Source: an optimization exercise on an open RTL-to-GDS flow (aim: small area, a short achievable clock period and few clock cycles). Production flows keep margins and buffers that such runs may drop. At most, simulation tests tie the RTL to the original design; equivalence was not proved. Some runs may be left out. An edit can pass the tests and still lose a function that they never use. The RTL of runs 2 to 13 was laid out without a check of its function.

Figure 1. Routing congestion map (run 1).
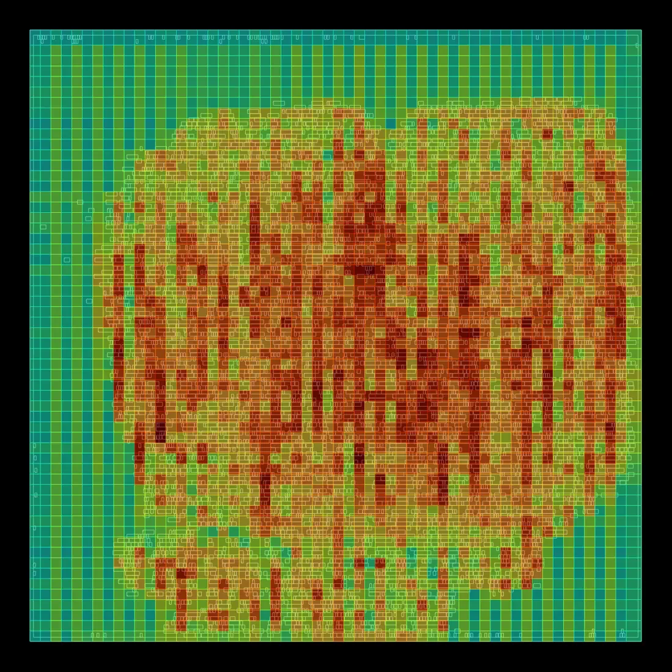
Figure 2. Metal 1 (run 1).
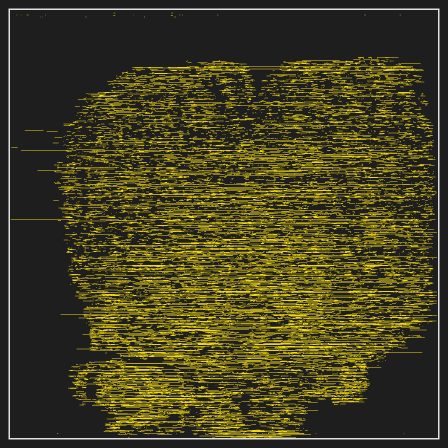
Figure 3. Clock wires, drivers and flops (run 1).
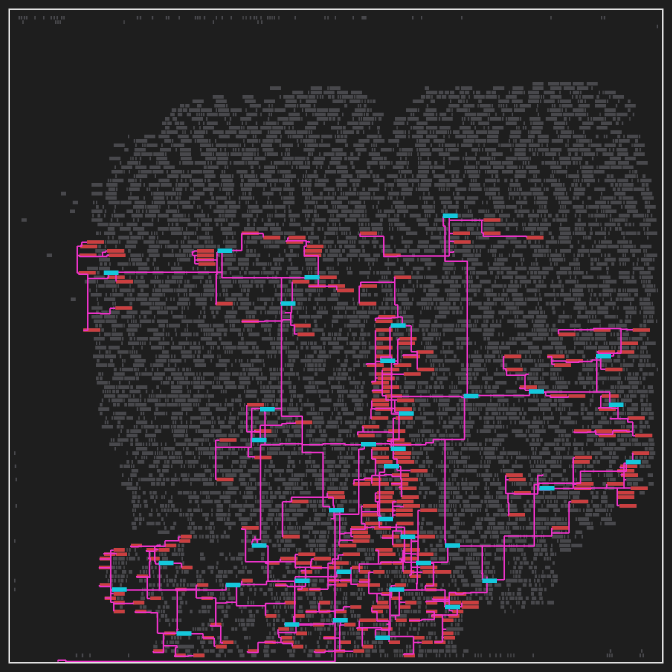
Figure 4. Metal layers overlaid (run 1).
The bar under the picture is 100 um long. Only two layers are drawn.
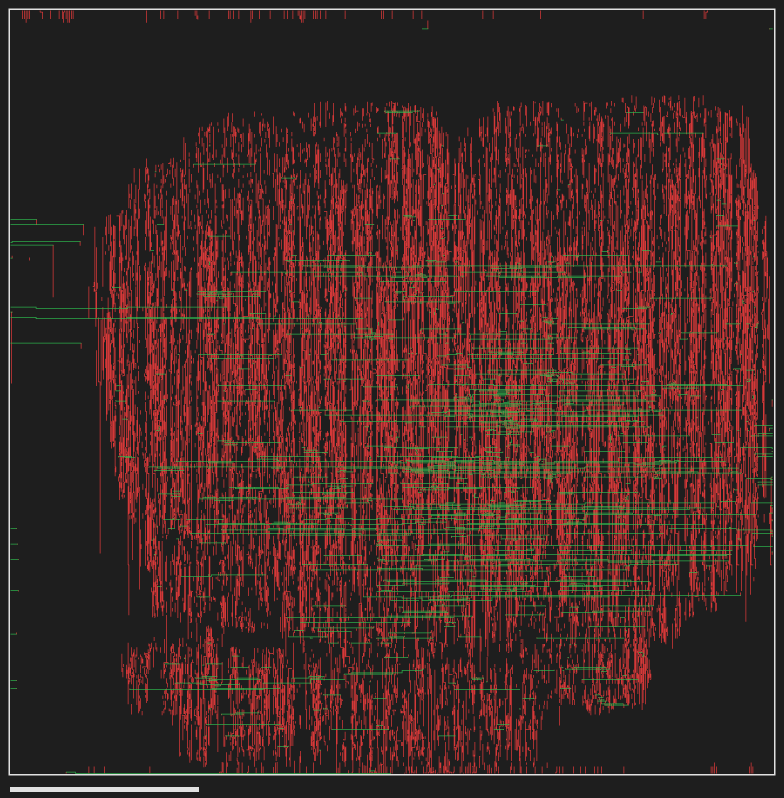
===== design.v =====
`timescale 1ns / 1ps
module MyDesign (
    input   wire dut_run                    ,    
    output  reg  dut_busy                   ,    
    input   wire reset_b                    ,    
    input   wire clk                        ,    
    output reg        input_sram_write_enable    ,    
    output wire [11:0] input_sram_write_addresss  ,    
    output wire [15:0] input_sram_write_data      ,    
    output reg [11:0] input_sram_read_address    ,    
    input  wire [15:0] input_sram_read_data      ,    
    output reg        output_sram_write_enable    ,    
    output reg [11:0] output_sram_write_addresss  ,    
    output reg [15:0] output_sram_write_data      ,    
    output wire [11:0] output_sram_read_address    ,    
    input  wire [15:0] output_sram_read_data      ,    
    output wire scratchpad_sram_write_enable    ,    
    output wire [11:0] scratchpad_sram_write_addresss  ,    
    output wire [15:0] scratchpad_sram_write_data      ,    
    output wire [11:0] scratchpad_sram_read_address    ,    
    input  wire [15:0] scratchpad_sram_read_data      ,    
    output reg        weights_sram_write_enable    ,    
    output wire [11:0] weights_sram_write_addresss  ,    
    output wire [15:0] weights_sram_write_data      ,    
    output reg [11:0] weights_sram_read_address    ,    
    input  wire [15:0] weights_sram_read_data          
  );
  parameter STATE_IDLE         = 4'b0000;   
  parameter STATE_READ_WEIGHT  = 4'b0001;   
  parameter STATE_SAVE_WEIGHT  = 4'b0010;   
  parameter STATE_READ_INPUT_1 = 5'd3;      
  parameter STATE_READ_INPUT_2 = 5'd4;      
  parameter STATE_READ_INPUT_3 = 5'd5;      
  parameter STATE_READ_INPUT_4 = 5'd6;      
  parameter STATE_READ_INPUT_5 = 5'd7;      
  parameter STATE_READ_INPUT_6 = 5'd8;      
  parameter STATE_READ_INPUT_7 = 5'd9;      
  parameter STATE_READ_INPUT_8 = 5'd10;     
  parameter STATE_READ_INPUT_9 = 5'd11;     
  parameter STATE_COMPUTE_OUTPUT = 5'd12;   
  parameter STATE_WRITE_OUTPUT  = 5'd13;    
  reg  [5:0] current_state;                 
  reg signed [15:0] input_buffer [5:0];    
  wire signed [7:0] processed_input [17:0];  
  reg signed [7:0] weight_buffer [9:0];    
  wire signed [15:0] multiplied_results [8:0];   
  wire signed [15:0] multiplied_results2[8:0];   
  wire signed [19:0] final_output;         
  wire signed [19:0] final_output2;        
  reg signed [15:0] relu_output;           
  reg [11:0] input_address, weight_address, output_address;  
  reg [10:0] row_counter;                                    
  always @(posedge clk)
  begin
    if (~reset_b)
    begin   
      current_state <= STATE_IDLE;
      dut_busy <= 1'b0;
      weights_sram_write_enable <= 1'b0;
      weights_sram_read_address <= 12'b0;
      input_sram_write_enable <= 1'b0;
      input_sram_read_address <= 12'b0;
      output_sram_write_enable <= 1'b0;
      output_sram_write_addresss <= 12'b0;
      output_sram_write_data <= 16'b0;
      input_address <= 12'b0;
      weight_address <= 12'b0;
      output_address <= 12'b0;
      row_counter <= 10'd0;
    end
    else
    begin
      case (current_state)
        STATE_IDLE:
        begin
          if (dut_run)
          begin
            current_state <= STATE_READ_WEIGHT;
            weights_sram_read_address <= 12'b0;
            input_sram_write_enable <= 1'b0;
            input_sram_read_address <= 12'b0;
            output_sram_write_enable <= 1'b0;
            output_sram_write_addresss <= 12'b0;
            output_sram_write_data <= 16'b0;
            input_address <= 12'b0;
            weight_address <= 12'b0;
            output_address <= 12'b0;
          end
          else
          begin
            current_state <= STATE_IDLE;   
            dut_busy <= 1'b0;
          end
        end
        STATE_READ_WEIGHT:
        begin
          dut_busy <= 1'b1;
          current_state <= STATE_SAVE_WEIGHT;
          weights_sram_write_enable <= 1'b0;
          weights_sram_read_address <= weight_address;   
          weight_address <= weight_address + 1'b1;       
        end
        STATE_SAVE_WEIGHT:
        begin
          if (weight_address > 0)
          begin
            {weight_buffer[(weights_sram_read_address*2)-2'd2], weight_buffer[(weights_sram_read_address*2)-2'd1]} <= weights_sram_read_data;
          end
          if (weight_address > 5)
          begin
            current_state <= STATE_READ_INPUT_1;
          end
          else
          begin
            current_state <= STATE_READ_WEIGHT;
          end
        end
        STATE_READ_INPUT_1:
        begin
          current_state <= STATE_READ_INPUT_2;
          output_sram_write_enable <= 1'b0;
          input_sram_write_enable <= 1'b0;
          input_sram_read_address <= input_address;
        end
        STATE_READ_INPUT_2:
        begin
          current_state <= STATE_READ_INPUT_3;
          input_sram_read_address <= input_address + 1'd1;
        end
        STATE_READ_INPUT_3:
        begin
          current_state <= STATE_READ_INPUT_4;
          input_sram_read_address <= input_address + 5'd8;
          input_buffer[0] <= input_sram_read_data;
        end
        STATE_READ_INPUT_4:
        begin
          current_state <= STATE_READ_INPUT_5;
          input_sram_read_address <= input_address + 5'd9;
          input_buffer[1] <= input_sram_read_data;
        end
        STATE_READ_INPUT_5:
        begin
          current_state <= STATE_READ_INPUT_6;
          input_sram_read_address <= input_address + 5'd16;
          input_buffer[2] <= input_sram_read_data;
        end
        STATE_READ_INPUT_6:
        begin
          current_state <= STATE_READ_INPUT_7;
          input_sram_read_address <= input_address + 5'd17;
          input_buffer[3] <= input_sram_read_data;
        end
        STATE_READ_INPUT_7:
        begin
          current_state <= STATE_READ_INPUT_8;
          input_buffer[4] <= input_sram_read_data;
        end
        STATE_READ_INPUT_8:
        begin
          current_state <= STATE_READ_INPUT_9;
          input_buffer[5] <= input_sram_read_data;
          if (row_counter > 5)
          begin
            input_address <= input_address + 2'd2;
            row_counter <= 8'd0;
          end
          else
          begin
            input_address <= input_address + 1'b1;
            row_counter <= row_counter + 1'b1;
          end
        end
        STATE_READ_INPUT_9:
        begin
          current_state <= STATE_COMPUTE_OUTPUT;
          if (final_output > 127)
          begin
            relu_output[15:8] <= 8'd127;
          end
          else if (final_output < 0)
          begin
            relu_output[15:8] <= 8'd0;
          end
          else
          begin
            relu_output[15:8] <= final_output;
          end
          if (final_output2 > 127)
          begin
            relu_output[7:0] <= 8'd127;
          end
          else if (final_output2 < 0)
          begin
            relu_output[7:0] <= 8'd0;
          end
          else
          begin
            relu_output[7:0] <= final_output2;
          end
        end
        STATE_COMPUTE_OUTPUT:
        begin
          output_sram_write_enable <= 1'b1;
          output_sram_write_addresss <= output_address;
          output_sram_write_data <= relu_output;   
          output_address <= output_address + 1'b1;
          if (input_address > 110)
          begin
            current_state <= STATE_WRITE_OUTPUT;
          end
          else
          begin
            current_state <= STATE_READ_INPUT_1;
          end
        end
        STATE_WRITE_OUTPUT:
        begin
          current_state <= STATE_IDLE;
          output_sram_write_enable <= 1'b0;
          dut_busy <= 1'b0;   
        end
        default:
        begin
          current_state <= STATE_IDLE;
        end
      endcase
    end
  end
  assign input_sram_write_addresss = 12'b0;
  assign input_sram_write_data = 16'b0;
  assign output_sram_read_address = 12'b0;
  assign scratchpad_sram_write_enable = 1'b0;
  assign scratchpad_sram_write_addresss = 12'b0;
  assign scratchpad_sram_write_data = 16'b0;
  assign scratchpad_sram_read_address = 12'b0;
  assign weights_sram_write_addresss = 12'b0;
  assign weights_sram_write_data = 16'b0;
  assign processed_input[0] = input_buffer[0][15:8];
  assign processed_input[1] = input_buffer[0][7:0];
  assign processed_input[2] = input_buffer[1][15:8];
  assign processed_input[3] = input_buffer[2][15:8];
  assign processed_input[4] = input_buffer[2][7:0];
  assign processed_input[5] = input_buffer[3][15:8];
  assign processed_input[6] = input_buffer[4][15:8];
  assign processed_input[7] = input_buffer[4][7:0];
  assign processed_input[8] = input_buffer[5][15:8];
  assign processed_input[9] = input_buffer[0][7:0];
  assign processed_input[10] = input_buffer[1][15:8];
  assign processed_input[11] = input_buffer[1][7:0];
  assign processed_input[12] = input_buffer[2][7:0];
  assign processed_input[13] = input_buffer[3][15:8];
  assign processed_input[14] = input_buffer[3][7:0];
  assign processed_input[15] = input_buffer[4][7:0];
  assign processed_input[16] = input_buffer[5][15:8];
  assign processed_input[17] = input_buffer[5][7:0];
  assign multiplied_results[0] = processed_input[0]*weight_buffer[0];
  assign multiplied_results[1] = processed_input[1]*weight_buffer[1];
  assign multiplied_results[2] = processed_input[2]*weight_buffer[2];
  assign multiplied_results[3] = processed_input[3]*weight_buffer[3];
  assign multiplied_results[4] = processed_input[4]*weight_buffer[4];
  assign multiplied_results[5] = processed_input[5]*weight_buffer[5];
  assign multiplied_results[6] = processed_input[6]*weight_buffer[6];
  assign multiplied_results[7] = processed_input[7]*weight_buffer[7];
  assign multiplied_results[8] = processed_input[8]*weight_buffer[8];
  assign final_output = multiplied_results[0]+multiplied_results[1]+multiplied_results[2]+multiplied_results[3]+multiplied_results[4]+multiplied_results[5]+multiplied_results[6]+multiplied_results[7]+multiplied_results[8];
  assign multiplied_results2[0] = processed_input[9]*weight_buffer[0];
  assign multiplied_results2[1] = processed_input[10]*weight_buffer[1];
  assign multiplied_results2[2] = processed_input[11]*weight_buffer[2];
  assign multiplied_results2[3] = processed_input[12]*weight_buffer[3];
  assign multiplied_results2[4] = processed_input[13]*weight_buffer[4];
  assign multiplied_results2[5] = processed_input[14]*weight_buffer[5];
  assign multiplied_results2[6] = processed_input[15]*weight_buffer[6];
  assign multiplied_results2[7] = processed_input[16]*weight_buffer[7];
  assign multiplied_results2[8] = processed_input[17]*weight_buffer[8];
  assign final_output2 = multiplied_results2[0]+multiplied_results2[1]+multiplied_results2[2]+multiplied_results2[3]+multiplied_results2[4]+multiplied_results2[5]+multiplied_results2[6]+multiplied_results2[7]+multiplied_results2[8];
endmodule

===== config.mk =====
export PLATFORM = sky130hd
export DESIGN_NAME = MyDesign
export DESIGN_NICKNAME = MyDesign
export VERILOG_FILES = /design/flow/design.v
export SDC_FILE = /design/flow/constraint.sdc
export NUM_CORES = 4
export LEC_CHECK = 0
export CAP_MARGIN = 20
export CORE_MARGIN = 2
export CORE_UTILIZATION = 40
export SLEW_MARGIN = 20

===== constraint.sdc =====
create_clock -name core_clock -period 11.0 [get_ports {clk}]
set_input_delay 2.2000 -clock core_clock [delete_from_list [all_inputs] [get_ports {clk}]]
set_output_delay 2.2000 -clock core_clock [all_outputs]
set_load 0.01 [all_outputs]

===== run.sh =====
#!/bin/bash
# synth_recipe.tcl (not shown) runs the flow's synth.tcl, then flattens the netlist and writes it again
# the make line also repeats each setting of config.mk as NAME=value (left out here)
make -C /OpenROAD-flow-scripts/flow DESIGN_CONFIG=/design/flow/config.mk WORK_HOME=/design/flow/orfs CLKGATE_MAP_FILE= SYNTH_SCRIPT=/design/flow/synth_recipe.tcl finish

==> flow_summary_export.csv, run 1 <==
group,metric,value,unit
sta,clock.fmax,0.1014,GHz
sta,tns,0,ns
yosys,synth_cell_types,85,
hold_path,whs_endpoint,"output_sram_write_data[3]",
clock_tree,cts_root_buf,"clkbuf_16",
finish,clk_share,1.859,%
setup_path,reg2reg_depth,23,
floorplanning,boundaryPins,232,
run,maxCapViolations,0,
finish,drive_gt1_share,3.065,%
floorplanning,core_area,158400,sq um
setup_path,critical_path_class,"flip-flop to flip-flop",
yosys,yosys.area_share.adder,57.18,%
sta,rsz0062_at_grt,"no",
yosys,syn_area_per_cell,10.03,sq um
finish,final_cell_mix,"inv_1, fa_1, and2_1, nand2_1, ha_1",
sta,setup_violations,0,
setup_path,r2r_start,"weight_buffer[4][1]",
floorplanning,num_tap_cells,2072,
finish,nNonClkBuffers,153,
outcome,outcome,"no timing/DRC/antenna violations",
hold_path,hold_class,"flip-flop to flip-flop",
sta,fin_skew,0.04120,ns
sta,slew_violations,0,
setup_path,cp_slowest_cell,"edfxtp_1",
floorplanning,die_height,403.3,um
clock_tree,tritoncts,"built",
yosys,synth_top_family_by_area,"adder cells",
yosys,synthArstFlopShare,0,%
place,placed_cells,8400,
route,route.met2.wl,93860,um
finish,buf_share,2.027,%
setup_path,crit_path_end_kind,"flip-flop",
Testbench counts for the RTL of run 1, summed over its fixed seeds: cycles 63,608.
Notes on Figure 1 above:
global routing usage on met3: 4.210%
GRT busiest layer: met2
WL/cell: 22.07 um
met1 Usage GRT: 28.66%
met2 Use GR: 41.43%

Notes on Figure 2 above:
longest straight run: 82.8 um
wire length on this layer: 70.1 mm

Notes on Figure 3 above:
[cyan] clock-net drivers | count: 37
[magenta] clock wires | length: 5470 um
[red] flip-flops | count: 289
routed clock nets: 38

Notes on Figure 4 above:
| color | layer | wire length |
|---|---|---|
| green | M3 | 13700 um |
| red | M2 | 93.9 mm |
routed via count: 42620
total track usage: 23.66%
Routed WL: 186900 um

Figure 5. Wiring heat map (run 1).
The bar under the picture is 100 um long. The die is cut into 20 by 20 equal tiles; black is low, pale yellow is high, scaled to the fullest tile. Values are wire area over tile area, all layers added.
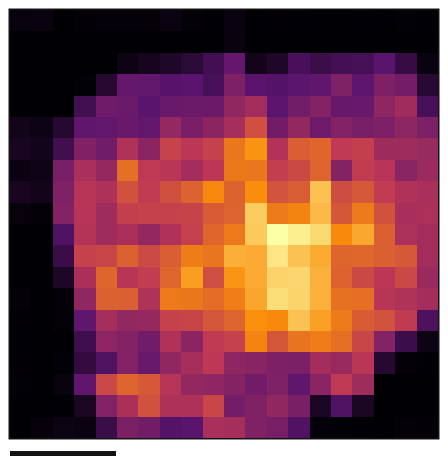

--- run 2: outline of the changes from run 1 ---
design.v: 277 -> 1596 lines; modules unchanged: 0
  MyDesign: edited, 276 -> 1592 lines
  fa: new, 4 lines
==> module fa as of run 2 <==
module fa (input wire a, input wire b, input wire c, output wire s, output wire co);
  assign s = a ^ b ^ c;
  assign co = (a & b) | (a & c) | (b & c);
endmodule
--- a/config.mk
+++ b/config.mk
@@ -6,6 +6,10 @@
 export NUM_CORES = 4
 export LEC_CHECK = 0
+export ABC_AREA = 0
+export ABC_CLOCK_PERIOD_IN_PS = 3000
 export CAP_MARGIN = 20
 export CORE_MARGIN = 2
 export CORE_UTILIZATION = 40
 export SLEW_MARGIN = 20
+export SYNTH_HIERARCHICAL = 1
+export SYNTH_MINIMUM_KEEP_SIZE = 0
Figure 6. Wiring heat map (run 2).
The bar under the picture is 100 um long. The die is cut into 29 by 29 equal tiles; black is low, pale yellow is high, scaled to the fullest tile. Values are wire area over tile area, all layers added.
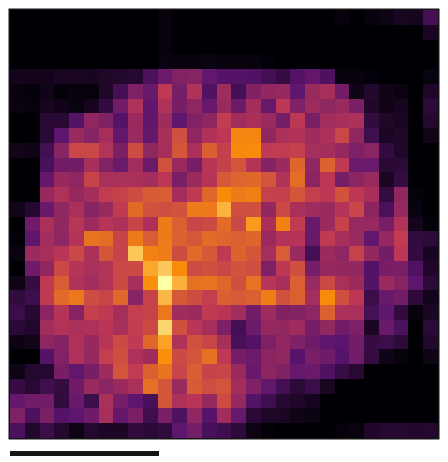
tiles over half the peak: 21%
mean over tiles: 0.19
emptiest ninth of the die: top left
fullest tile: 0.66
nearly empty tiles: 21%
total track usage: 23.32%
routed via count: 25290
Routed WL: 97220 um
WL/cell: 21.26 um

Figure 7. Routing congestion map (run 2).
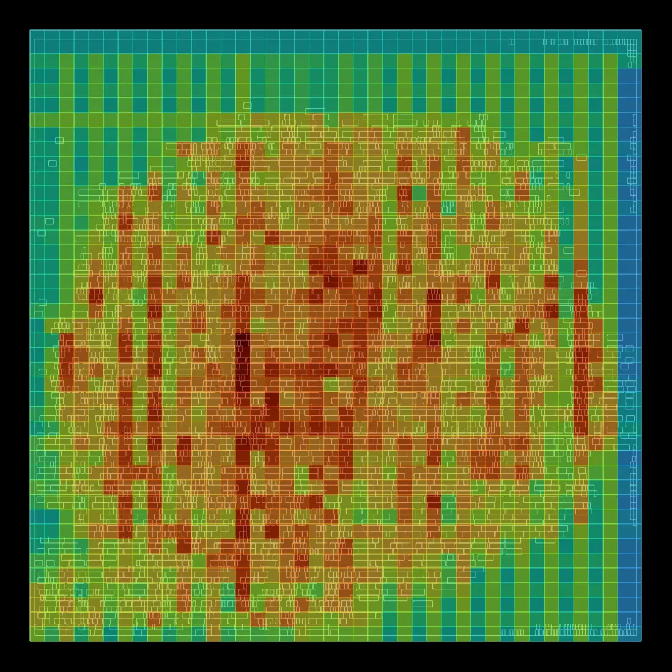
global routing usage on met3: 2.746%
met2 Use GR: 35.61%

==> flow_summary_export.csv, run 2 <==
group,metric,value,unit
place,port_buffers,67,
finish,buf_share,3.400,%
yosys,synth_edf_count,72,
global_routing,use_met1,34.50,%
finish,drive_gt1_share,6.474,%
outcome,outcome,"no timing/DRC/antenna violations",
setup_path,r2r_start,"ph[4]",
setup_path,critical_path_class,"flip-flop to flip-flop",
sta,slew_violations,0,
sta,clock.fmax,0.2297,GHz
yosys,ys_seq_elements,401,
finish,final_cell_mix,"nand2_1, o21ai_0, dfxtp_1, fa_1, nor2_1",
sta,fin_skew,0.03382,ns
finish,clk_share,4.315,%
hold_path,whs_endpoint,"x1[0]",
global_routing,busiest_layer,"met2",
floorplanning,die_height,287.1,um
sta,rsz0062_at_grt,"no",
floorplanning,num_tap_cells,1050,
route,topRoutingLayerUsed,"met5",
yosys,syn_area_per_cell,8.736,sq um
place,post_dp_cell_area,32480,sq um
place,placed_cells,4474,
floorplanning,boundaryPins,232,
clock_tree,cts_root_buf,"clkbuf_16",
setup_path,cpMostUsedCell,"fa_1",
yosys,synthArstFlopShare,0,%
run,maxCapViolations,0,
sta,tns,0,ns
clock_tree,tritoncts,"built",
hold_path,hold_class,"flip-flop to flip-flop",
floorplanning,core_area,79130,sq um
yosys,synth_cell_types,76,
route,route.met2.wl,42770,um
setup_path,reg2reg_depth,9,
setup_path,cp_slowest_cell,"mux2i_1",
finish,nNonClkBuffers,117,
yosys,yosys.area_share.adder,27.26,%
finish,multi_input_area,21250,sq um
setup_path,crit_path_end_kind,"flip-flop",
sta,setup_violations,0,
Figure 8. Clock wires, drivers and flops (run 2).
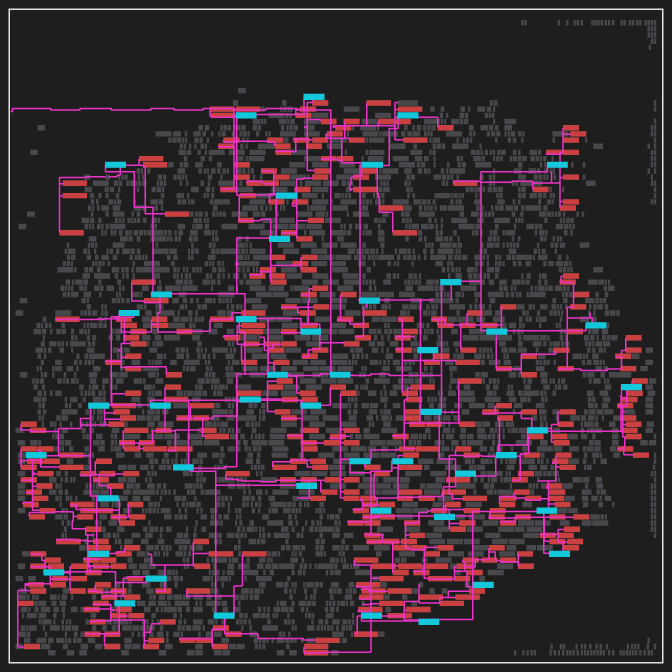
[cyan] clock-net drivers | count: 46
[red] flip-flops | count: 401
[magenta] clock wires | length: 5960 um
routed clock nets: 47

Figure 9. Metal layers overlaid (run 2).
The bar under the picture is 100 um long. Only two layers are drawn.
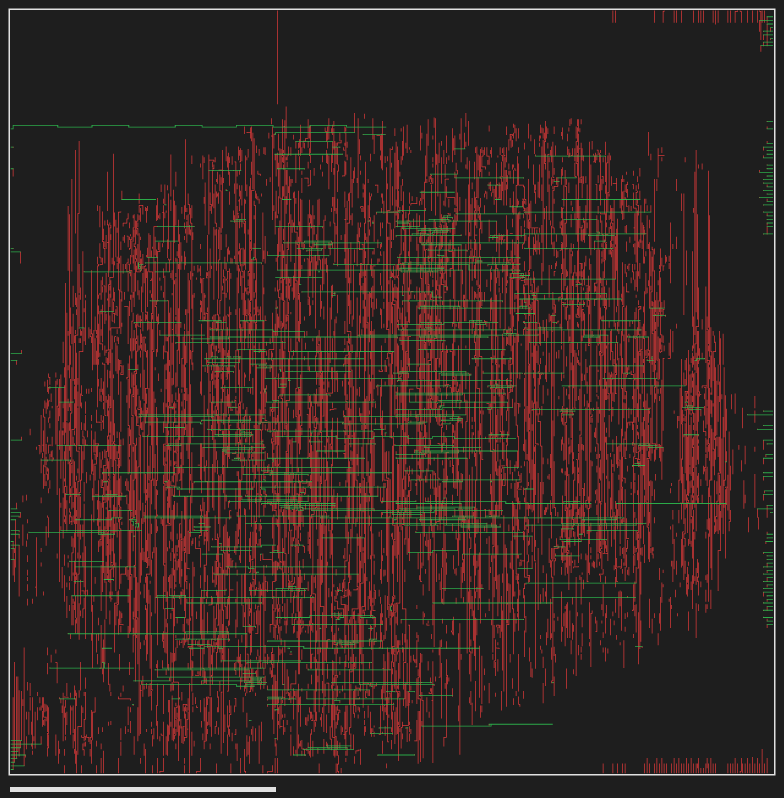

## Run 3: what changed since run 2
--- a/config.mk
+++ b/config.mk
@@ -5,8 +5,7 @@
 export SDC_FILE = /design/flow/constraint.sdc
 export NUM_CORES = 4
 export LEC_CHECK = 0
-export ABC_AREA = 0
-export ABC_CLOCK_PERIOD_IN_PS = 3000
+export ABC_AREA = 1
 export CAP_MARGIN = 20
 export CORE_MARGIN = 2
 export CORE_UTILIZATION = 40
Figure 10. Metal layers overlaid (run 3).
The bar under the picture is 100 um long. Only two layers are drawn.
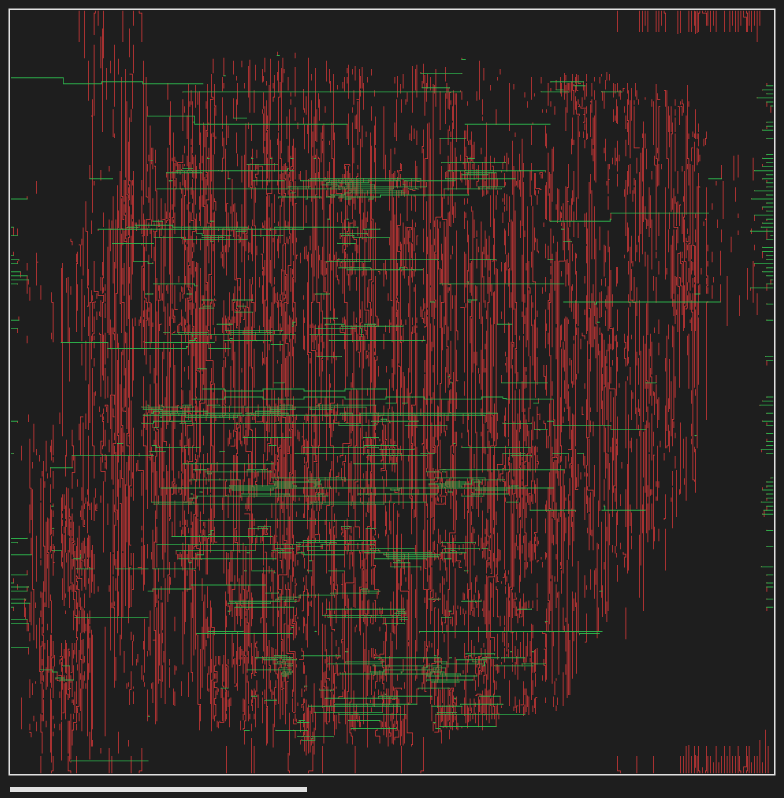
| color | layer | wire length |
|---|---|---|
| red | M2 | 37.0 mm |
| green | M3 | 5480 um |

Figure 11. Routing congestion map (run 3).
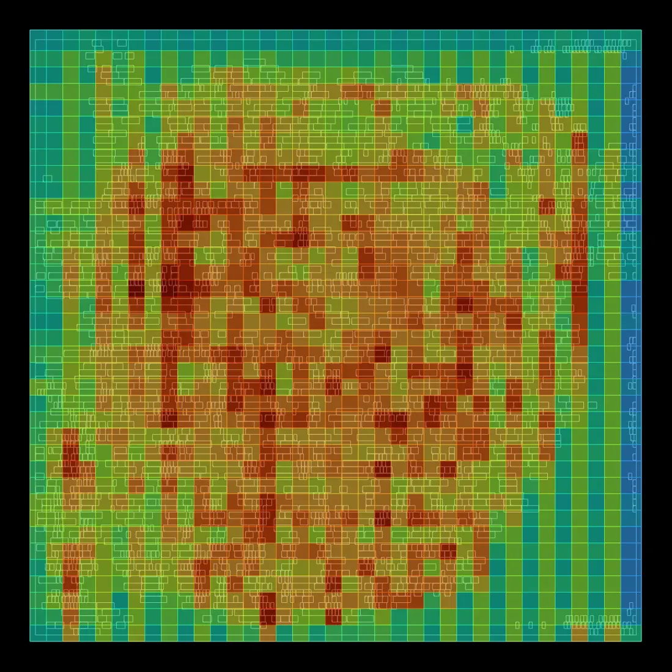
met1 Usage GRT: 31.07%
WL/cell: 22.85 um
met2 Use GR: 38.93%
fin util: 44.76%

Figure 12. Metal 1 (run 3).
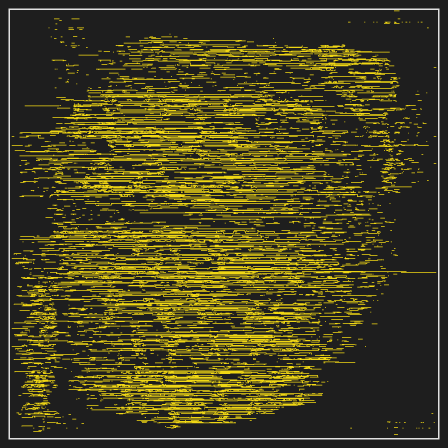
nets with wire on the layer: 2661
wire length on this layer: 31.8 mm
main direction: horizontal

==> flow_summary_export.csv, run 3 <==
group,metric,value,unit
route,vias,17740,
finish,multi_input_area,15150,sq um
setup_path,cpMostUsedCell,"fa_1",
setup_path,critical_path_class,"flip-flop to flip-flop",
hold_path,hold_class,"flip-flop to flip-flop",
yosys,synth_cell_types,39,
clock_tree,cts_setup_buffers,0,
setup_path,reg2reg_depth,9,
route,route.met2.wl,37030,um
finish,final_cell_mix,"dfxtp_1, fa_1, xor2_1, nand2_1, inv_1",
clock_tree,cts_root_buf,"clkbuf_16",
global_routing,grt_use_met3,3.507,%
floorplanning,core_area,63200,sq um
setup_path,cp_slowest_cell,"edfxtp_1",
finish,clk_share,5.587,%
hold_path,whs_endpoint,"x1[5]",
clock_tree,tritoncts,"built",
route,topRoutingLayerUsed,"met4",
sta,clock.fmax,0.2225,GHz
sta,fin_skew,0.03139,ns
place,post_dp_cell_area,26680,sq um
finish,drive_gt1_share,4.524,%
sta,slew_violations,0,
yosys,yosys.area_share.adder,27.87,%
setup_path,crit_path_end_kind,"flip-flop",
global_routing,track_usage,23.79,%
finish,buf_share,2.743,%
place,port_buffers,67,
route,wirelength,78440,um
yosys,ys_seq_elements,401,
sta,setup_violations,0,
outcome,outcome,"no timing/DRC/antenna violations",
global_routing,busiest_layer,"met2",
yosys,synth_edf_count,72,
yosys,synthArstFlopShare,0,%
sta,rsz0062_at_grt,"no",
yosys,synth_top_family_by_area,"adder cells",
run,maxCapViolations,0,
Figure 13. Wiring heat map (run 3).
The bar under the picture is 100 um long. The die is cut into 26 by 26 equal tiles; black is low, pale yellow is high, scaled to the fullest tile. Values are wire area over tile area, all layers added.
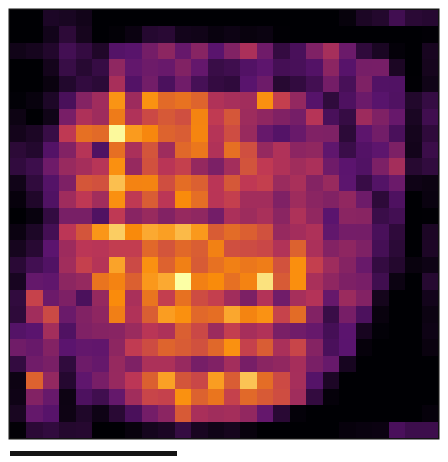

--- run 4: outline of the changes from run 3 ---
design.v: 1596 -> 1519 lines; modules unchanged: 1
  MyDesign: edited, 1592 -> 1515 lines
Figure 14. Wiring heat map (run 4).
The bar under the picture is 100 um long. The die is cut into 27 by 27 equal tiles; black is low, pale yellow is high, scaled to the fullest tile. Values are wire area over tile area, all layers added.
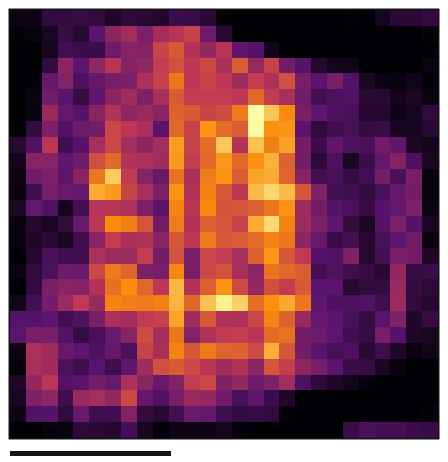
emptiest ninth of the die: top right
nearly empty tiles: 12%
tiles over half the peak: 24%
densest ninth of the die: middle

Figure 15. Metal layers overlaid (run 4).
The bar under the picture is 100 um long. Only two layers are drawn.
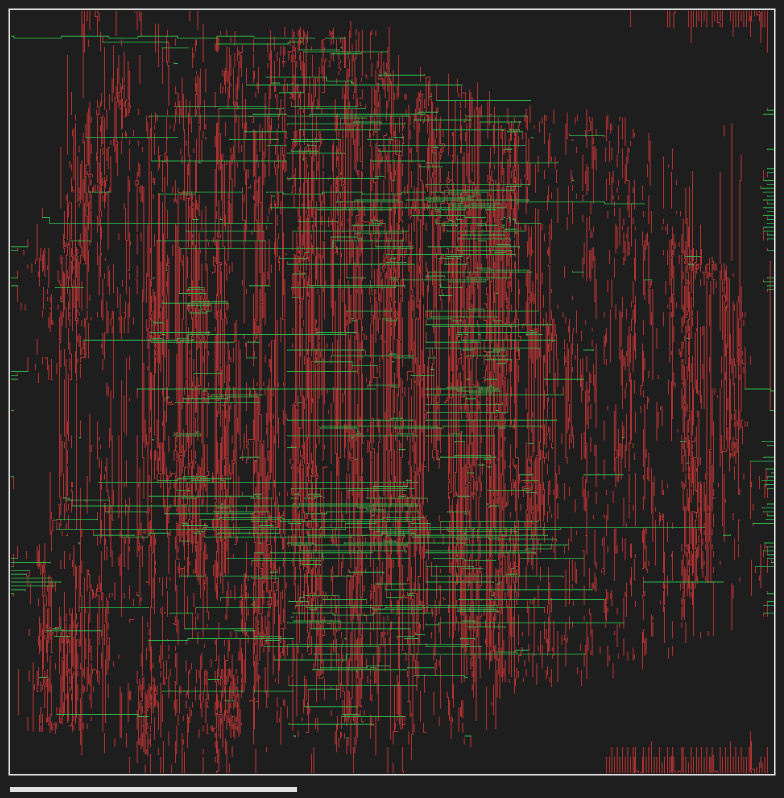
| color | layer | wire length |
|---|---|---|
| red | M2 | 41.2 mm |
| green | M3 | 7970 um |

Figure 16. Routing congestion map (run 4).
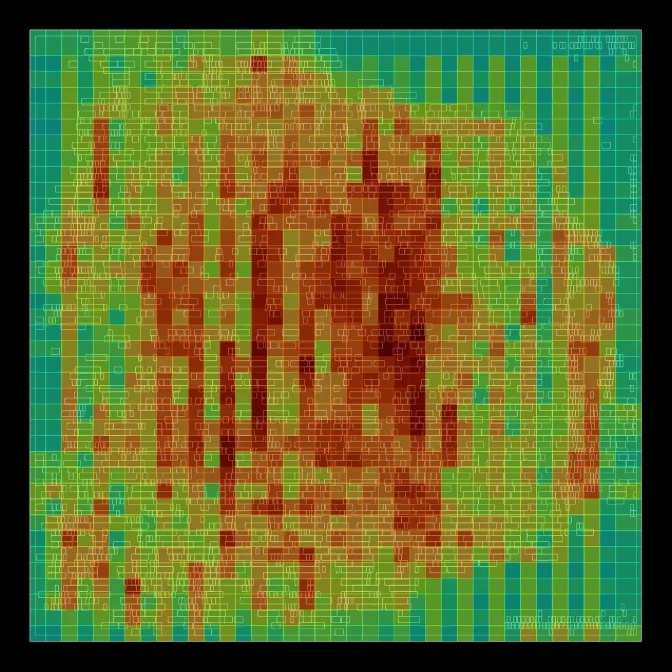
total track usage: 25.38%
met1 Usage GRT: 34.36%

==> flow_summary_export.csv, run 4 <==
group,metric,value,unit
sta,fin_skew,0.02869,ns
floorplanning,num_tap_cells,882,
finish,clk_share,5.726,%
outcome,outcome,"no timing/DRC/antenna violations",
setup_path,reg2reg_depth,8,
yosys,synthMuxAreaShare,1.162,%
sta,clock.fmax,0.2177,GHz
clock_tree,cts_root_buf,"clkbuf_16",
route,drtPass1Iterations,5,
global_routing,grt_use_met3,4.751,%
sta,tns,0,ns
finish,drive_gt1_share,6.277,%
clock_tree,cts_setup_buffers,0,
place,placed_cells,3579,
setup_path,crit_path_end_kind,"flip-flop",
global_routing,busiest_layer,"met2",
clock_tree,holdBufCountCts,0,
global_routing,grt_start_max_net_pins,95,
setup_path,cp_slowest_cell,"mux2i_1",
setup_path,cpMostUsedCell,"fa_1",
finish,buf_share,3.194,%
finish,layout_commonest_cell,"xor2_1",
finish,utilization,44.75,%
hold_path,hold_depth,0,
place,post_dp_cell_area,28870,sq um
sta,slew_violations,0,
setup_path,critical_path_class,"flip-flop to flip-flop",
run,maxCapViolations,0,
sta,setup_violations,0,
sta,rsz0062_at_grt,"no",
finish,nNonClkBuffers,108,
route,route.met2.wl,41220,um
place,port_buffers,67,
floorplanning,core_area,68470,sq um
yosys,synth_edf_count,108,
route,post_drt_wl_per_cell,24.43,um
yosys,synth_top_family_by_area,"adder cells",
finish,multi_input_area,15920,sq um
floorplanning,boundaryPins,232,
floorplanning,die_height,266.5,um
yosys,synthArstFlopShare,0,%
yosys,syn_area_per_cell,10.33,sq um
hold_path,hold_class,"flip-flop to flip-flop",
yosys,synth_cell_types,43,
setup_path,cpLargestDelayFamily,"adder cells",
yosys,yosys.area_share.adder,25.90,%
yosys,ys_seq_elements,439,
clock_tree,tritoncts,"built",
route,vias,19620,
route,topRoutingLayerUsed,"met5",
global_routing,use_met2,40.79,%
Figure 17. Clock wires, drivers and flops (run 4).
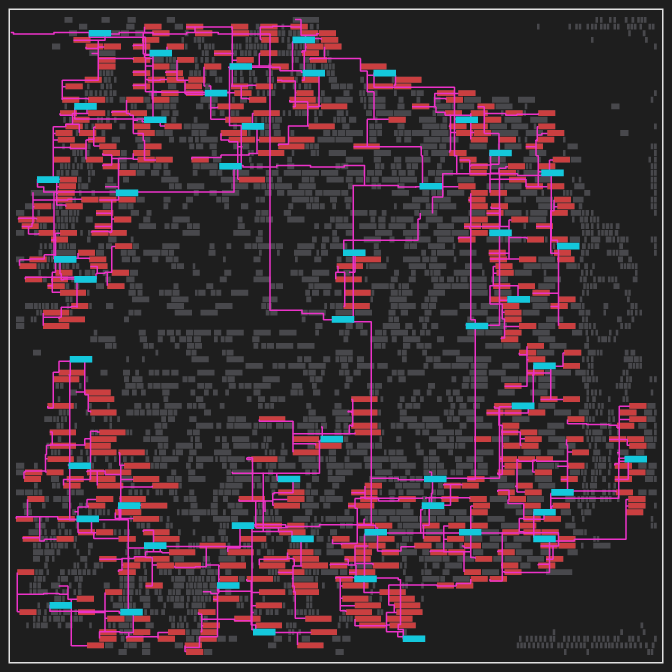

## Run 5: what changed since run 4
--- a/config.mk
+++ b/config.mk
@@ -9,6 +9,7 @@
 export CAP_MARGIN = 20
 export CORE_MARGIN = 2
 export CORE_UTILIZATION = 40
+export CTS_BUF_LIST = sky130_fd_sc_hd__clkbuf_4 sky130_fd_sc_hd__clkbuf_8
 export SLEW_MARGIN = 20
 export SYNTH_HIERARCHICAL = 1
 export SYNTH_MINIMUM_KEEP_SIZE = 0
Figure 18. Clock wires, drivers and flops (run 5).
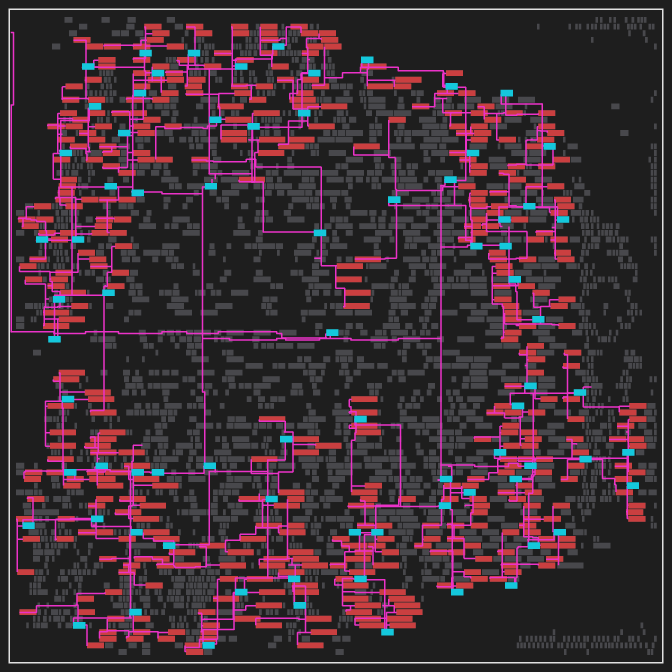
[magenta] clock wires | length: 6310 um
[red] flip-flops | count: 439
[cyan] clock-net drivers | count: 77
routed clock nets: 78

Figure 19. Wiring heat map (run 5).
The bar under the picture is 100 um long. The die is cut into 27 by 27 equal tiles; black is low, pale yellow is high, scaled to the fullest tile. Values are wire area over tile area, all layers added.
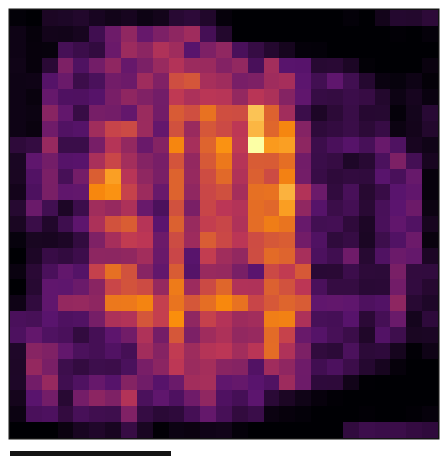
nearly empty tiles: 12%
mean over tiles: 0.21
emptiest ninth of the die: top right
fullest tile: 0.77

Figure 20. Routing congestion map (run 5).
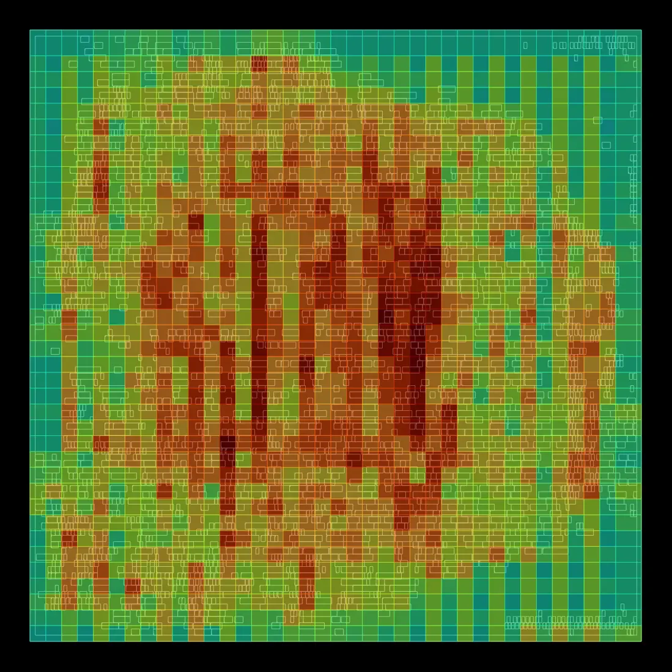
WL/cell: 24.15 um
met2 Use GR: 40.43%
global routing usage on met3: 5.120%
fin util: 44.75%

==> flow_summary_export.csv, run 5 <==
group,metric,value,unit
setup_path,r2r_start,"ph[0]",
yosys,synthMuxAreaShare,1.162,%
finish,buf_share,3.193,%
yosys,ys_seq_area_share,35.80,%
finish,drive_gt1_share,7.898,%
floorplanning,boundaryPins,232,
floorplanning,die_height,266.5,um
yosys,yosys.area_share.adder,25.90,%
route,vias,19740,
route,topRoutingLayerUsed,"met5",
global_routing,track_usage,25.50,%
finish,clk_share,5.709,%
setup_path,critical_path_class,"flip-flop to flip-flop",
yosys,postSynthCellCount,2670,
hold_path,hold_depth,0,
route,routed-wl-met3,7097,um
yosys,syn_area_per_cell,10.33,sq um
yosys,synth_edf_count,108,
yosys,yosys_warnings,7,
yosys,synth_top_family_by_area,"adder cells",
setup_path,reg2reg_depth,8,
setup_path,slowest_delay,0.93,ns
hold_path,hold_class,"flip-flop to flip-flop",
route,route.met2.wl,40940,um
setup_path,cpLargestDelayFamily,"adder cells",
setup_path,cp_slowest_cell,"mux2i_1",
sta,clock.fmax,0.2165,GHz
place,post_dp_cell_area,28870,sq um
floorplanning,core_area,68470,sq um
setup_path,crit_path_end_kind,"flip-flop",
setup_path,cpMostUsedCell,"fa_1",
place,port_buffers,67,
yosys,ys_seq_elements,439,
yosys,synthArstFlopShare,0,%
finish,final_cell_area,30640,sq um
sta,rsz0062_at_grt,"no",
hold_path,whs_endpoint,"wd_hi[5]",
clock_tree,cts_setup_buffers,0,
global_routing,use_met1,34.27,%
finish,layout_commonest_cell,"xor2_1",
floorplanning,dieArea,71040,sq um
finish,num_antenna_cells,3,
outcome,outcome,"no timing/DRC/antenna violations",
finish,final_cell_mix,"xor2_1, dfxtp_1, fa_1, nand2_1, o22ai_1",
route,drtPass1Iterations,7,
clock_tree,tritoncts,"built",
sta,tns,0,ns
clock_tree,holdBufCountCts,0,
run,maxCapViolations,0,
global_routing,busiest_layer,"met2",
hold_path,holdCritStartpoint,"wd_lo[5]",
sta,setup_violations,0,
finish,nNonClkBuffers,108,
yosys,syn_area,27570,sq um
sta,fin_skew,0.05320,ns
yosys,synth-main-ff-cell,"dfxtp_1",
finish,multi_input_area,15920,sq um
clock_tree,cts_root_buf,"clkbuf_8",
clock_tree,cts_max_level,3,
place,placed_cells,3579,
route,wirelength,89870,um
floorplanning,num_tap_cells,882,
global_routing,grt_start_max_net_pins,95,
yosys,synth_cell_types,43,
Figure 21. Metal 1 (run 5).
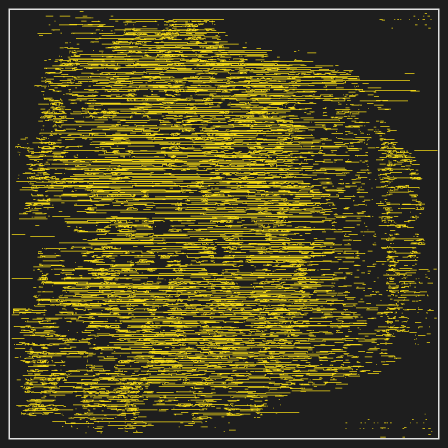

## Run 6: what changed since run 5
--- a/config.mk
+++ b/config.mk
@@ -9,7 +9,6 @@
 export CAP_MARGIN = 20
 export CORE_MARGIN = 2
 export CORE_UTILIZATION = 40
-export CTS_BUF_LIST = sky130_fd_sc_hd__clkbuf_4 sky130_fd_sc_hd__clkbuf_8
-export SLEW_MARGIN = 20
+export SLEW_MARGIN = 85
 export SYNTH_HIERARCHICAL = 1
 export SYNTH_MINIMUM_KEEP_SIZE = 0
Figure 22. Metal 1 (run 6).
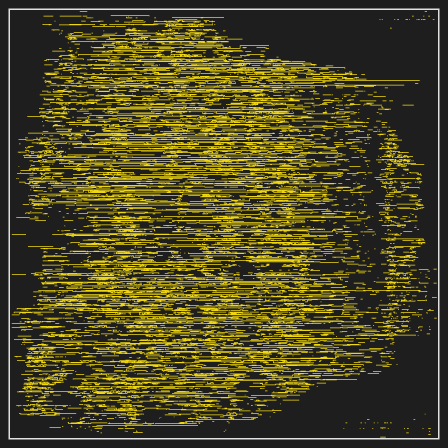
longest straight run: 107 um
wire length on this layer: 38.2 mm
main direction: horizontal
routed via count: 21200
met1 Usage GRT: 34.68%
Routed WL: 93770 um

Figure 23. Wiring heat map (run 6).
The bar under the picture is 100 um long. The die is cut into 27 by 27 equal tiles; black is low, pale yellow is high, scaled to the fullest tile. Values are wire area over tile area, all layers added.
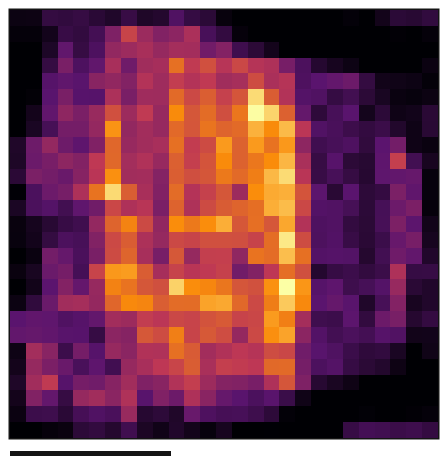
nearly empty tiles: 12%
fullest tile: 0.69
emptiest ninth of the die: top right
mean over tiles: 0.22
total track usage: 26.28%
WL/cell: 23.17 um

==> flow_summary_export.csv, run 6 <==
group,metric,value,unit
yosys,synth_top_family_by_area,"adder cells",
floorplanning,dieArea,71040,sq um
finish,nNonClkBuffers,485,
place,placed_cells,3948,
setup_path,cpLargestDelayFamily,"buffers and inverters",
sta,slew_violations,0,
setup_path,cp_slowest_cell,"clkdlybuf4s50_1",
yosys,synth_edf_count,108,
finish,multi_input_area,19580,sq um
clock_tree,cts_max_level,2,
global_routing,grt_start_max_net_pins,34,
finish,final_cell_mix,"dfxtp_1, nand2_1, fa_1, inv_1, xor2_1",
sta,fin_skew,0.02429,ns
hold_path,holdCritStartpoint,"wd_lo[0]",
route,topRoutingLayerUsed,"met5",
finish,layout_commonest_cell,"dfxtp_1",
sta,rsz0062_at_grt,"no",
place,post_dp_cell_area,33690,sq um
yosys,postSynthCellCount,2670,
clock_tree,cts_root_buf,"clkbuf_16",
global_routing,grt_pass1_wl,136900,um
setup_path,critical_path_required,11.54,ns
floorplanning,die_height,266.5,um
yosys,yosys.area_share.adder,25.90,%
hold_path,hold_class,"flip-flop to flip-flop",
route,routed_via_density,5.239,
setup_path,critical_path_class,"flip-flop to flip-flop",
sta,clock.fmax,0.1989,GHz
setup_path,slowest_delay,0.53,ns
route,routed-wl-met3,7808,um
finish,num_antenna_cells,1,
finish,utilization,53.72,%
yosys,synth-main-ff-cell,"dfxtp_1",
place,port_buffers,67,
floorplanning,boundaryPins,232,
floorplanning,num_tap_cells,882,
finish,top_register,"kd",
hold_path,hold_depth,0,
yosys,synth_cell_types,43,
setup_path,cpMostUsedCell,"clkdlybuf4s50_1",
run,maxCapViolations,0,
finish,clk_share,4.460,%
clock_tree,cts_setup_buffers,0,
setup_path,r2r_start,"r810",
setup_path,crit_path_end_kind,"flip-flop",
yosys,ys_seq_elements,439,
clock_tree,holdBufCountCts,0,
yosys,synthArstFlopShare,0,%
yosys,ys_seq_area_share,35.80,%
sta,tns,0,ns
yosys,syn_area,27570,sq um
hold_path,whs_endpoint,"wd_hi[0]",
global_routing,use_met2,43.17,%
finish,drive_gt1_share,32.40,%
yosys,synthMuxAreaShare,1.162,%
yosys,yosys_warnings,7,
yosys,syn_area_per_cell,10.33,sq um
sta,setup_violations,0,
route,drtPass1Iterations,7,
route,route.met2.wl,44440,um
finish,buf_share,8.977,%
setup_path,reg2reg_depth,20,
finish,final_cell_area,36780,sq um
global_routing,grt_use_met3,4.788,%
outcome,outcome,"no timing/DRC/antenna violations",
global_routing,busiest_layer,"met2",
clock_tree,tritoncts,"built",
yosys,synth_compound_area_share,10.77,%
setup_path,cp-startpoint,"r810",
Figure 24. Metal layers overlaid (run 6).
The bar under the picture is 100 um long. Only two layers are drawn.
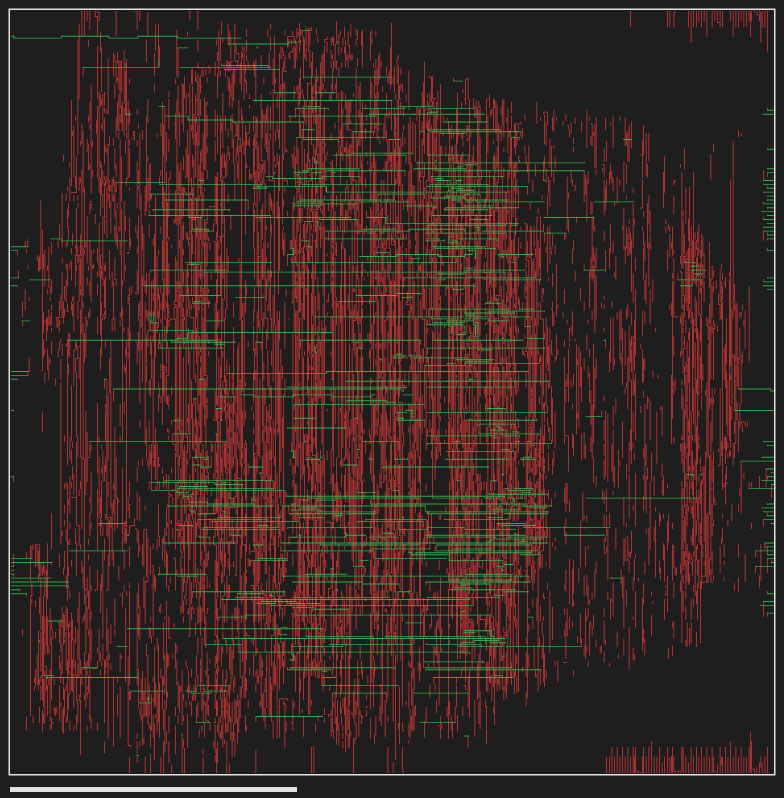
| color | layer | wire length |
|---|---|---|
| green | M3 | 7810 um |
| red | M2 | 44.4 mm |

Figure 25. Routing congestion map (run 6).
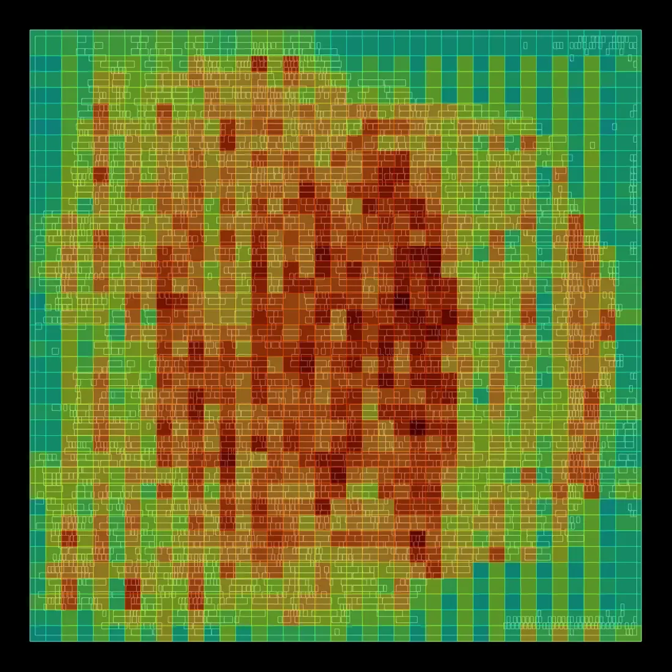

## Run 7: what changed since run 6
--- a/config.mk
+++ b/config.mk
@@ -9,6 +9,6 @@
 export CAP_MARGIN = 20
 export CORE_MARGIN = 2
 export CORE_UTILIZATION = 40
-export SLEW_MARGIN = 85
+export SLEW_MARGIN = 65
 export SYNTH_HIERARCHICAL = 1
 export SYNTH_MINIMUM_KEEP_SIZE = 0
Figure 26. Routing congestion map (run 7).
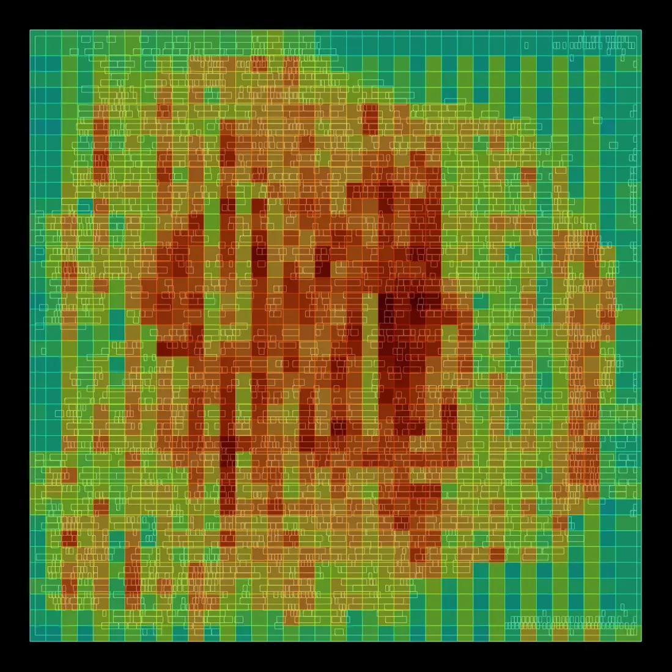
total track usage: 25.29%
WL/cell: 24.09 um

Figure 27. Clock wires, drivers and flops (run 7).
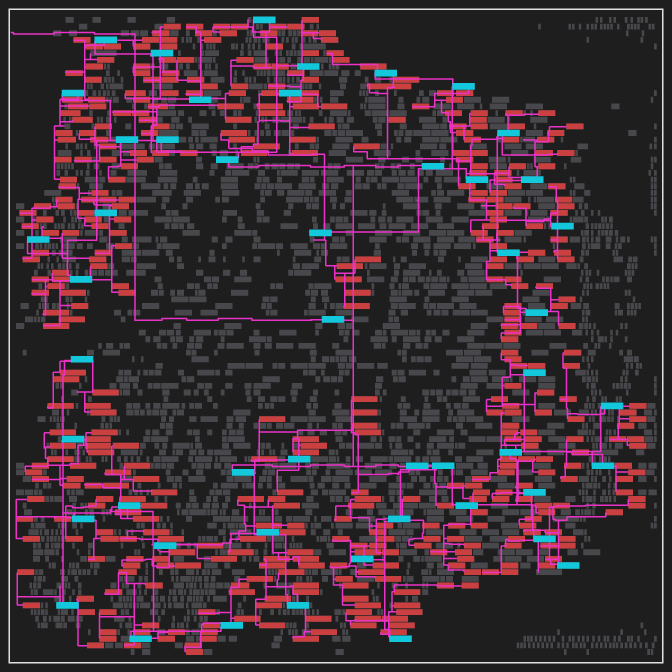
[cyan] clock-net drivers | count: 49
[red] flip-flops | count: 439
[magenta] clock wires | length: 5830 um
routed clock nets: 50

==> flow_summary_export.csv, run 7 <==
group,metric,value,unit
setup_path,critical_path_class,"flip-flop to flip-flop",
finish,clk_share,5.320,%
global_routing,busiest_layer,"met2",
finish,top_register,"kd",
place,placed_cells,3639,
global_routing,use_met2,40.68,%
clock_tree,cts_max_level,2,
yosys,synth_compound_area_share,10.77,%
sta,fin_skew,0.02757,ns
setup_path,critical_path_required,11.43,ns
outcome,outcome,"no timing/DRC/antenna violations",
clock_tree,holdBufCountCts,0,
setup_path,crit_path_end_kind,"flip-flop",
global_routing,grt_use_met3,5.120,%
finish,buf_share,4.646,%
finish,drive_gt1_share,9.965,%
yosys,ys_seq_area_share,35.80,%
finish,multi_input_area,16400,sq um
finish,num_antenna_cells,1,
hold_path,holdCritStartpoint,"wd_lo[3]",
yosys,ys_seq_elements,439,
clock_tree,tritoncts,"built",
finish,final_cell_area,31560,sq um
clock_tree,cts_setup_buffers,0,
route,routed_via_density,5.331,
setup_path,cp_slowest_cell,"fa_1",
place,post_dp_cell_area,29830,sq um
setup_path,cpLargestDelayFamily,"adder cells",
setup_path,slowest_delay,0.55,ns
setup_path,cpMostUsedCell,"fa_1",
finish,utilization,46.10,%
yosys,synth_edf_count,108,
floorplanning,core_area,68470,sq um
finish,layout_commonest_cell,"xor2_1",
floorplanning,boundaryPins,232,
yosys,synth_top_family_by_area,"adder cells",
yosys,syn_area_per_cell,10.33,sq um
global_routing,grt_pass1_wl,130500,um
route,routed-wl-met3,7607,um
yosys,synthMuxAreaShare,1.162,%
floorplanning,num_tap_cells,882,
hold_path,hold_depth,0,
sta,clock.fmax,0.2550,GHz
sta,tns,0,ns
sta,rsz0062_at_grt,"no",
global_routing,grt_start_max_net_pins,95,
yosys,synth_cell_types,43,
Figure 28. Metal 1 (run 7).
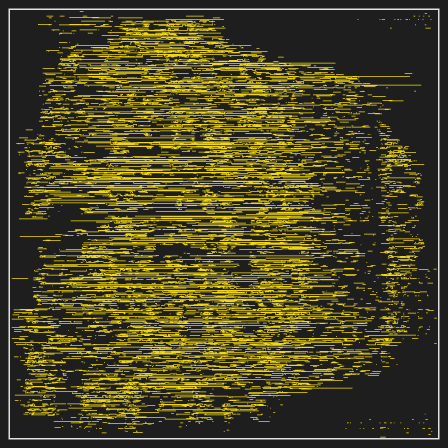
main direction: horizontal
longest straight run: 104 um
wire length on this layer: 37.5 mm
share of all routed wire: 42%
routed via count: 19900
Routed WL: 89910 um
met1 Usage GRT: 33.80%

Figure 29. Metal layers overlaid (run 7).
The bar under the picture is 100 um long. Only two layers are drawn.
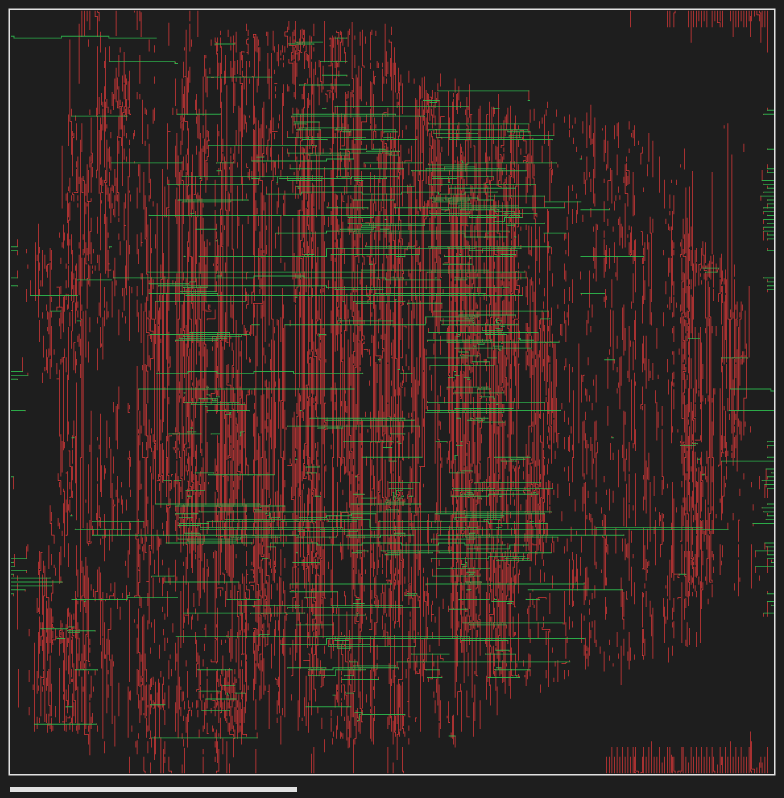

## Run 8: what changed since run 7
==> flow/run.sh (new file) <==
#!/bin/bash
# Layout: the standard ORFS flow (standard.sh, unchanged synthesis),
# with repair_timing asked to keep a setup margin of 7.7 ns on the design's
# 11 ns clock, and the port buffers made as buf_2 cells.
# Each ORFS step writes its full log under orfs/logs; make's output goes to
# standard.log.
set -o pipefail
bash standard.sh SETUP_SLACK_MARGIN=7.7 "BUFFER_PORTS_ARGS=-buffer_cell sky130_fd_sc_hd__buf_2" finish > standard.log 2>&1
==> standard.sh (new file) <==
#!/bin/bash
# synth_recipe.tcl (not shown) runs the flow's synth.tcl, then flattens the netlist and writes it again
# the make line also repeats each setting of config.mk as NAME=value (left out here)
make -C /OpenROAD-flow-scripts/flow DESIGN_CONFIG=/design/flow/config.mk WORK_HOME=/design/flow/orfs CLKGATE_MAP_FILE= SYNTH_SCRIPT=/design/flow/synth_recipe.tcl "${@:-finish}"
removed: run.sh
Figure 30. Metal layers overlaid (run 8).
The bar under the picture is 100 um long. Only two layers are drawn.
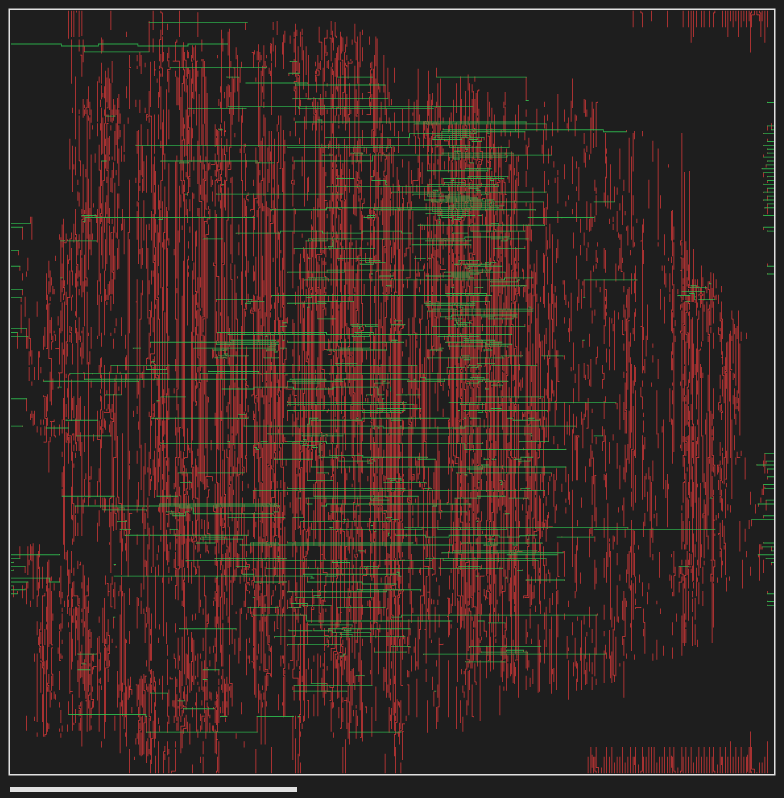
| color | layer | wire length |
|---|---|---|
| red | M2 | 43.3 mm |
| green | M3 | 7820 um |

Figure 31. Routing congestion map (run 8).
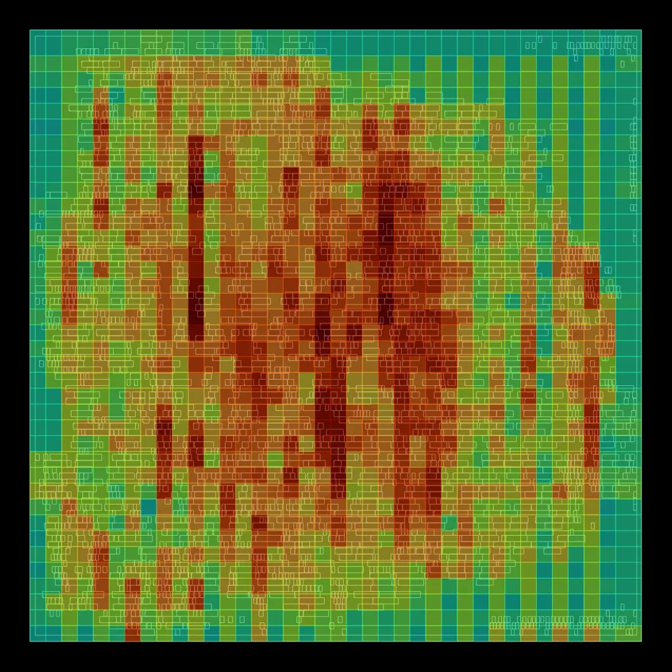
total track usage: 25.72%
met2 Use GR: 42.41%
global routing usage on met3: 6.089%
fin util: 48.65%

==> flow_summary_export.csv, run 8 <==
group,metric,value,unit
outcome,outcome,"no timing/DRC/antenna violations",
floorplanning,die_height,266.5,um
clock_tree,cts_root_buf,"clkbuf_16",
sta,tns,0,ns
route,post_drt_wl_per_cell,23.76,um
yosys,synth-main-ff-cell,"dfxtp_1",
place,port_buffers,67,
route,drtPass1Iterations,5,
floorplanning,core_area,68470,sq um
floorplanning,dieArea,71040,sq um
global_routing,grt_pass1_wl,133900,um
global_routing,use_met1,33.36,%
route,route.met2.wl,43310,um
finish,num_antenna_cells,1,
yosys,synthArstFlopShare,0,%
setup_path,critical_path_class,"flip-flop to flip-flop",
yosys,synth_edf_count,108,
setup_path,cp-startpoint,"ph[3]",
yosys,synth_cell_types,43,
route,routed-wl-met3,7818,um
setup_path,reg2reg_depth,9,
place,placed_cells,3628,
route,routed_via_density,5.298,
hold_path,holdCritStartpoint,"wd_lo[1]",
setup_path,r2r_start,"ph[3]",
setup_path,cp_slowest_cell,"fa_2",
clock_tree,cts_setup_buffers,109,
clock_tree,tritoncts,"built",
finish,multi_input_area,17080,sq um
finish,clk_share,4.898,%
setup_path,crit_path_end_kind,"flip-flop",
floorplanning,num_tap_cells,882,
clock_tree,holdBufCountCts,0,
sta,slew_violations,0,
setup_path,cpLargestDelayFamily,"adder cells",
yosys,ys_seq_area_share,35.80,%
yosys,synthMuxAreaShare,1.162,%
global_routing,grt_start_max_net_pins,82,
sta,clock.fmax,0.2759,GHz
yosys,postSynthCellCount,2670,
finish,buf_share,7.622,%
yosys,yosys_warnings,7,
setup_path,slowest_delay,0.62,ns
finish,drive_gt1_share,20.32,%
place,post_dp_cell_area,29680,sq um
yosys,syn_area_per_cell,10.33,sq um
yosys,syn_area,27570,sq um
setup_path,cpMostUsedCell,"fa_2",
hold_path,hold_class,"flip-flop to flip-flop",
finish,final_cell_mix,"xor2_1, dfxtp_1, nand2_1, fa_1, o22ai_1",
setup_path,critical_path_required,11.45,ns
hold_path,hold_depth,0,
finish,layout_commonest_cell,"xor2_1",
Figure 32. Clock wires, drivers and flops (run 8).
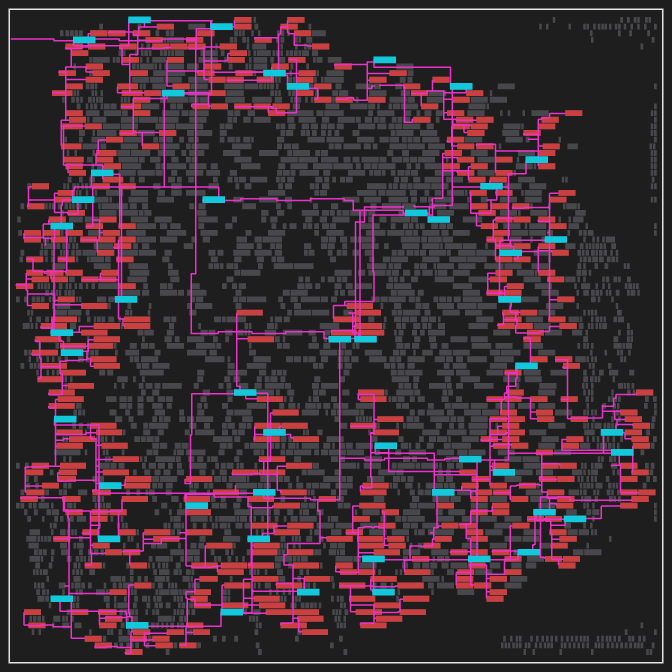
[red] flip-flops | count: 439
[cyan] clock-net drivers | count: 49
[magenta] clock wires | length: 5990 um
flops lie: spread over the die
Max Clock Skew: 0.03332 ns
clock latency (worst-skew pair): 0.60 ns

Figure 33. Metal 1 (run 8).
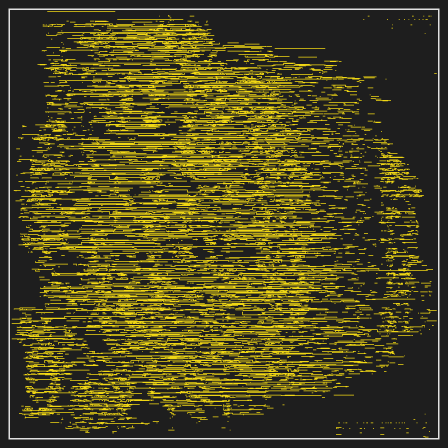

## Run 9: what changed since run 8
==> flow/run.sh (replaced) <==
#!/bin/bash
# Layout: the standard ORFS flow (standard.sh, unchanged synthesis),
# with repair_timing asked to keep a setup margin of 7.3 ns on the design's
# 11 ns clock, and the port buffers made as buf_2 cells.
# Each ORFS step writes its full log under orfs/logs; make's output goes to
# standard.log.
set -o pipefail
bash standard.sh SETUP_SLACK_MARGIN=7.3 "BUFFER_PORTS_ARGS=-buffer_cell sky130_fd_sc_hd__buf_2" finish > standard.log 2>&1
Figure 34. Metal 1 (run 9).
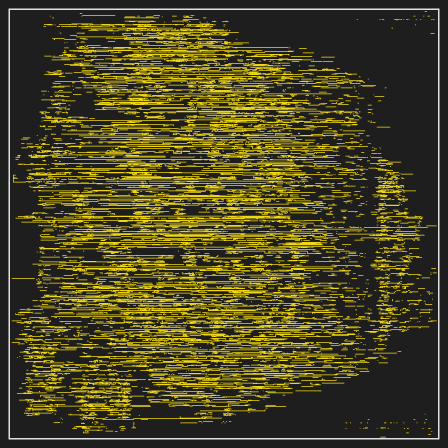
longest straight run: 107 um
share of all routed wire: 41%
wire length on this layer: 36.4 mm
nets with wire on the layer: 2982

Figure 35. Metal layers overlaid (run 9).
The bar under the picture is 100 um long. Only two layers are drawn.
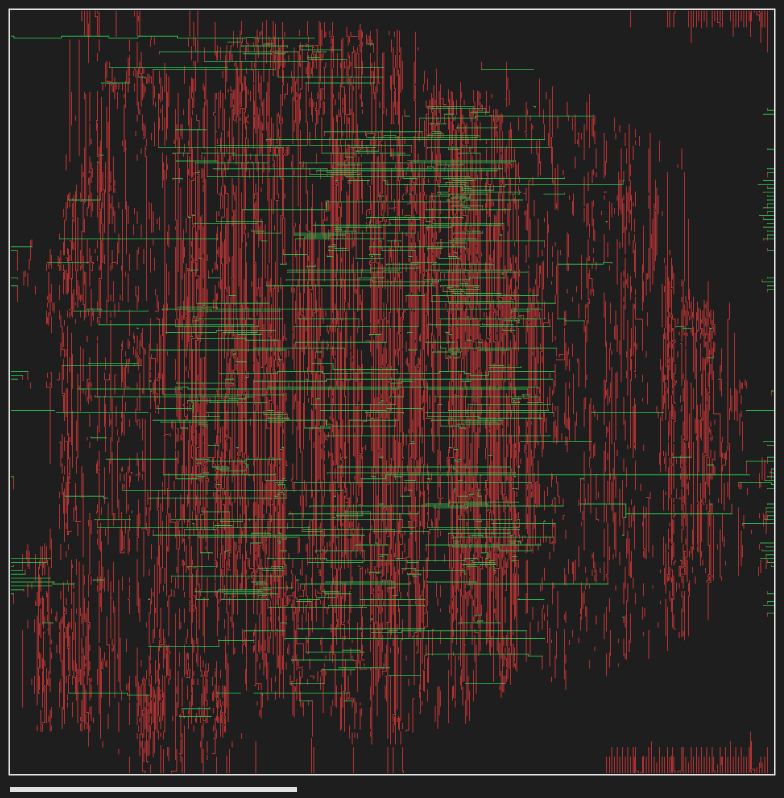
| color | layer | wire length |
|---|---|---|
| red | M2 | 41.7 mm |
| green | M3 | 8350 um |
total track usage: 25.20%
Routed WL: 89860 um
routed via count: 19990

Figure 36. Clock wires, drivers and flops (run 9).
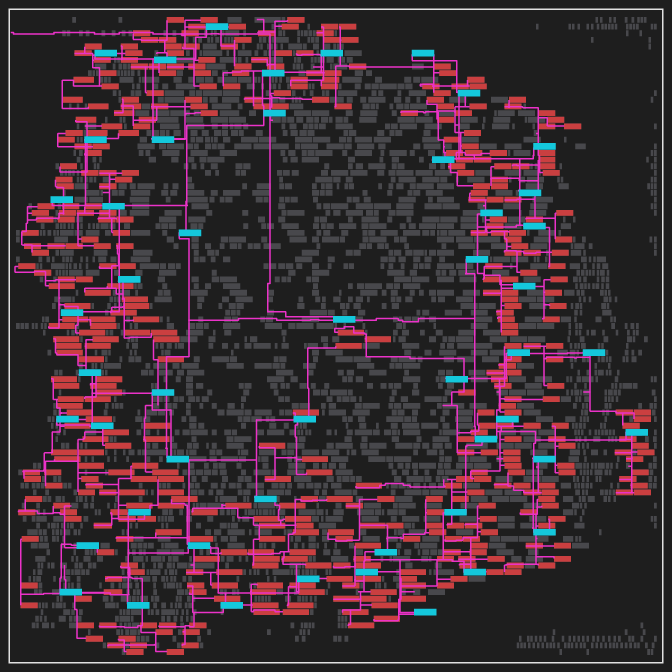
[cyan] clock-net drivers | count: 50
[red] flip-flops | count: 439
[magenta] clock wires | length: 5790 um
routed clock nets: 51
flops lie: spread over the die

==> flow_summary_export.csv, run 9 <==
group,metric,value,unit
finish,layout_commonest_cell,"xor2_1",
setup_path,cpMostUsedCell,"fa_1",
finish,final_cell_mix,"xor2_1, fa_1, dfxtp_1, nand2_1, o22ai_1",
route,post_drt_wl_per_cell,23.87,um
finish,multi_input_area,16500,sq um
run,maxCapViolations,0,
clock_tree,tritoncts,"built",
yosys,synthMuxAreaShare,1.162,%
yosys,syn_area,27570,sq um
outcome,outcome,"no timing/DRC/antenna violations",
sta,rsz0062_at_grt,"no",
finish,top_register,"kd",
finish,buf_share,4.866,%
finish,utilization,46.50,%
floorplanning,num_tap_cells,882,
yosys,synth_edf_count,108,
route,routed-wl-met3,8351,um
place,placed_cells,3636,
route,drtPass1Iterations,5,
clock_tree,cts_max_level,2,
finish,drive_gt1_share,13.74,%
floorplanning,boundaryPins,232,
yosys,synth_top_family_by_area,"adder cells",
setup_path,crit_path_end_kind,"flip-flop",
global_routing,grt_use_met3,5.748,%
clock_tree,holdBufCountCts,0,
setup_path,cp_slowest_cell,"fa_1",
route,route.met2.wl,41750,um
global_routing,grt_start_max_net_pins,86,
hold_path,hold_depth,0,
clock_tree,cts_setup_buffers,17,
yosys,ys_seq_elements,439,
clock_tree,insertion_delay,0.61,ns
clock_tree,cts_root_buf,"clkbuf_16",
finish,final_cell_area,31830,sq um
place,port_buffers,67,
setup_path,critical_path_required,11.45,ns
setup_path,cp-startpoint,"ph[0]",
finish,clk_share,5.542,%
hold_path,holdCritStartpoint,"wd_lo[4]",
Figure 37. Wiring heat map (run 9).
The bar under the picture is 100 um long. The die is cut into 27 by 27 equal tiles; black is low, pale yellow is high, scaled to the fullest tile. Values are wire area over tile area, all layers added.
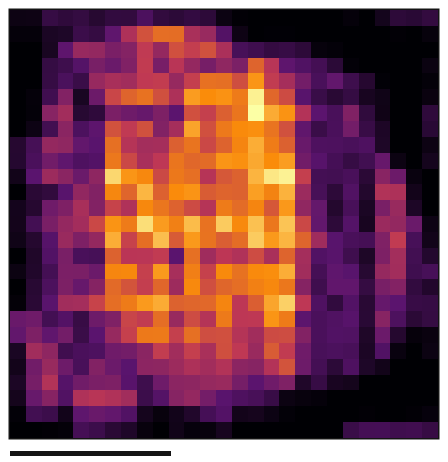

## Run 10: what changed since run 9
--- a/design.v
+++ b/design.v
@@ -37,6 +37,7 @@
   assign weights_sram_write_data = 16'b0;
   reg busy;
   wire start = ~busy & dut_run;
+  wire runi = dut_run;
   reg       rd;
   reg [2:0] st;
   reg [4:0] q;
@@ -49,34 +50,23 @@
   wire [3:0] row_c  = st_c[0] ? ~q_c[4:1] : q_c[4:1];
   wire [2:0] col_c  = st_c + {2'b0, q_c[0]};
   always @(posedge clk) begin
-    if (~reset_b) begin
-      rd <= 1'b0;
-      st <= 3'd0;
-      q <= 5'd0;
-      raddr <= 7'd0;
-      waddr_w <= 3'd0;
-    end else if (start) begin
-      rd <= 1'b1;
+    if (~reset_b) rd <= 1'b0;
+    else rd <= start | rd_c;
+    if (start) begin
       st <= 3'd0;
       q <= 5'd1;
-      raddr <= 7'd1;
-      waddr_w <= 3'd1;
-    end else begin
-      rd <= rd_c;
-      if (rd) begin
-        st <= st_c;
-        q <= q_c;
-      end
-      raddr <= rd_c ? {row_c, col_c} : 7'd0;
-      waddr_w <= (rd && st == 3'd0 && q_c <= 5'd4) ? q_c[2:0] : 3'd0;
+    end else if (rd) begin
+      st <= st_c;
+      q <= q_c;
     end
+    raddr <= start ? 7'd1 : rd_c ? {row_c, col_c} : 7'd0;
+    waddr_w <= start ? 3'd1 : (rd && st == 3'd0 && q_c <= 5'd4) ? q_c[2:0] : 3'd0;
   end
   assign input_sram_read_address = {5'b0, raddr};
   assign weights_sram_read_address = {9'b0, waddr_w};
   reg sw;
   always @(posedge clk)
-    if (~reset_b) sw <= 1'b0;
-    else sw <= rd & (q == 5'd3) & (st != 3'd0);
+    sw <= rd & (q == 5'd3) & (st != 3'd0);
   function [11:0] booth;
     input [7:0] w;
     integer j;
@@ -104,8 +94,7 @@
     end
   end
   reg [15:0] x0, x1, x2, x3, x4, x5;
-  reg [7:0]  x6;
-  reg [8:0] ph;    
+  reg [2:0] ph;    
   always @(posedge clk) begin
     x0 <= input_sram_read_data;
     if (sw) begin
@@ -114,18 +103,28 @@
       x1 <= x0; x2 <= x1; x3 <= x2;
     end
     x4 <= x3; x5 <= x4;
-    x6 <= x5[7:0];
-    ph <= {9{start}} | ~ph;
+    ph <= {3{start}} | ~ph;
+  end
+  reg [7:0] px0;
+  reg [7:0] px1;
+  reg [7:0] px2;
+  reg [7:0] px3;
+  reg [7:0] px4;
+  reg [7:0] px5;
+  reg [7:0] px6;
+  reg [7:0] px7;
+  reg [7:0] px8;
+  always @(posedge clk) begin
+    px0 <= ph[0] ? x5[7:0] : x4[15:8];
+    px1 <= ph[1] ? x4[15:8] : x4[7:0];
+    px2 <= ph[2] ? x4[7:0] : x3[15:8];
+    px3 <= ph[0] ? x3[7:0] : x2[15:8];
+    px4 <= ph[1] ? x2[15:8] : x2[7:0];
+    px5 <= ph[2] ? x2[7:0] : x1[15:8];
+    px6 <= ph[0] ? x1[7:0] : x0[15:8];
+    px7 <= ph[1] ? x0[15:8] : x0[7:0];
+    px8 <= ph[2] ? x0[7:0] : input_sram_read_data[15:8];
   end
-  wire [7:0] px0 = ph[0] ? x5[15:8] : x6[7:0];
-  wire [7:0] px1 = ph[1] ? x5[7:0] : x5[15:8];
-  wire [7:0] px2 = ph[2] ? x4[15:8] : x5[7:0];
-  wire [7:0] px3 = ph[3] ? x3[15:8] : x4[7:0];
-  wire [7:0] px4 = ph[4] ? x3[7:0] : x3[15:8];
-  wire [7:0] px5 = ph[5] ? x2[15:8] : x3[7:0];
-  wire [7:0] px6 = ph[6] ? x1[15:8] : x2[7:0];
-  wire [7:0] px7 = ph[7] ? x1[7:0] : x1[15:8];
-  wire [7:0] px8 = ph[8] ? x0[15:8] : x1[7:0];
   wire [11:0] kd0 = kd[11:0];
   wire [11:0] kd1 = kd[23:12];
   wire [11:0] kd2 = kd[35:24];
@@ -1486,28 +1485,24 @@
       dut_busy <= 1'b0;
       vf <= 0;
       output_sram_write_enable <= 1'b0;
-      last <= 1'b0;
-      oa <= 7'd0;
-      odn <= 1'b0;
-      waddr_o <= 7'd0;
     end else begin
       vf <= {vf[3:0], rd & q[0] & (q[4:2] != 3'd0)};
       output_sram_write_enable <= vf[4];
-      last <= vf[4] & (oa == 7'd97);
-      busy <= (~busy & dut_run) | (busy & ~last);
-      dut_busy <= (~dut_busy & dut_run) | (dut_busy & ~last);
-      if (start) begin
-        oa <= 7'd0;
-        odn <= 1'b0;
-      end else if (vf[4]) begin
-        waddr_o <= oa;
-        if (~odn) begin
-          if (oa >= 7'd91) begin oa <= oa + 7'd1; odn <= 1'b1; end
-          else oa <= oa + 7'd7;
-        end else begin
-          if (oa <= 7'd6) begin oa <= oa + 7'd1; odn <= 1'b0; end
-          else oa <= oa - 7'd7;
-        end
+      busy <= (~busy & runi) | (busy & ~last);
+      dut_busy <= (~dut_busy & runi) | (dut_busy & ~last);
+    end
+    last <= vf[4] & (oa == 7'd97);
+    if (start) begin
+      oa <= 7'd0;
+      odn <= 1'b0;
+    end else if (vf[4]) begin
+      waddr_o <= oa;
+      if (~odn) begin
+        if (oa >= 7'd91) begin oa <= oa + 7'd1; odn <= 1'b1; end
+        else oa <= oa + 7'd7;
+      end else begin
+        if (oa <= 7'd6) begin oa <= oa + 7'd1; odn <= 1'b0; end
+        else oa <= oa - 7'd7;
       end
     end
   end
==> flow/run.sh (replaced) <==
#!/bin/bash
# Layout: the standard ORFS flow (standard.sh, unchanged synthesis),
# with repair_timing asked to keep a setup margin of 7.6 ns on the design's
# 11 ns clock, and the port buffers made as buf_2 cells.
# Each ORFS step writes its full log under orfs/logs; make's output goes to
# standard.log.
set -o pipefail
bash standard.sh SETUP_SLACK_MARGIN=7.6 "BUFFER_PORTS_ARGS=-buffer_cell sky130_fd_sc_hd__buf_2" finish > standard.log 2>&1
--- a/config.mk
+++ b/config.mk
@@ -8,7 +8,10 @@
 export ABC_AREA = 1
 export CAP_MARGIN = 20
 export CORE_MARGIN = 2
-export CORE_UTILIZATION = 40
-export SLEW_MARGIN = 65
+export CORE_UTILIZATION = 55
+export CTS_BUF_LIST = sky130_fd_sc_hd__clkbuf_8 sky130_fd_sc_hd__clkbuf_16
+export CTS_CLUSTER_DIAMETER = 80
+export CTS_CLUSTER_SIZE = 30
+export SLEW_MARGIN = 20
 export SYNTH_HIERARCHICAL = 1
 export SYNTH_MINIMUM_KEEP_SIZE = 0
Figure 38. Wiring heat map (run 10).
The bar under the picture is 50 um long. The die is cut into 23 by 23 equal tiles; black is low, pale yellow is high, scaled to the fullest tile. Values are wire area over tile area, all layers added.
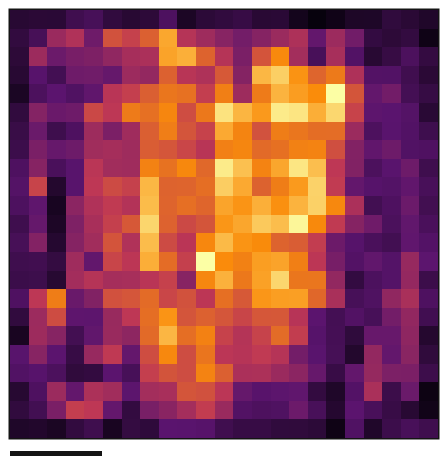
tiles over half the peak: 35%
fullest tile: 0.68
densest ninth of the die: middle

Figure 39. Routing congestion map (run 10).
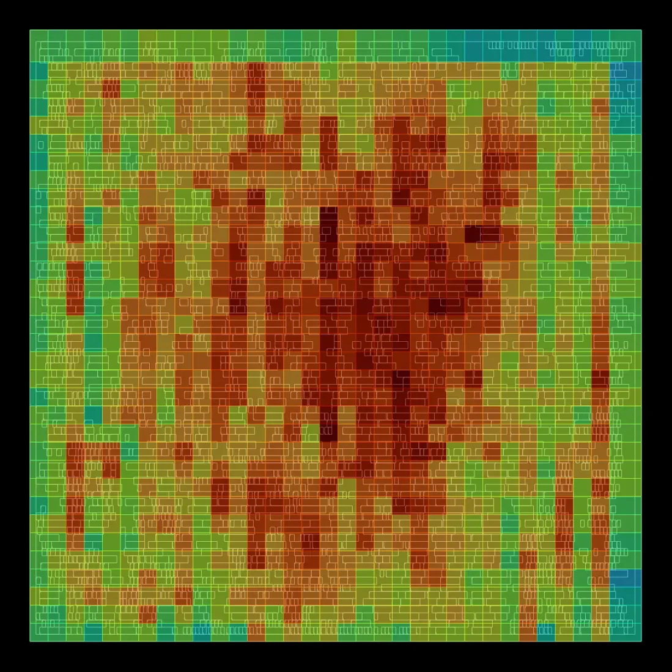
fin util: 60.41%
met1 Usage GRT: 45.98%
global routing usage on met3: 4.657%
WL/cell: 25.13 um

Figure 40. Clock wires, drivers and flops (run 10).
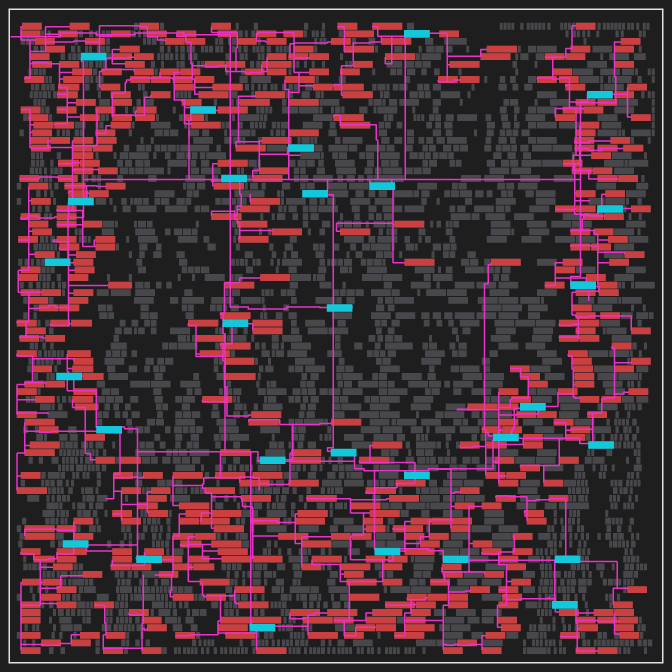
[magenta] clock wires | length: 5350 um
[red] flip-flops | count: 489
[cyan] clock-net drivers | count: 29
flops lie: spread over the die

==> flow_summary_export.csv, run 10 <==
group,metric,value,unit
yosys,yosys_warnings,7,
yosys,syn_area_per_cell,10.23,sq um
finish,nNonClkBuffers,148,
global_routing,use_met2,53.51,%
global_routing,grt_pass1_wl,130700,um
clock_tree,holdBufCountCts,0,
finish,final_cell_mix,"dfxtp_1, inv_1, fa_1, nand2_1, xor2_1",
finish,multi_input_area,15740,sq um
route,wirelength,90830,um
sta,slew_violations,0,
yosys,synth_cell_types,35,
place,post_dp_cell_area,29320,sq um
floorplanning,dieArea,54250,sq um
finish,area_growth,7.962,%
global_routing,busiest_layer,"met2",
global_routing,grt_start_max_net_pins,110,
global_routing,track_usage,33.68,%
route,routed_via_density,5.603,
setup_path,cp_slowest_cell,"fa_1",
clock_tree,insertion_delay,0.65,ns
hold_path,hold_depth,0,
floorplanning,die_height,232.9,um
yosys,synth-main-ff-cell,"dfxtp_1",
sta,setup_violations,0,
finish,clk_share,3.563,%
clock_tree,tritoncts,"built",
setup_path,crit_arrival,3.92,ns
yosys,synthMuxAreaShare,0.3126,%
finish,multi_input_area_share,50.59,%
floorplanning,core_area,51510,sq um
yosys,yosys.area_share.adder,24.77,%
hold_path,hold_class,"flip-flop to flip-flop",
yosys,synthArstFlopShare,0,%
setup_path,slowest_delay,0.61,ns
yosys,ys_seq_area_share,37.96,%
clock_tree,cts_root_buf,"clkbuf_16",
yosys,synth_edf_count,115,
finish,layout_commonest_cell,"dfxtp_1",
clock_tree,cts_setup_buffers,31,
setup_path,crit_path_end_kind,"flip-flop",
finish,clock_buffers,29,
setup_path,r2r_start,"px1[7]",
place,placed_cells,3495,
setup_path,critical_path_required,11.48,ns
yosys,synth_top_family_by_area,"adder cells",
sta,rsz0062_at_grt,"yes",
finish,buf_share,3.153,%
outcome,outcome,"no timing/DRC/antenna violations",
route,topRoutingLayerUsed,"met5",
hold_path,whs_endpoint,"x5[5]",
floorplanning,boundaryPins,232,
finish,nNetsFinal,3357,
sta,clock.fmax,0.2908,GHz
clock_tree,cts_max_level,1,
yosys,syn_area,28820,sq um
finish,drive_gt1_share,9.983,%
setup_path,cpMostUsedCell,"fa_1",
hold_path,holdCritStartpoint,"x4[5]",
route,routed-wl-met3,7568,um
route,route.met2.wl,41590,um
sta,fin_skew,0.04454,ns
floorplanning,num_tap_cells,680,
run,maxCapViolations,0,
setup_path,reg2reg_depth,8,
yosys,ys_seq_elements,489,
clock_tree,clockBufferDepth,3,
finish,num_antenna_cells,0,
global_routing,grt-ovfl-total,0,
yosys,synth_compound_area_share,10.68,%
sta,hold_violations,0,
setup_path,cpLargestDelayFamily,"adder cells",
setup_path,critical_path_class,"flip-flop to flip-flop",
route,drtPass1Iterations,5,
setup_path,crit_path_start_kind,"flip-flop",
route,vias,20260,
yosys,postSynthCellCount,2816,
sta,tns,0,ns
finish,top_register,"kd",
finish,final_cell_area,31120,sq um
place,port_buffers,67,
finish,largest_register_ffs,108,
setup_path,cp-startpoint,"px1[7]",
Figure 41. Metal layers overlaid (run 10).
The bar under the picture is 50 um long. Only two layers are drawn.
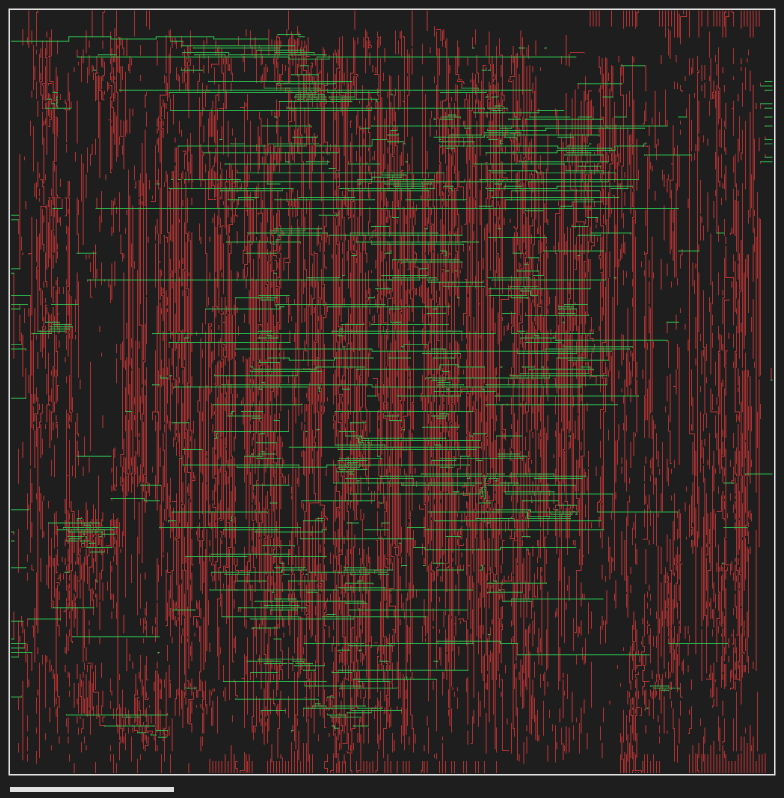

## Run 11: what changed since run 10
==> flow/run.sh (replaced) <==
#!/bin/bash
# Layout: the standard ORFS flow (standard.sh, unchanged synthesis),
# with repair_timing asked to keep a setup margin of 7.75 ns on the design's
# 11 ns clock, and the port buffers made as buf_2 cells.
# Each ORFS step writes its full log under orfs/logs; make's output goes to
# standard.log.
set -o pipefail
bash standard.sh SETUP_SLACK_MARGIN=7.75 "BUFFER_PORTS_ARGS=-buffer_cell sky130_fd_sc_hd__buf_2" finish > standard.log 2>&1
Figure 42. Metal layers overlaid (run 11).
The bar under the picture is 50 um long. Only two layers are drawn.
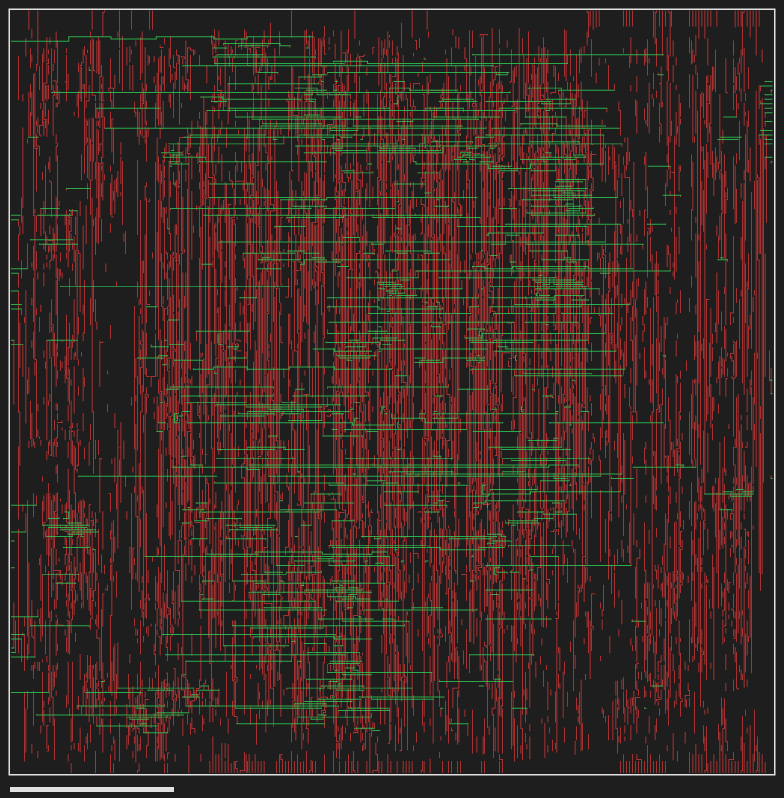
| color | layer | wire length |
|---|---|---|
| red | M2 | 43.1 mm |
| green | M3 | 8360 um |
routed via count: 20500
total track usage: 34.16%
Routed WL: 92200 um
WL/cell: 25.42 um

Figure 43. Wiring heat map (run 11).
The bar under the picture is 50 um long. The die is cut into 23 by 23 equal tiles; black is low, pale yellow is high, scaled to the fullest tile. Values are wire area over tile area, all layers added.
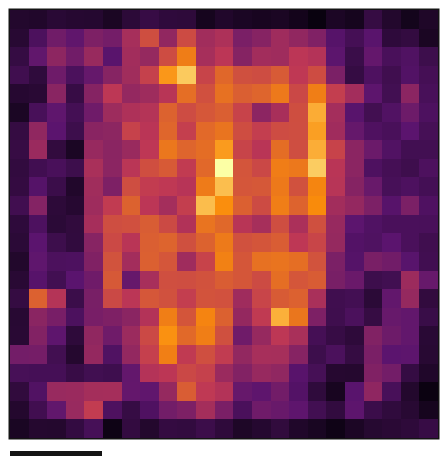
fullest tile: 0.80
densest ninth of the die: middle
emptiest ninth of the die: bottom right
tiles over half the peak: 28%

Figure 44. Clock wires, drivers and flops (run 11).
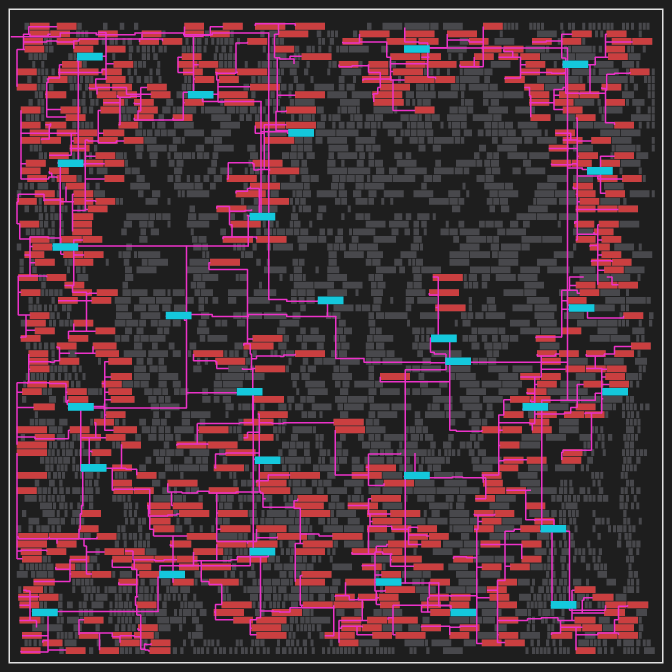
[cyan] clock-net drivers | count: 28
[red] flip-flops | count: 489
[magenta] clock wires | length: 5460 um
flops lie: spread over the die
routed clock nets: 29

==> flow_summary_export.csv, run 11 <==
group,metric,value,unit
place,placed_cells,3493,
floorplanning,die_height,232.9,um
setup_path,cpMostUsedCell,"fa_2",
yosys,synth_edf_count,115,
global_routing,use_met2,55.99,%
finish,layout_commonest_cell,"dfxtp_1",
setup_path,crit_arrival,3.98,ns
sta,hold_violations,0,
route,drtPass1Iterations,6,
setup_path,crit_path_start_kind,"flip-flop",
finish,clk_share,3.456,%
global_routing,grt_start_max_net_pins,99,
floorplanning,core_area,51510,sq um
setup_path,cpLargestDelayFamily,"adder cells",
global_routing,grt-ovfl-total,0,
yosys,yosys.area_share.adder,24.77,%
sta,clock.fmax,0.2876,GHz
route,route.met2.wl,43130,um
clock_tree,tritoncts,"built",
finish,drive_gt1_share,13.31,%
yosys,synth-main-ff-cell,"dfxtp_1",
finish,num_antenna_cells,1,
finish,largest_register_ffs,108,
place,port_buffers,67,
sta,tns,0,ns
route,routed-wl-met3,8362,um
yosys,synthArstFlopShare,0,%
route,routed_via_density,5.652,
yosys,ys_seq_elements,489,
setup_path,reg2reg_depth,8,
hold_path,holdCritStartpoint,"wd_lo[3]",
clock_tree,insertion_delay,0.63,ns
hold_path,hold_class,"flip-flop to flip-flop",
yosys,postSynthCellCount,2816,
clock_tree,holdBufCountCts,0,
sta,setup_violations,0,
place,post_dp_cell_area,29300,sq um
setup_path,cp_slowest_cell,"fa_2",
finish,area_growth,9.677,%
run,maxCapViolations,0,
yosys,syn_area,28820,sq um
outcome,outcome,"no timing/DRC/antenna violations",
sta,rsz0062_at_grt,"yes",
yosys,synth_cell_types,35,
setup_path,critical_path_required,11.50,ns
clock_tree,cts_setup_buffers,63,
finish,nNonClkBuffers,160,
clock_tree,cts_root_buf,"clkbuf_16",
yosys,ys_seq_area_share,37.96,%
global_routing,grt_use_met3,5.257,%
clock_tree,clockBufferDepth,3,
finish,nNetsFinal,3368,
setup_path,crit_path_end_kind,"flip-flop",
finish,multi_input_area,15950,sq um
finish,utilization,61.37,%
global_routing,grt_pass1_wl,132600,um
finish,clock_buffers,31,
hold_path,whs_endpoint,"wd_hi[3]",
sta,fin_skew,0.04481,ns
setup_path,r2r_start,"kd[15]",
setup_path,slowest_delay,0.61,ns
yosys,syn_area_per_cell,10.23,sq um
yosys,synthMuxAreaShare,0.3126,%
floorplanning,boundaryPins,232,
yosys,yosys_warnings,7,
setup_path,cp-startpoint,"kd[15]",
floorplanning,dieArea,54250,sq um
finish,final_cell_area,31610,sq um
Figure 45. Metal 1 (run 11).
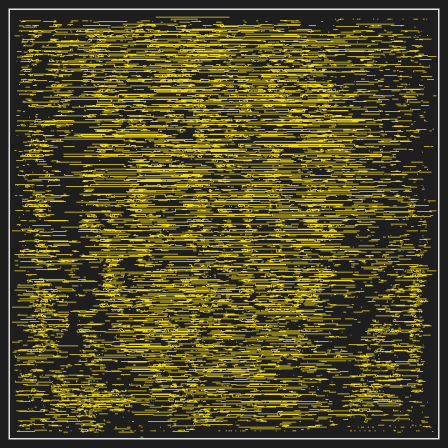

## Run 12: what changed since run 11
--- a/design.v
+++ b/design.v
@@ -80,17 +80,17 @@
       end
     end
   endfunction
-  reg [107:0] kd;
+  reg [71:0] kr;    
   wire ld = rd & (st == 3'd0);
   always @(posedge clk) begin
-    if (ld && q == 5'd1) kd[23:0]  <= {booth(weights_sram_read_data[7:0]), booth(weights_sram_read_data[15:8])};
-    if (ld && q == 5'd2) kd[47:24] <= {booth(weights_sram_read_data[7:0]), booth(weights_sram_read_data[15:8])};
-    if (ld && q == 5'd3) kd[71:48] <= {booth(weights_sram_read_data[7:0]), booth(weights_sram_read_data[15:8])};
-    if (ld && q == 5'd4) kd[95:72] <= {booth(weights_sram_read_data[7:0]), booth(weights_sram_read_data[15:8])};
-    if (ld && q == 5'd5) kd[107:96] <= booth(weights_sram_read_data[15:8]);
+    if (ld && q == 5'd1) kr[15:0]  <= {weights_sram_read_data[7:0], weights_sram_read_data[15:8]};
+    if (ld && q == 5'd2) kr[31:16] <= {weights_sram_read_data[7:0], weights_sram_read_data[15:8]};
+    if (ld && q == 5'd3) kr[47:32] <= {weights_sram_read_data[7:0], weights_sram_read_data[15:8]};
+    if (ld && q == 5'd4) kr[63:48] <= {weights_sram_read_data[7:0], weights_sram_read_data[15:8]};
+    if (ld && q == 5'd5) kr[71:64] <= weights_sram_read_data[15:8];
     if (sw) begin
-      kd[35:0] <= kd[107:72];
-      kd[107:72] <= kd[35:0];
+      kr[23:0] <= kr[71:48];
+      kr[71:48] <= kr[23:0];
     end
   end
   reg [15:0] x0, x1, x2, x3, x4, x5;
@@ -125,15 +125,15 @@
     px7 <= ph[1] ? x0[15:8] : x0[7:0];
     px8 <= ph[2] ? x0[7:0] : input_sram_read_data[15:8];
   end
-  wire [11:0] kd0 = kd[11:0];
-  wire [11:0] kd1 = kd[23:12];
-  wire [11:0] kd2 = kd[35:24];
-  wire [11:0] kd3 = kd[47:36];
-  wire [11:0] kd4 = kd[59:48];
-  wire [11:0] kd5 = kd[71:60];
-  wire [11:0] kd6 = kd[83:72];
-  wire [11:0] kd7 = kd[95:84];
-  wire [11:0] kd8 = kd[107:96];
+  wire [11:0] kd0 = booth(kr[7:0]);
+  wire [11:0] kd1 = booth(kr[15:8]);
+  wire [11:0] kd2 = booth(kr[23:16]);
+  wire [11:0] kd3 = booth(kr[31:24]);
+  wire [11:0] kd4 = booth(kr[39:32]);
+  wire [11:0] kd5 = booth(kr[47:40]);
+  wire [11:0] kd6 = booth(kr[55:48]);
+  wire [11:0] kd7 = booth(kr[63:56]);
+  wire [11:0] kd8 = booth(kr[71:64]);
   wire y0_0_0 = (kd0[0] & px0[0]) ^ kd0[2];
   wire y0_0_1 = ((kd0[0] & px0[1]) | (kd0[1] & px0[0])) ^ kd0[2];
   wire y0_0_2 = ((kd0[0] & px0[2]) | (kd0[1] & px0[1])) ^ kd0[2];
==> flow/run.sh (replaced) <==
#!/bin/bash
# Layout: the standard ORFS flow (standard.sh, unchanged synthesis),
# with repair_timing asked to keep a setup margin of 7.6 ns on the design's
# 11 ns clock, and the port buffers made as buf_2 cells.
# Each ORFS step writes its full log under orfs/logs; make's output goes to
# standard.log.
set -o pipefail
bash standard.sh SETUP_SLACK_MARGIN=7.6 "BUFFER_PORTS_ARGS=-buffer_cell sky130_fd_sc_hd__buf_2" finish > standard.log 2>&1
Figure 46. Metal 1 (run 12).
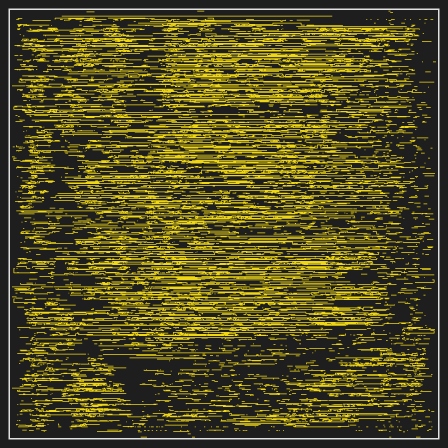
main direction: horizontal
wire length on this layer: 36.2 mm
longest straight run: 145 um
nets with wire on the layer: 3192

Figure 47. Wiring heat map (run 12).
The bar under the picture is 50 um long. The die is cut into 23 by 23 equal tiles; black is low, pale yellow is high, scaled to the fullest tile. Values are wire area over tile area, all layers added.
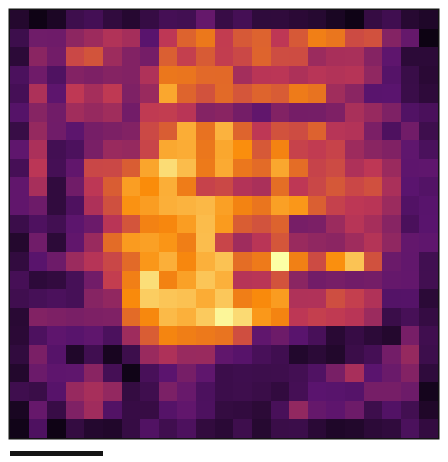
tiles over half the peak: 32%
fullest tile: 0.73
densest ninth of the die: middle
mean over tiles: 0.29

Figure 48. Clock wires, drivers and flops (run 12).
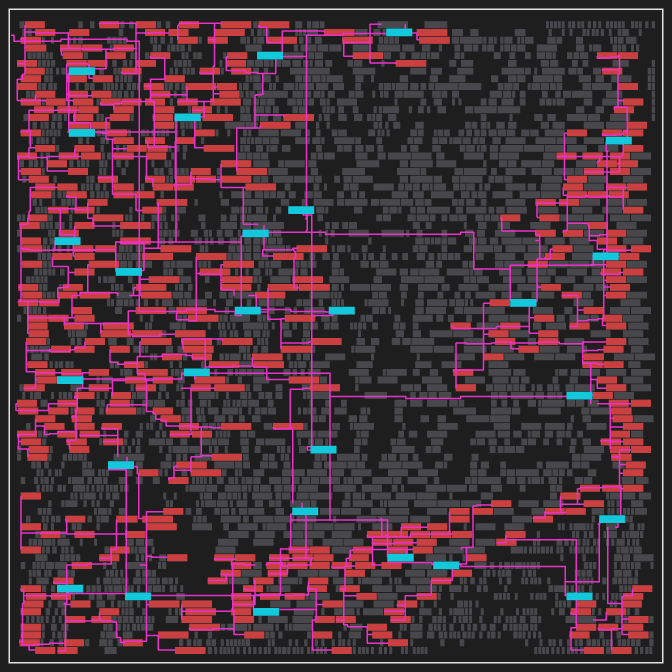
[red] flip-flops | count: 453
[magenta] clock wires | length: 5130 um
[cyan] clock-net drivers | count: 27
flops lie: spread over the die
Max Clock Skew: 0.04002 ns
clock latency (worst-skew pair): 0.63 ns

==> flow_summary_export.csv, run 12 <==
group,metric,value,unit
yosys,synthArstFlopShare,0,%
hold_path,hold_class,"flip-flop to flip-flop",
setup_path,path_depth,10,
setup_path,critPathBufInv,3,
hold_path,hold_depth,0,
finish,largest_register_ffs,72,
setup_path,cpLargestDelayFamily,"adder cells",
clock_tree,tritoncts,"built",
floorplanning,num_tap_cells,672,
finish,num_antenna_cells,0,
finish,utilization,62.96,%
global_routing,grt_pass1_vias,20500,
yosys,yosys.area_share.adder,25.51,%
setup_path,critical_path.max_fanout,6,
setup_path,crit_arrival,4.19,ns
global_routing,track_usage,34.14,%
setup_path,reg2reg_depth,10,
sta,clock.fmax,0.2753,GHz
route,routed_via_density,5.636,
route,routed-wl-met3,7246,um
global_routing,grt_use_met3,4.706,%
setup_path,r2r_start,"kr[37]",
yosys,synth_edf_count,79,
yosys,syn_area,27990,sq um
sta,hold-worst-slack,0.3468,ns
route,postRouteAntennaNets,0,
sta,rsz0062_at_grt,"yes",
route,vias,21020,
sta,slew_violations,0,
yosys,synth_cell_types,39,
floorplanning,core_area,50170,sq um
floorplanning,row_count,82,
sta,hold_violations,0,
route,post_drt_wl_per_cell,24.39,um
setup_path,cp_slowest_cell,"fa_2",
floorplanning,die_height,229.6,um
global_routing,use_met1,46.26,%
finish,clk_share,3.355,%
finish,layout_commonest_cell,"nand2_1",
finish,area_growth,12.84,%
finish,multi_input_area,16950,sq um
setup_path,cp-startpoint,"kr[37]",
yosys,synth_compound_area_share,10.98,%
yosys,ys_seq_elements,453,
clock_tree,clockBufferDepth,3,
sta,relSlewSlack,35.13,%
yosys,synthMuxAreaShare,0.3218,%
setup_path,critical_path_class,"flip-flop to flip-flop",
yosys,synth_top_family_by_area,"adder cells",
setup_path,crit_path_start_kind,"flip-flop",
yosys,syn_area_per_cell,9.736,sq um
place,post_dp_cell_area,28460,sq um
yosys,synth-main-ff-cell,"dfxtp_1",
sta,setup_violations,0,
hold_path,whs_endpoint,"wd_hi[1]",
setup_path,crit_path_end_kind,"flip-flop",
yosys,postSynthCellCount,2875,
setup_path,cpMostUsedCell,"fa_2",
yosys,yosys_warnings,7,
clock_tree,cts_setup_buffers,97,
floorplanning,boundaryPins,232,
finish,clock_buffers,28,
route,drtPass1Iterations,6,
finish,seqCellArea,9863,sq um
run,maxCapViolations,0,
finish,nNetsFinal,3480,
finish,buf_share,4.916,%
route,wirelength,90940,um
hold_path,holdCritStartpoint,"wd_lo[1]",
outcome,outcome,"no timing/DRC/antenna violations",
clock_tree,cts_root_buf,"clkbuf_16",
clock_tree,cts_max_level,1,
setup_path,critical_path_required,11.56,ns
sta,tns,0,ns
place,port_buffers,67,
global_routing,use_met2,52.33,%
global_routing,grt-ovfl-total,0,
floorplanning,dieArea,52710,sq um
global_routing,busiest_layer,"met2",
finish,final_cell_mix,"nand2_1, dfxtp_1, inv_1, xor2_1, fa_1",
yosys,ys_seq_area_share,35.22,%
route,route.met2.wl,40550,um
place,placed_cells,3547,
finish,drive_gt1_share,16.16,%
setup_path,slowest_delay,0.63,ns
global_routing,grt_start_max_net_pins,87,
finish,nNonClkBuffers,212,
route,topRoutingLayerUsed,"met4",
clock_tree,holdBufCountCts,0,
finish,top_register,"kr",
finish,multi_input_area_share,53.67,%
finish,final_cell_area,31590,sq um
Figure 49. Routing congestion map (run 12).
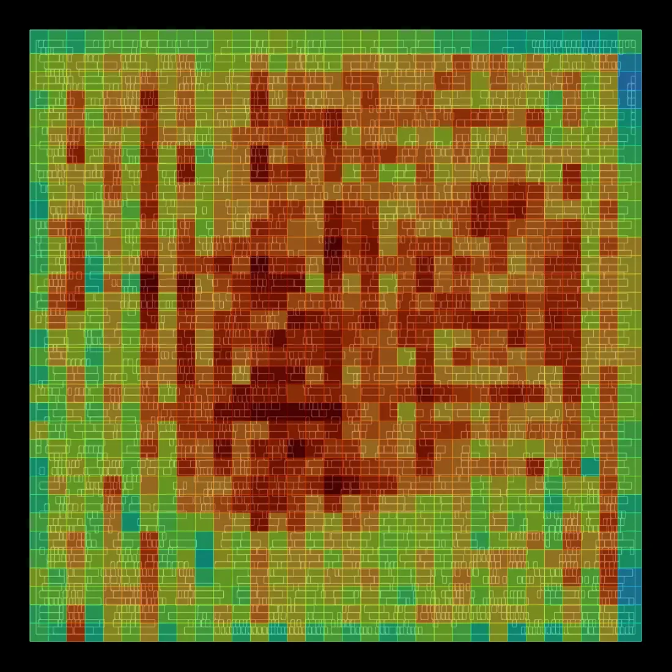

## Run 13: what changed since run 12
==> flow/run.sh (replaced) <==
#!/bin/bash
# Layout: the standard ORFS flow (standard.sh, unchanged synthesis),
# with repair_timing asked to keep a setup margin of 7.8 ns on the design's
# 11 ns clock, and the port buffers made as buf_2 cells.
# Each ORFS step writes its full log under orfs/logs; make's output goes to
# standard.log.
set -o pipefail
bash standard.sh SETUP_SLACK_MARGIN=7.8 "BUFFER_PORTS_ARGS=-buffer_cell sky130_fd_sc_hd__buf_2" finish > standard.log 2>&1
Figure 50. Routing congestion map (run 13).
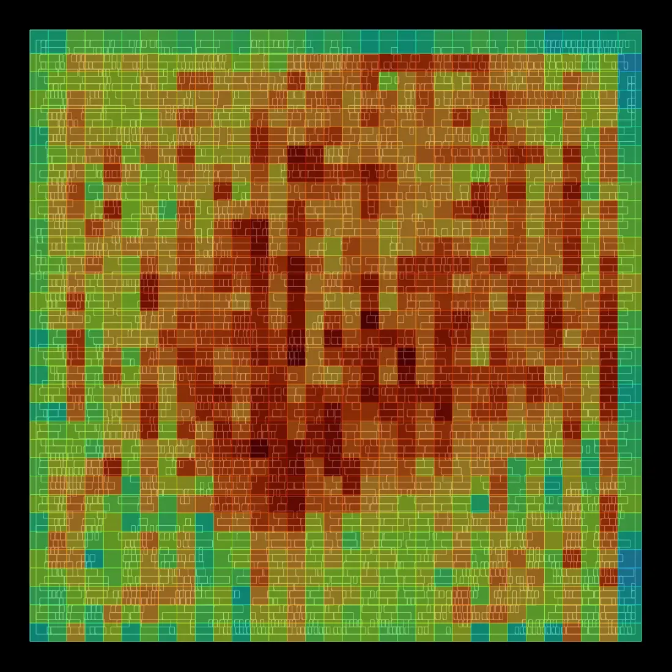
met1 Usage GRT: 44.86%
fin util: 63.42%
total track usage: 33.84%
met2 Use GR: 52.85%

Figure 51. Metal layers overlaid (run 13).
The bar under the picture is 50 um long. Only two layers are drawn.
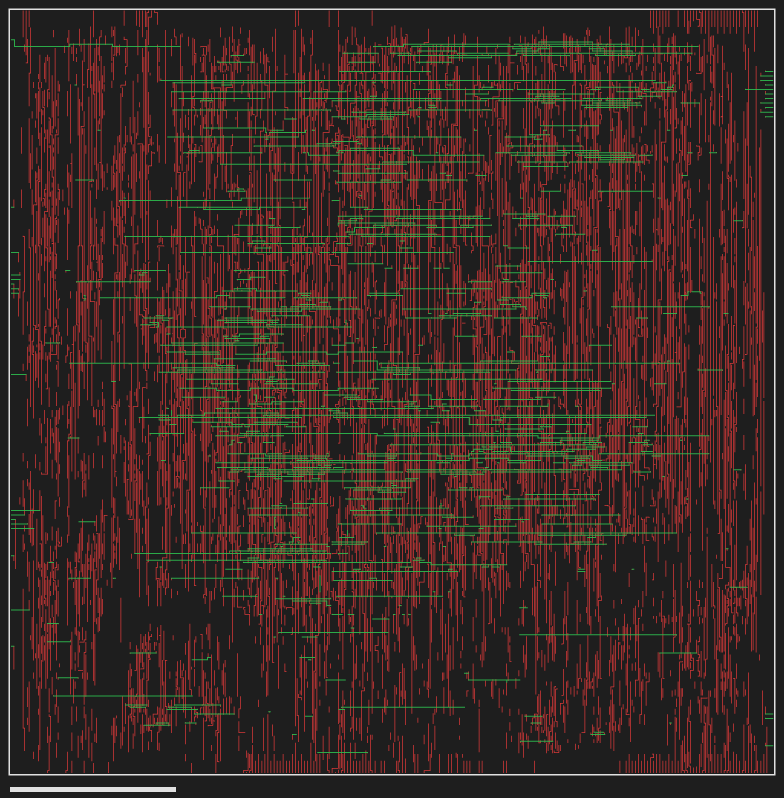
| color | layer | wire length |
|---|---|---|
| red | M2 | 41.1 mm |
| green | M3 | 7590 um |
routed via count: 21000
WL/cell: 24.22 um

==> flow_summary_export.csv, run 13 <==
group,metric,value,unit
floorplanning,dieArea,52710,sq um
finish,area_growth,13.67,%
run,maxCapViolations,0,
finish,multi_input_area_share,53.72,%
finish,final_cell_mix,"nand2_1, dfxtp_1, inv_1, xor2_1, fa_1",
sta,setup_violations,0,
finish,num_antenna_cells,1,
yosys,synth_edf_count,79,
global_routing,grt_start_max_net_pins,91,
global_routing,grt-ovfl-total,0,
setup_path,path_depth,10,
route,drtPass1Iterations,6,
finish,final_cell_area,31820,sq um
setup_path,critical_path.max_fanout,5,
finish,nNonClkBuffers,213,
global_routing,grt_pass1_vias,20370,
yosys,yosys.area_share.adder,25.51,%
finish,largest_register_ffs,72,
yosys,ys_seq_elements,453,
route,route.met2.wl,41070,um
hold_path,hold_depth,0,
setup_path,reg2reg_depth,10,
setup_path,crit_path_end_kind,"flip-flop",
global_routing,grt_use_met3,5.478,%
place,placed_cells,3546,
global_routing,busiest_layer,"met2",
hold_path,hold_class,"flip-flop to flip-flop",
finish,drive_gt1_share,17.66,%
setup_path,slowest_delay,0.61,ns
yosys,syn_area_per_cell,9.736,sq um
floorplanning,row_count,82,
setup_path,critical_path_required,11.46,ns
setup_path,cp_slowest_cell,"fa_2",
yosys,synthArstFlopShare,0,%
sta,clock.fmax,0.2741,GHz
setup_path,critPathBufInv,2,
clock_tree,cts_max_level,1,
clock_tree,clockBufferDepth,3,
clock_tree,cts_setup_buffers,93,
yosys,synthDominantCellAreaShare,26.75,%
finish,buf_share,5.258,%
yosys,synth_cell_types,39,
global_routing,grt_pass1_wl,129900,um
hold_path,holdCritStartpoint,"x4[0]",
finish,seqCellArea,9884,sq um
sta,relSlewSlack,29.69,%
sta,hold_violations,0,
finish,nNetsFinal,3480,
finish,top_register,"kr",
clock_tree,cts_root_buf,"clkbuf_16",
hold_path,whs_endpoint,"x5[0]",
yosys,ys_seq_area_share,35.22,%
setup_path,cpLargestDelayFamily,"adder cells",
route,first_iter_violations,2290,
finish,clk_share,3.122,%
sta,slew_violations,0,
place,post_dp_cell_area,28570,sq um
yosys,syn_area,27990,sq um
sta,hold-worst-slack,0.3594,ns
yosys,synthTopCellsByArea,"dfxtp_1, fa_1, xor2_1, edfxtp_1, nand2_1",
yosys,synth_top_family_by_area,"adder cells",
yosys,postSynthCellCount,2875,
sta,rsz0062_at_grt,"yes",
finish,multi_input_comb_cells,2000,
setup_path,cpMostUsedCell,"fa_2",
place,pre_cts_ws,6.642,ns
route,routed_via_density,5.629,
setup_path,critical_path_class,"flip-flop to flip-flop",
yosys,synth_compound_area_share,10.98,%
route,postRouteAntennaNets,0,
yosys,yosys_warnings,7,
finish,final-instance-count-excl-fill,3731,
floorplanning,die_height,229.6,um
clock_tree,tritoncts,"built",
sta,fin_skew,0.03146,ns
route,topRoutingLayerUsed,"met5",
floorplanning,num_tap_cells,672,
setup_path,r2r_start,"kr[21]",
clock_tree,holdBufCountCts,0,
finish,multi_input_area,17090,sq um
floorplanning,core_area,50170,sq um
sta,tns,0,ns
outcome,outcome,"no timing/DRC/antenna violations",
clock_tree,insertion_delay,0.60,ns
setup_path,crit_path_start_kind,"flip-flop",
place,port_buffers,67,
yosys,synth-main-ff-cell,"dfxtp_1",
finish,layout_commonest_cell,"nand2_1",
floorplanning,die_w,229.6,um
route,routed-wl-met3,7589,um
setup_path,crit_arrival,4.10,ns
floorplanning,boundaryPins,232,
setup_path,cp-startpoint,"kr[21]",
Figure 52. Wiring heat map (run 13).
The bar under the picture is 50 um long. The die is cut into 23 by 23 equal tiles; black is low, pale yellow is high, scaled to the fullest tile. Values are wire area over tile area, all layers added.
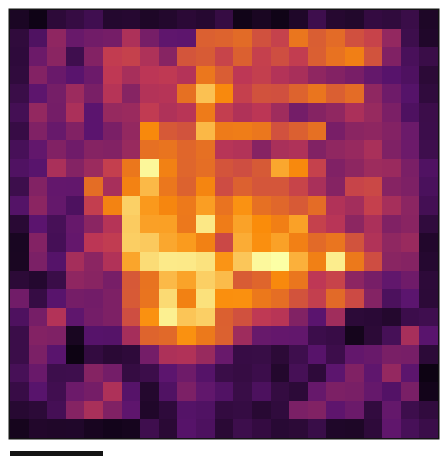
fullest tile: 0.73
tiles over half the peak: 32%
mean over tiles: 0.29
densest ninth of the die: middle
Routed WL: 90360 um


## Gallery

Metal 1.
(a)
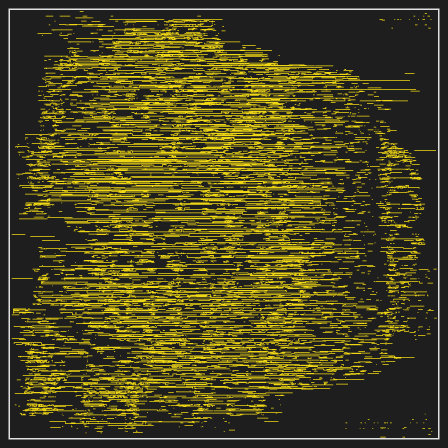
(b)
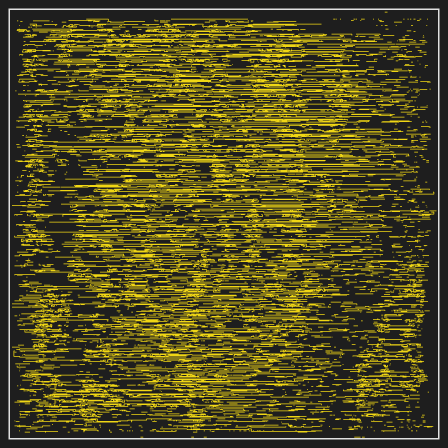
(c)
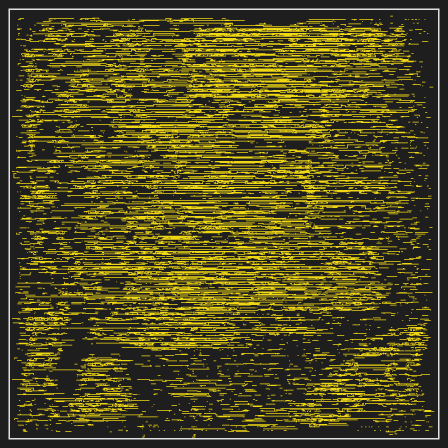
(d)
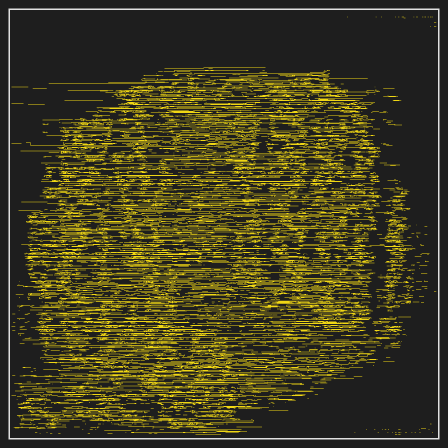
(c) comes from run 13.
(a) comes from run 4.
(d) comes from run 2.
(b) comes from run 10.

Key to (d):
nets with wire on the layer: 3524
main direction: horizontal
wire length on this layer: 43.6 mm
longest straight run: 150 um


==> screenshots <==
Clock wires, drivers and flops.
panel A
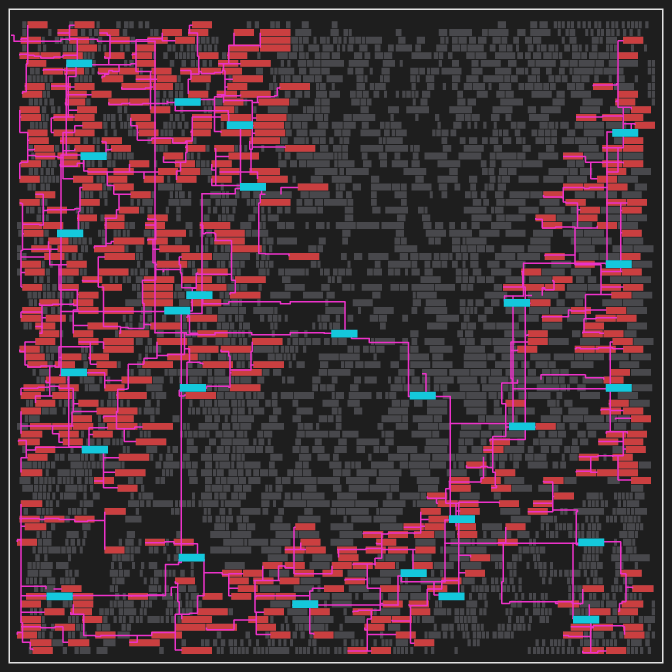
panel B
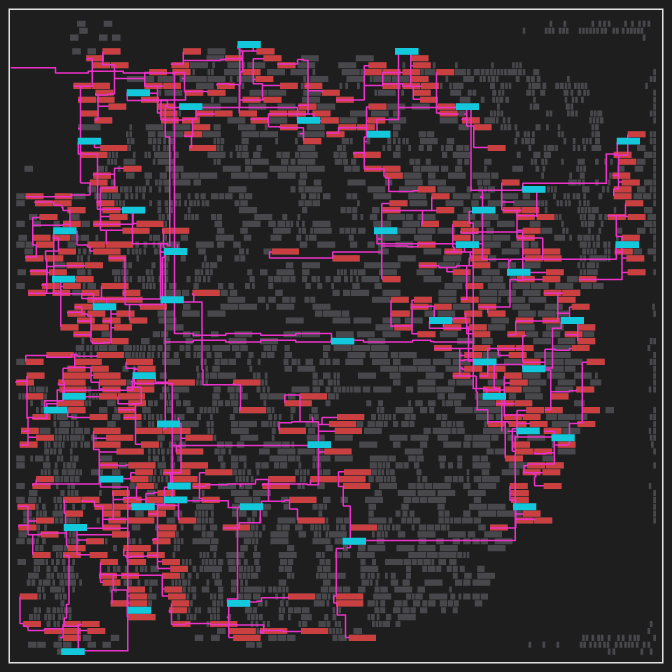
panel C
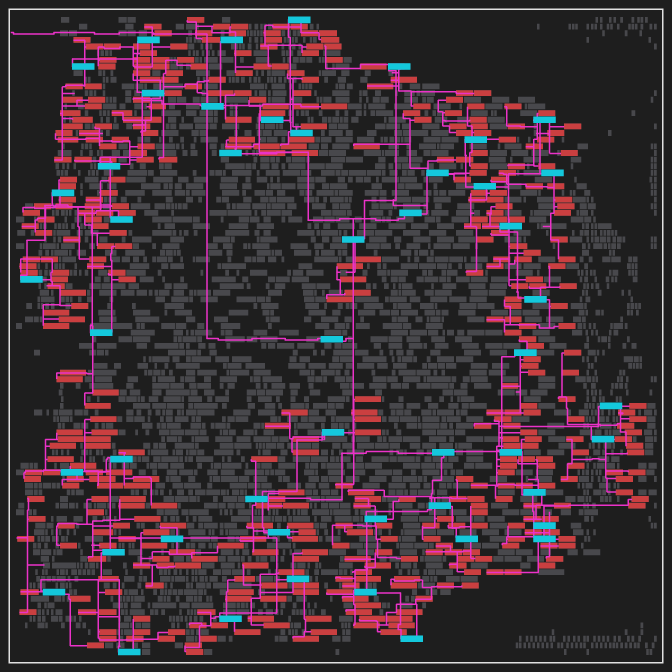
Panel B comes from run 3.
Panel A comes from run 13.
Panel C comes from run 6.

Key to panel C:
[magenta] clock wires | length: 5760 um
[red] flip-flops | count: 439
[cyan] clock-net drivers | count: 49
routed clock nets: 50

-- what the ideal ports hide --
Ports are ideal in the flow. The routed layouts listed here were re-timed in OpenROAD. Step 1, drivers: a clkbuf_16 drives clk and a buf_2 each remaining input, both assumed. Step 2 also shifts input and output timing later by t, the mid clock arrival at the registers, as if the neighbouring blocks saw the same clock. a / b / c = ideal ports / drivers / drivers and shift; a / b = the first two.
| run | t (ns) | setup WS [ns] | clock arrival spread, ns |
|---|---|---|---|
| run 1 | 0.646 | 1.136 / 1.136 / 1.136 | 0.042 / 0.042 |
| run 2 | 0.665 | 6.646 / 6.646 / 6.435 | 0.034 / 0.034 |
| run 3 | 0.647 | 6.505 / 6.505 / 6.505 | 0.033 / 0.032 |
| run 4 | 0.661 | 6.408 / 6.408 / 6.138 | 0.029 / 0.029 |
| run 5 | 0.726 | 6.380 / 6.380 / 6.188 | 0.053 / 0.054 |
| run 6 | 0.664 | 5.973 / 5.973 / 5.973 | 0.027 / 0.026 |
| run 7 | 0.651 | 7.078 / 7.078 / 7.078 | 0.029 / 0.028 |
| run 8 | 0.653 | 7.375 / 7.375 / 7.375 | 0.034 / 0.033 |
| run 9 | 0.653 | 7.317 / 7.317 / 7.317 | 0.055 / 0.055 |
| run 10 | 0.684 | 7.562 / 7.560 / 7.129 | 0.047 / 0.047 |
| run 11 | 0.667 | 7.523 / 7.523 / 7.288 | 0.047 / 0.047 |
| run 12 | 0.673 | 7.368 / 7.368 / 7.368 | 0.048 / 0.047 |
| run 13 | 0.649 | 7.352 / 7.352 / 7.352 | 0.032 / 0.031 |
After both steps every run listed still meets setup and hold. For run 10, which loses most, drivers alone change the setup slack by -0.002 ns; drivers and shift together by -0.433 ns.
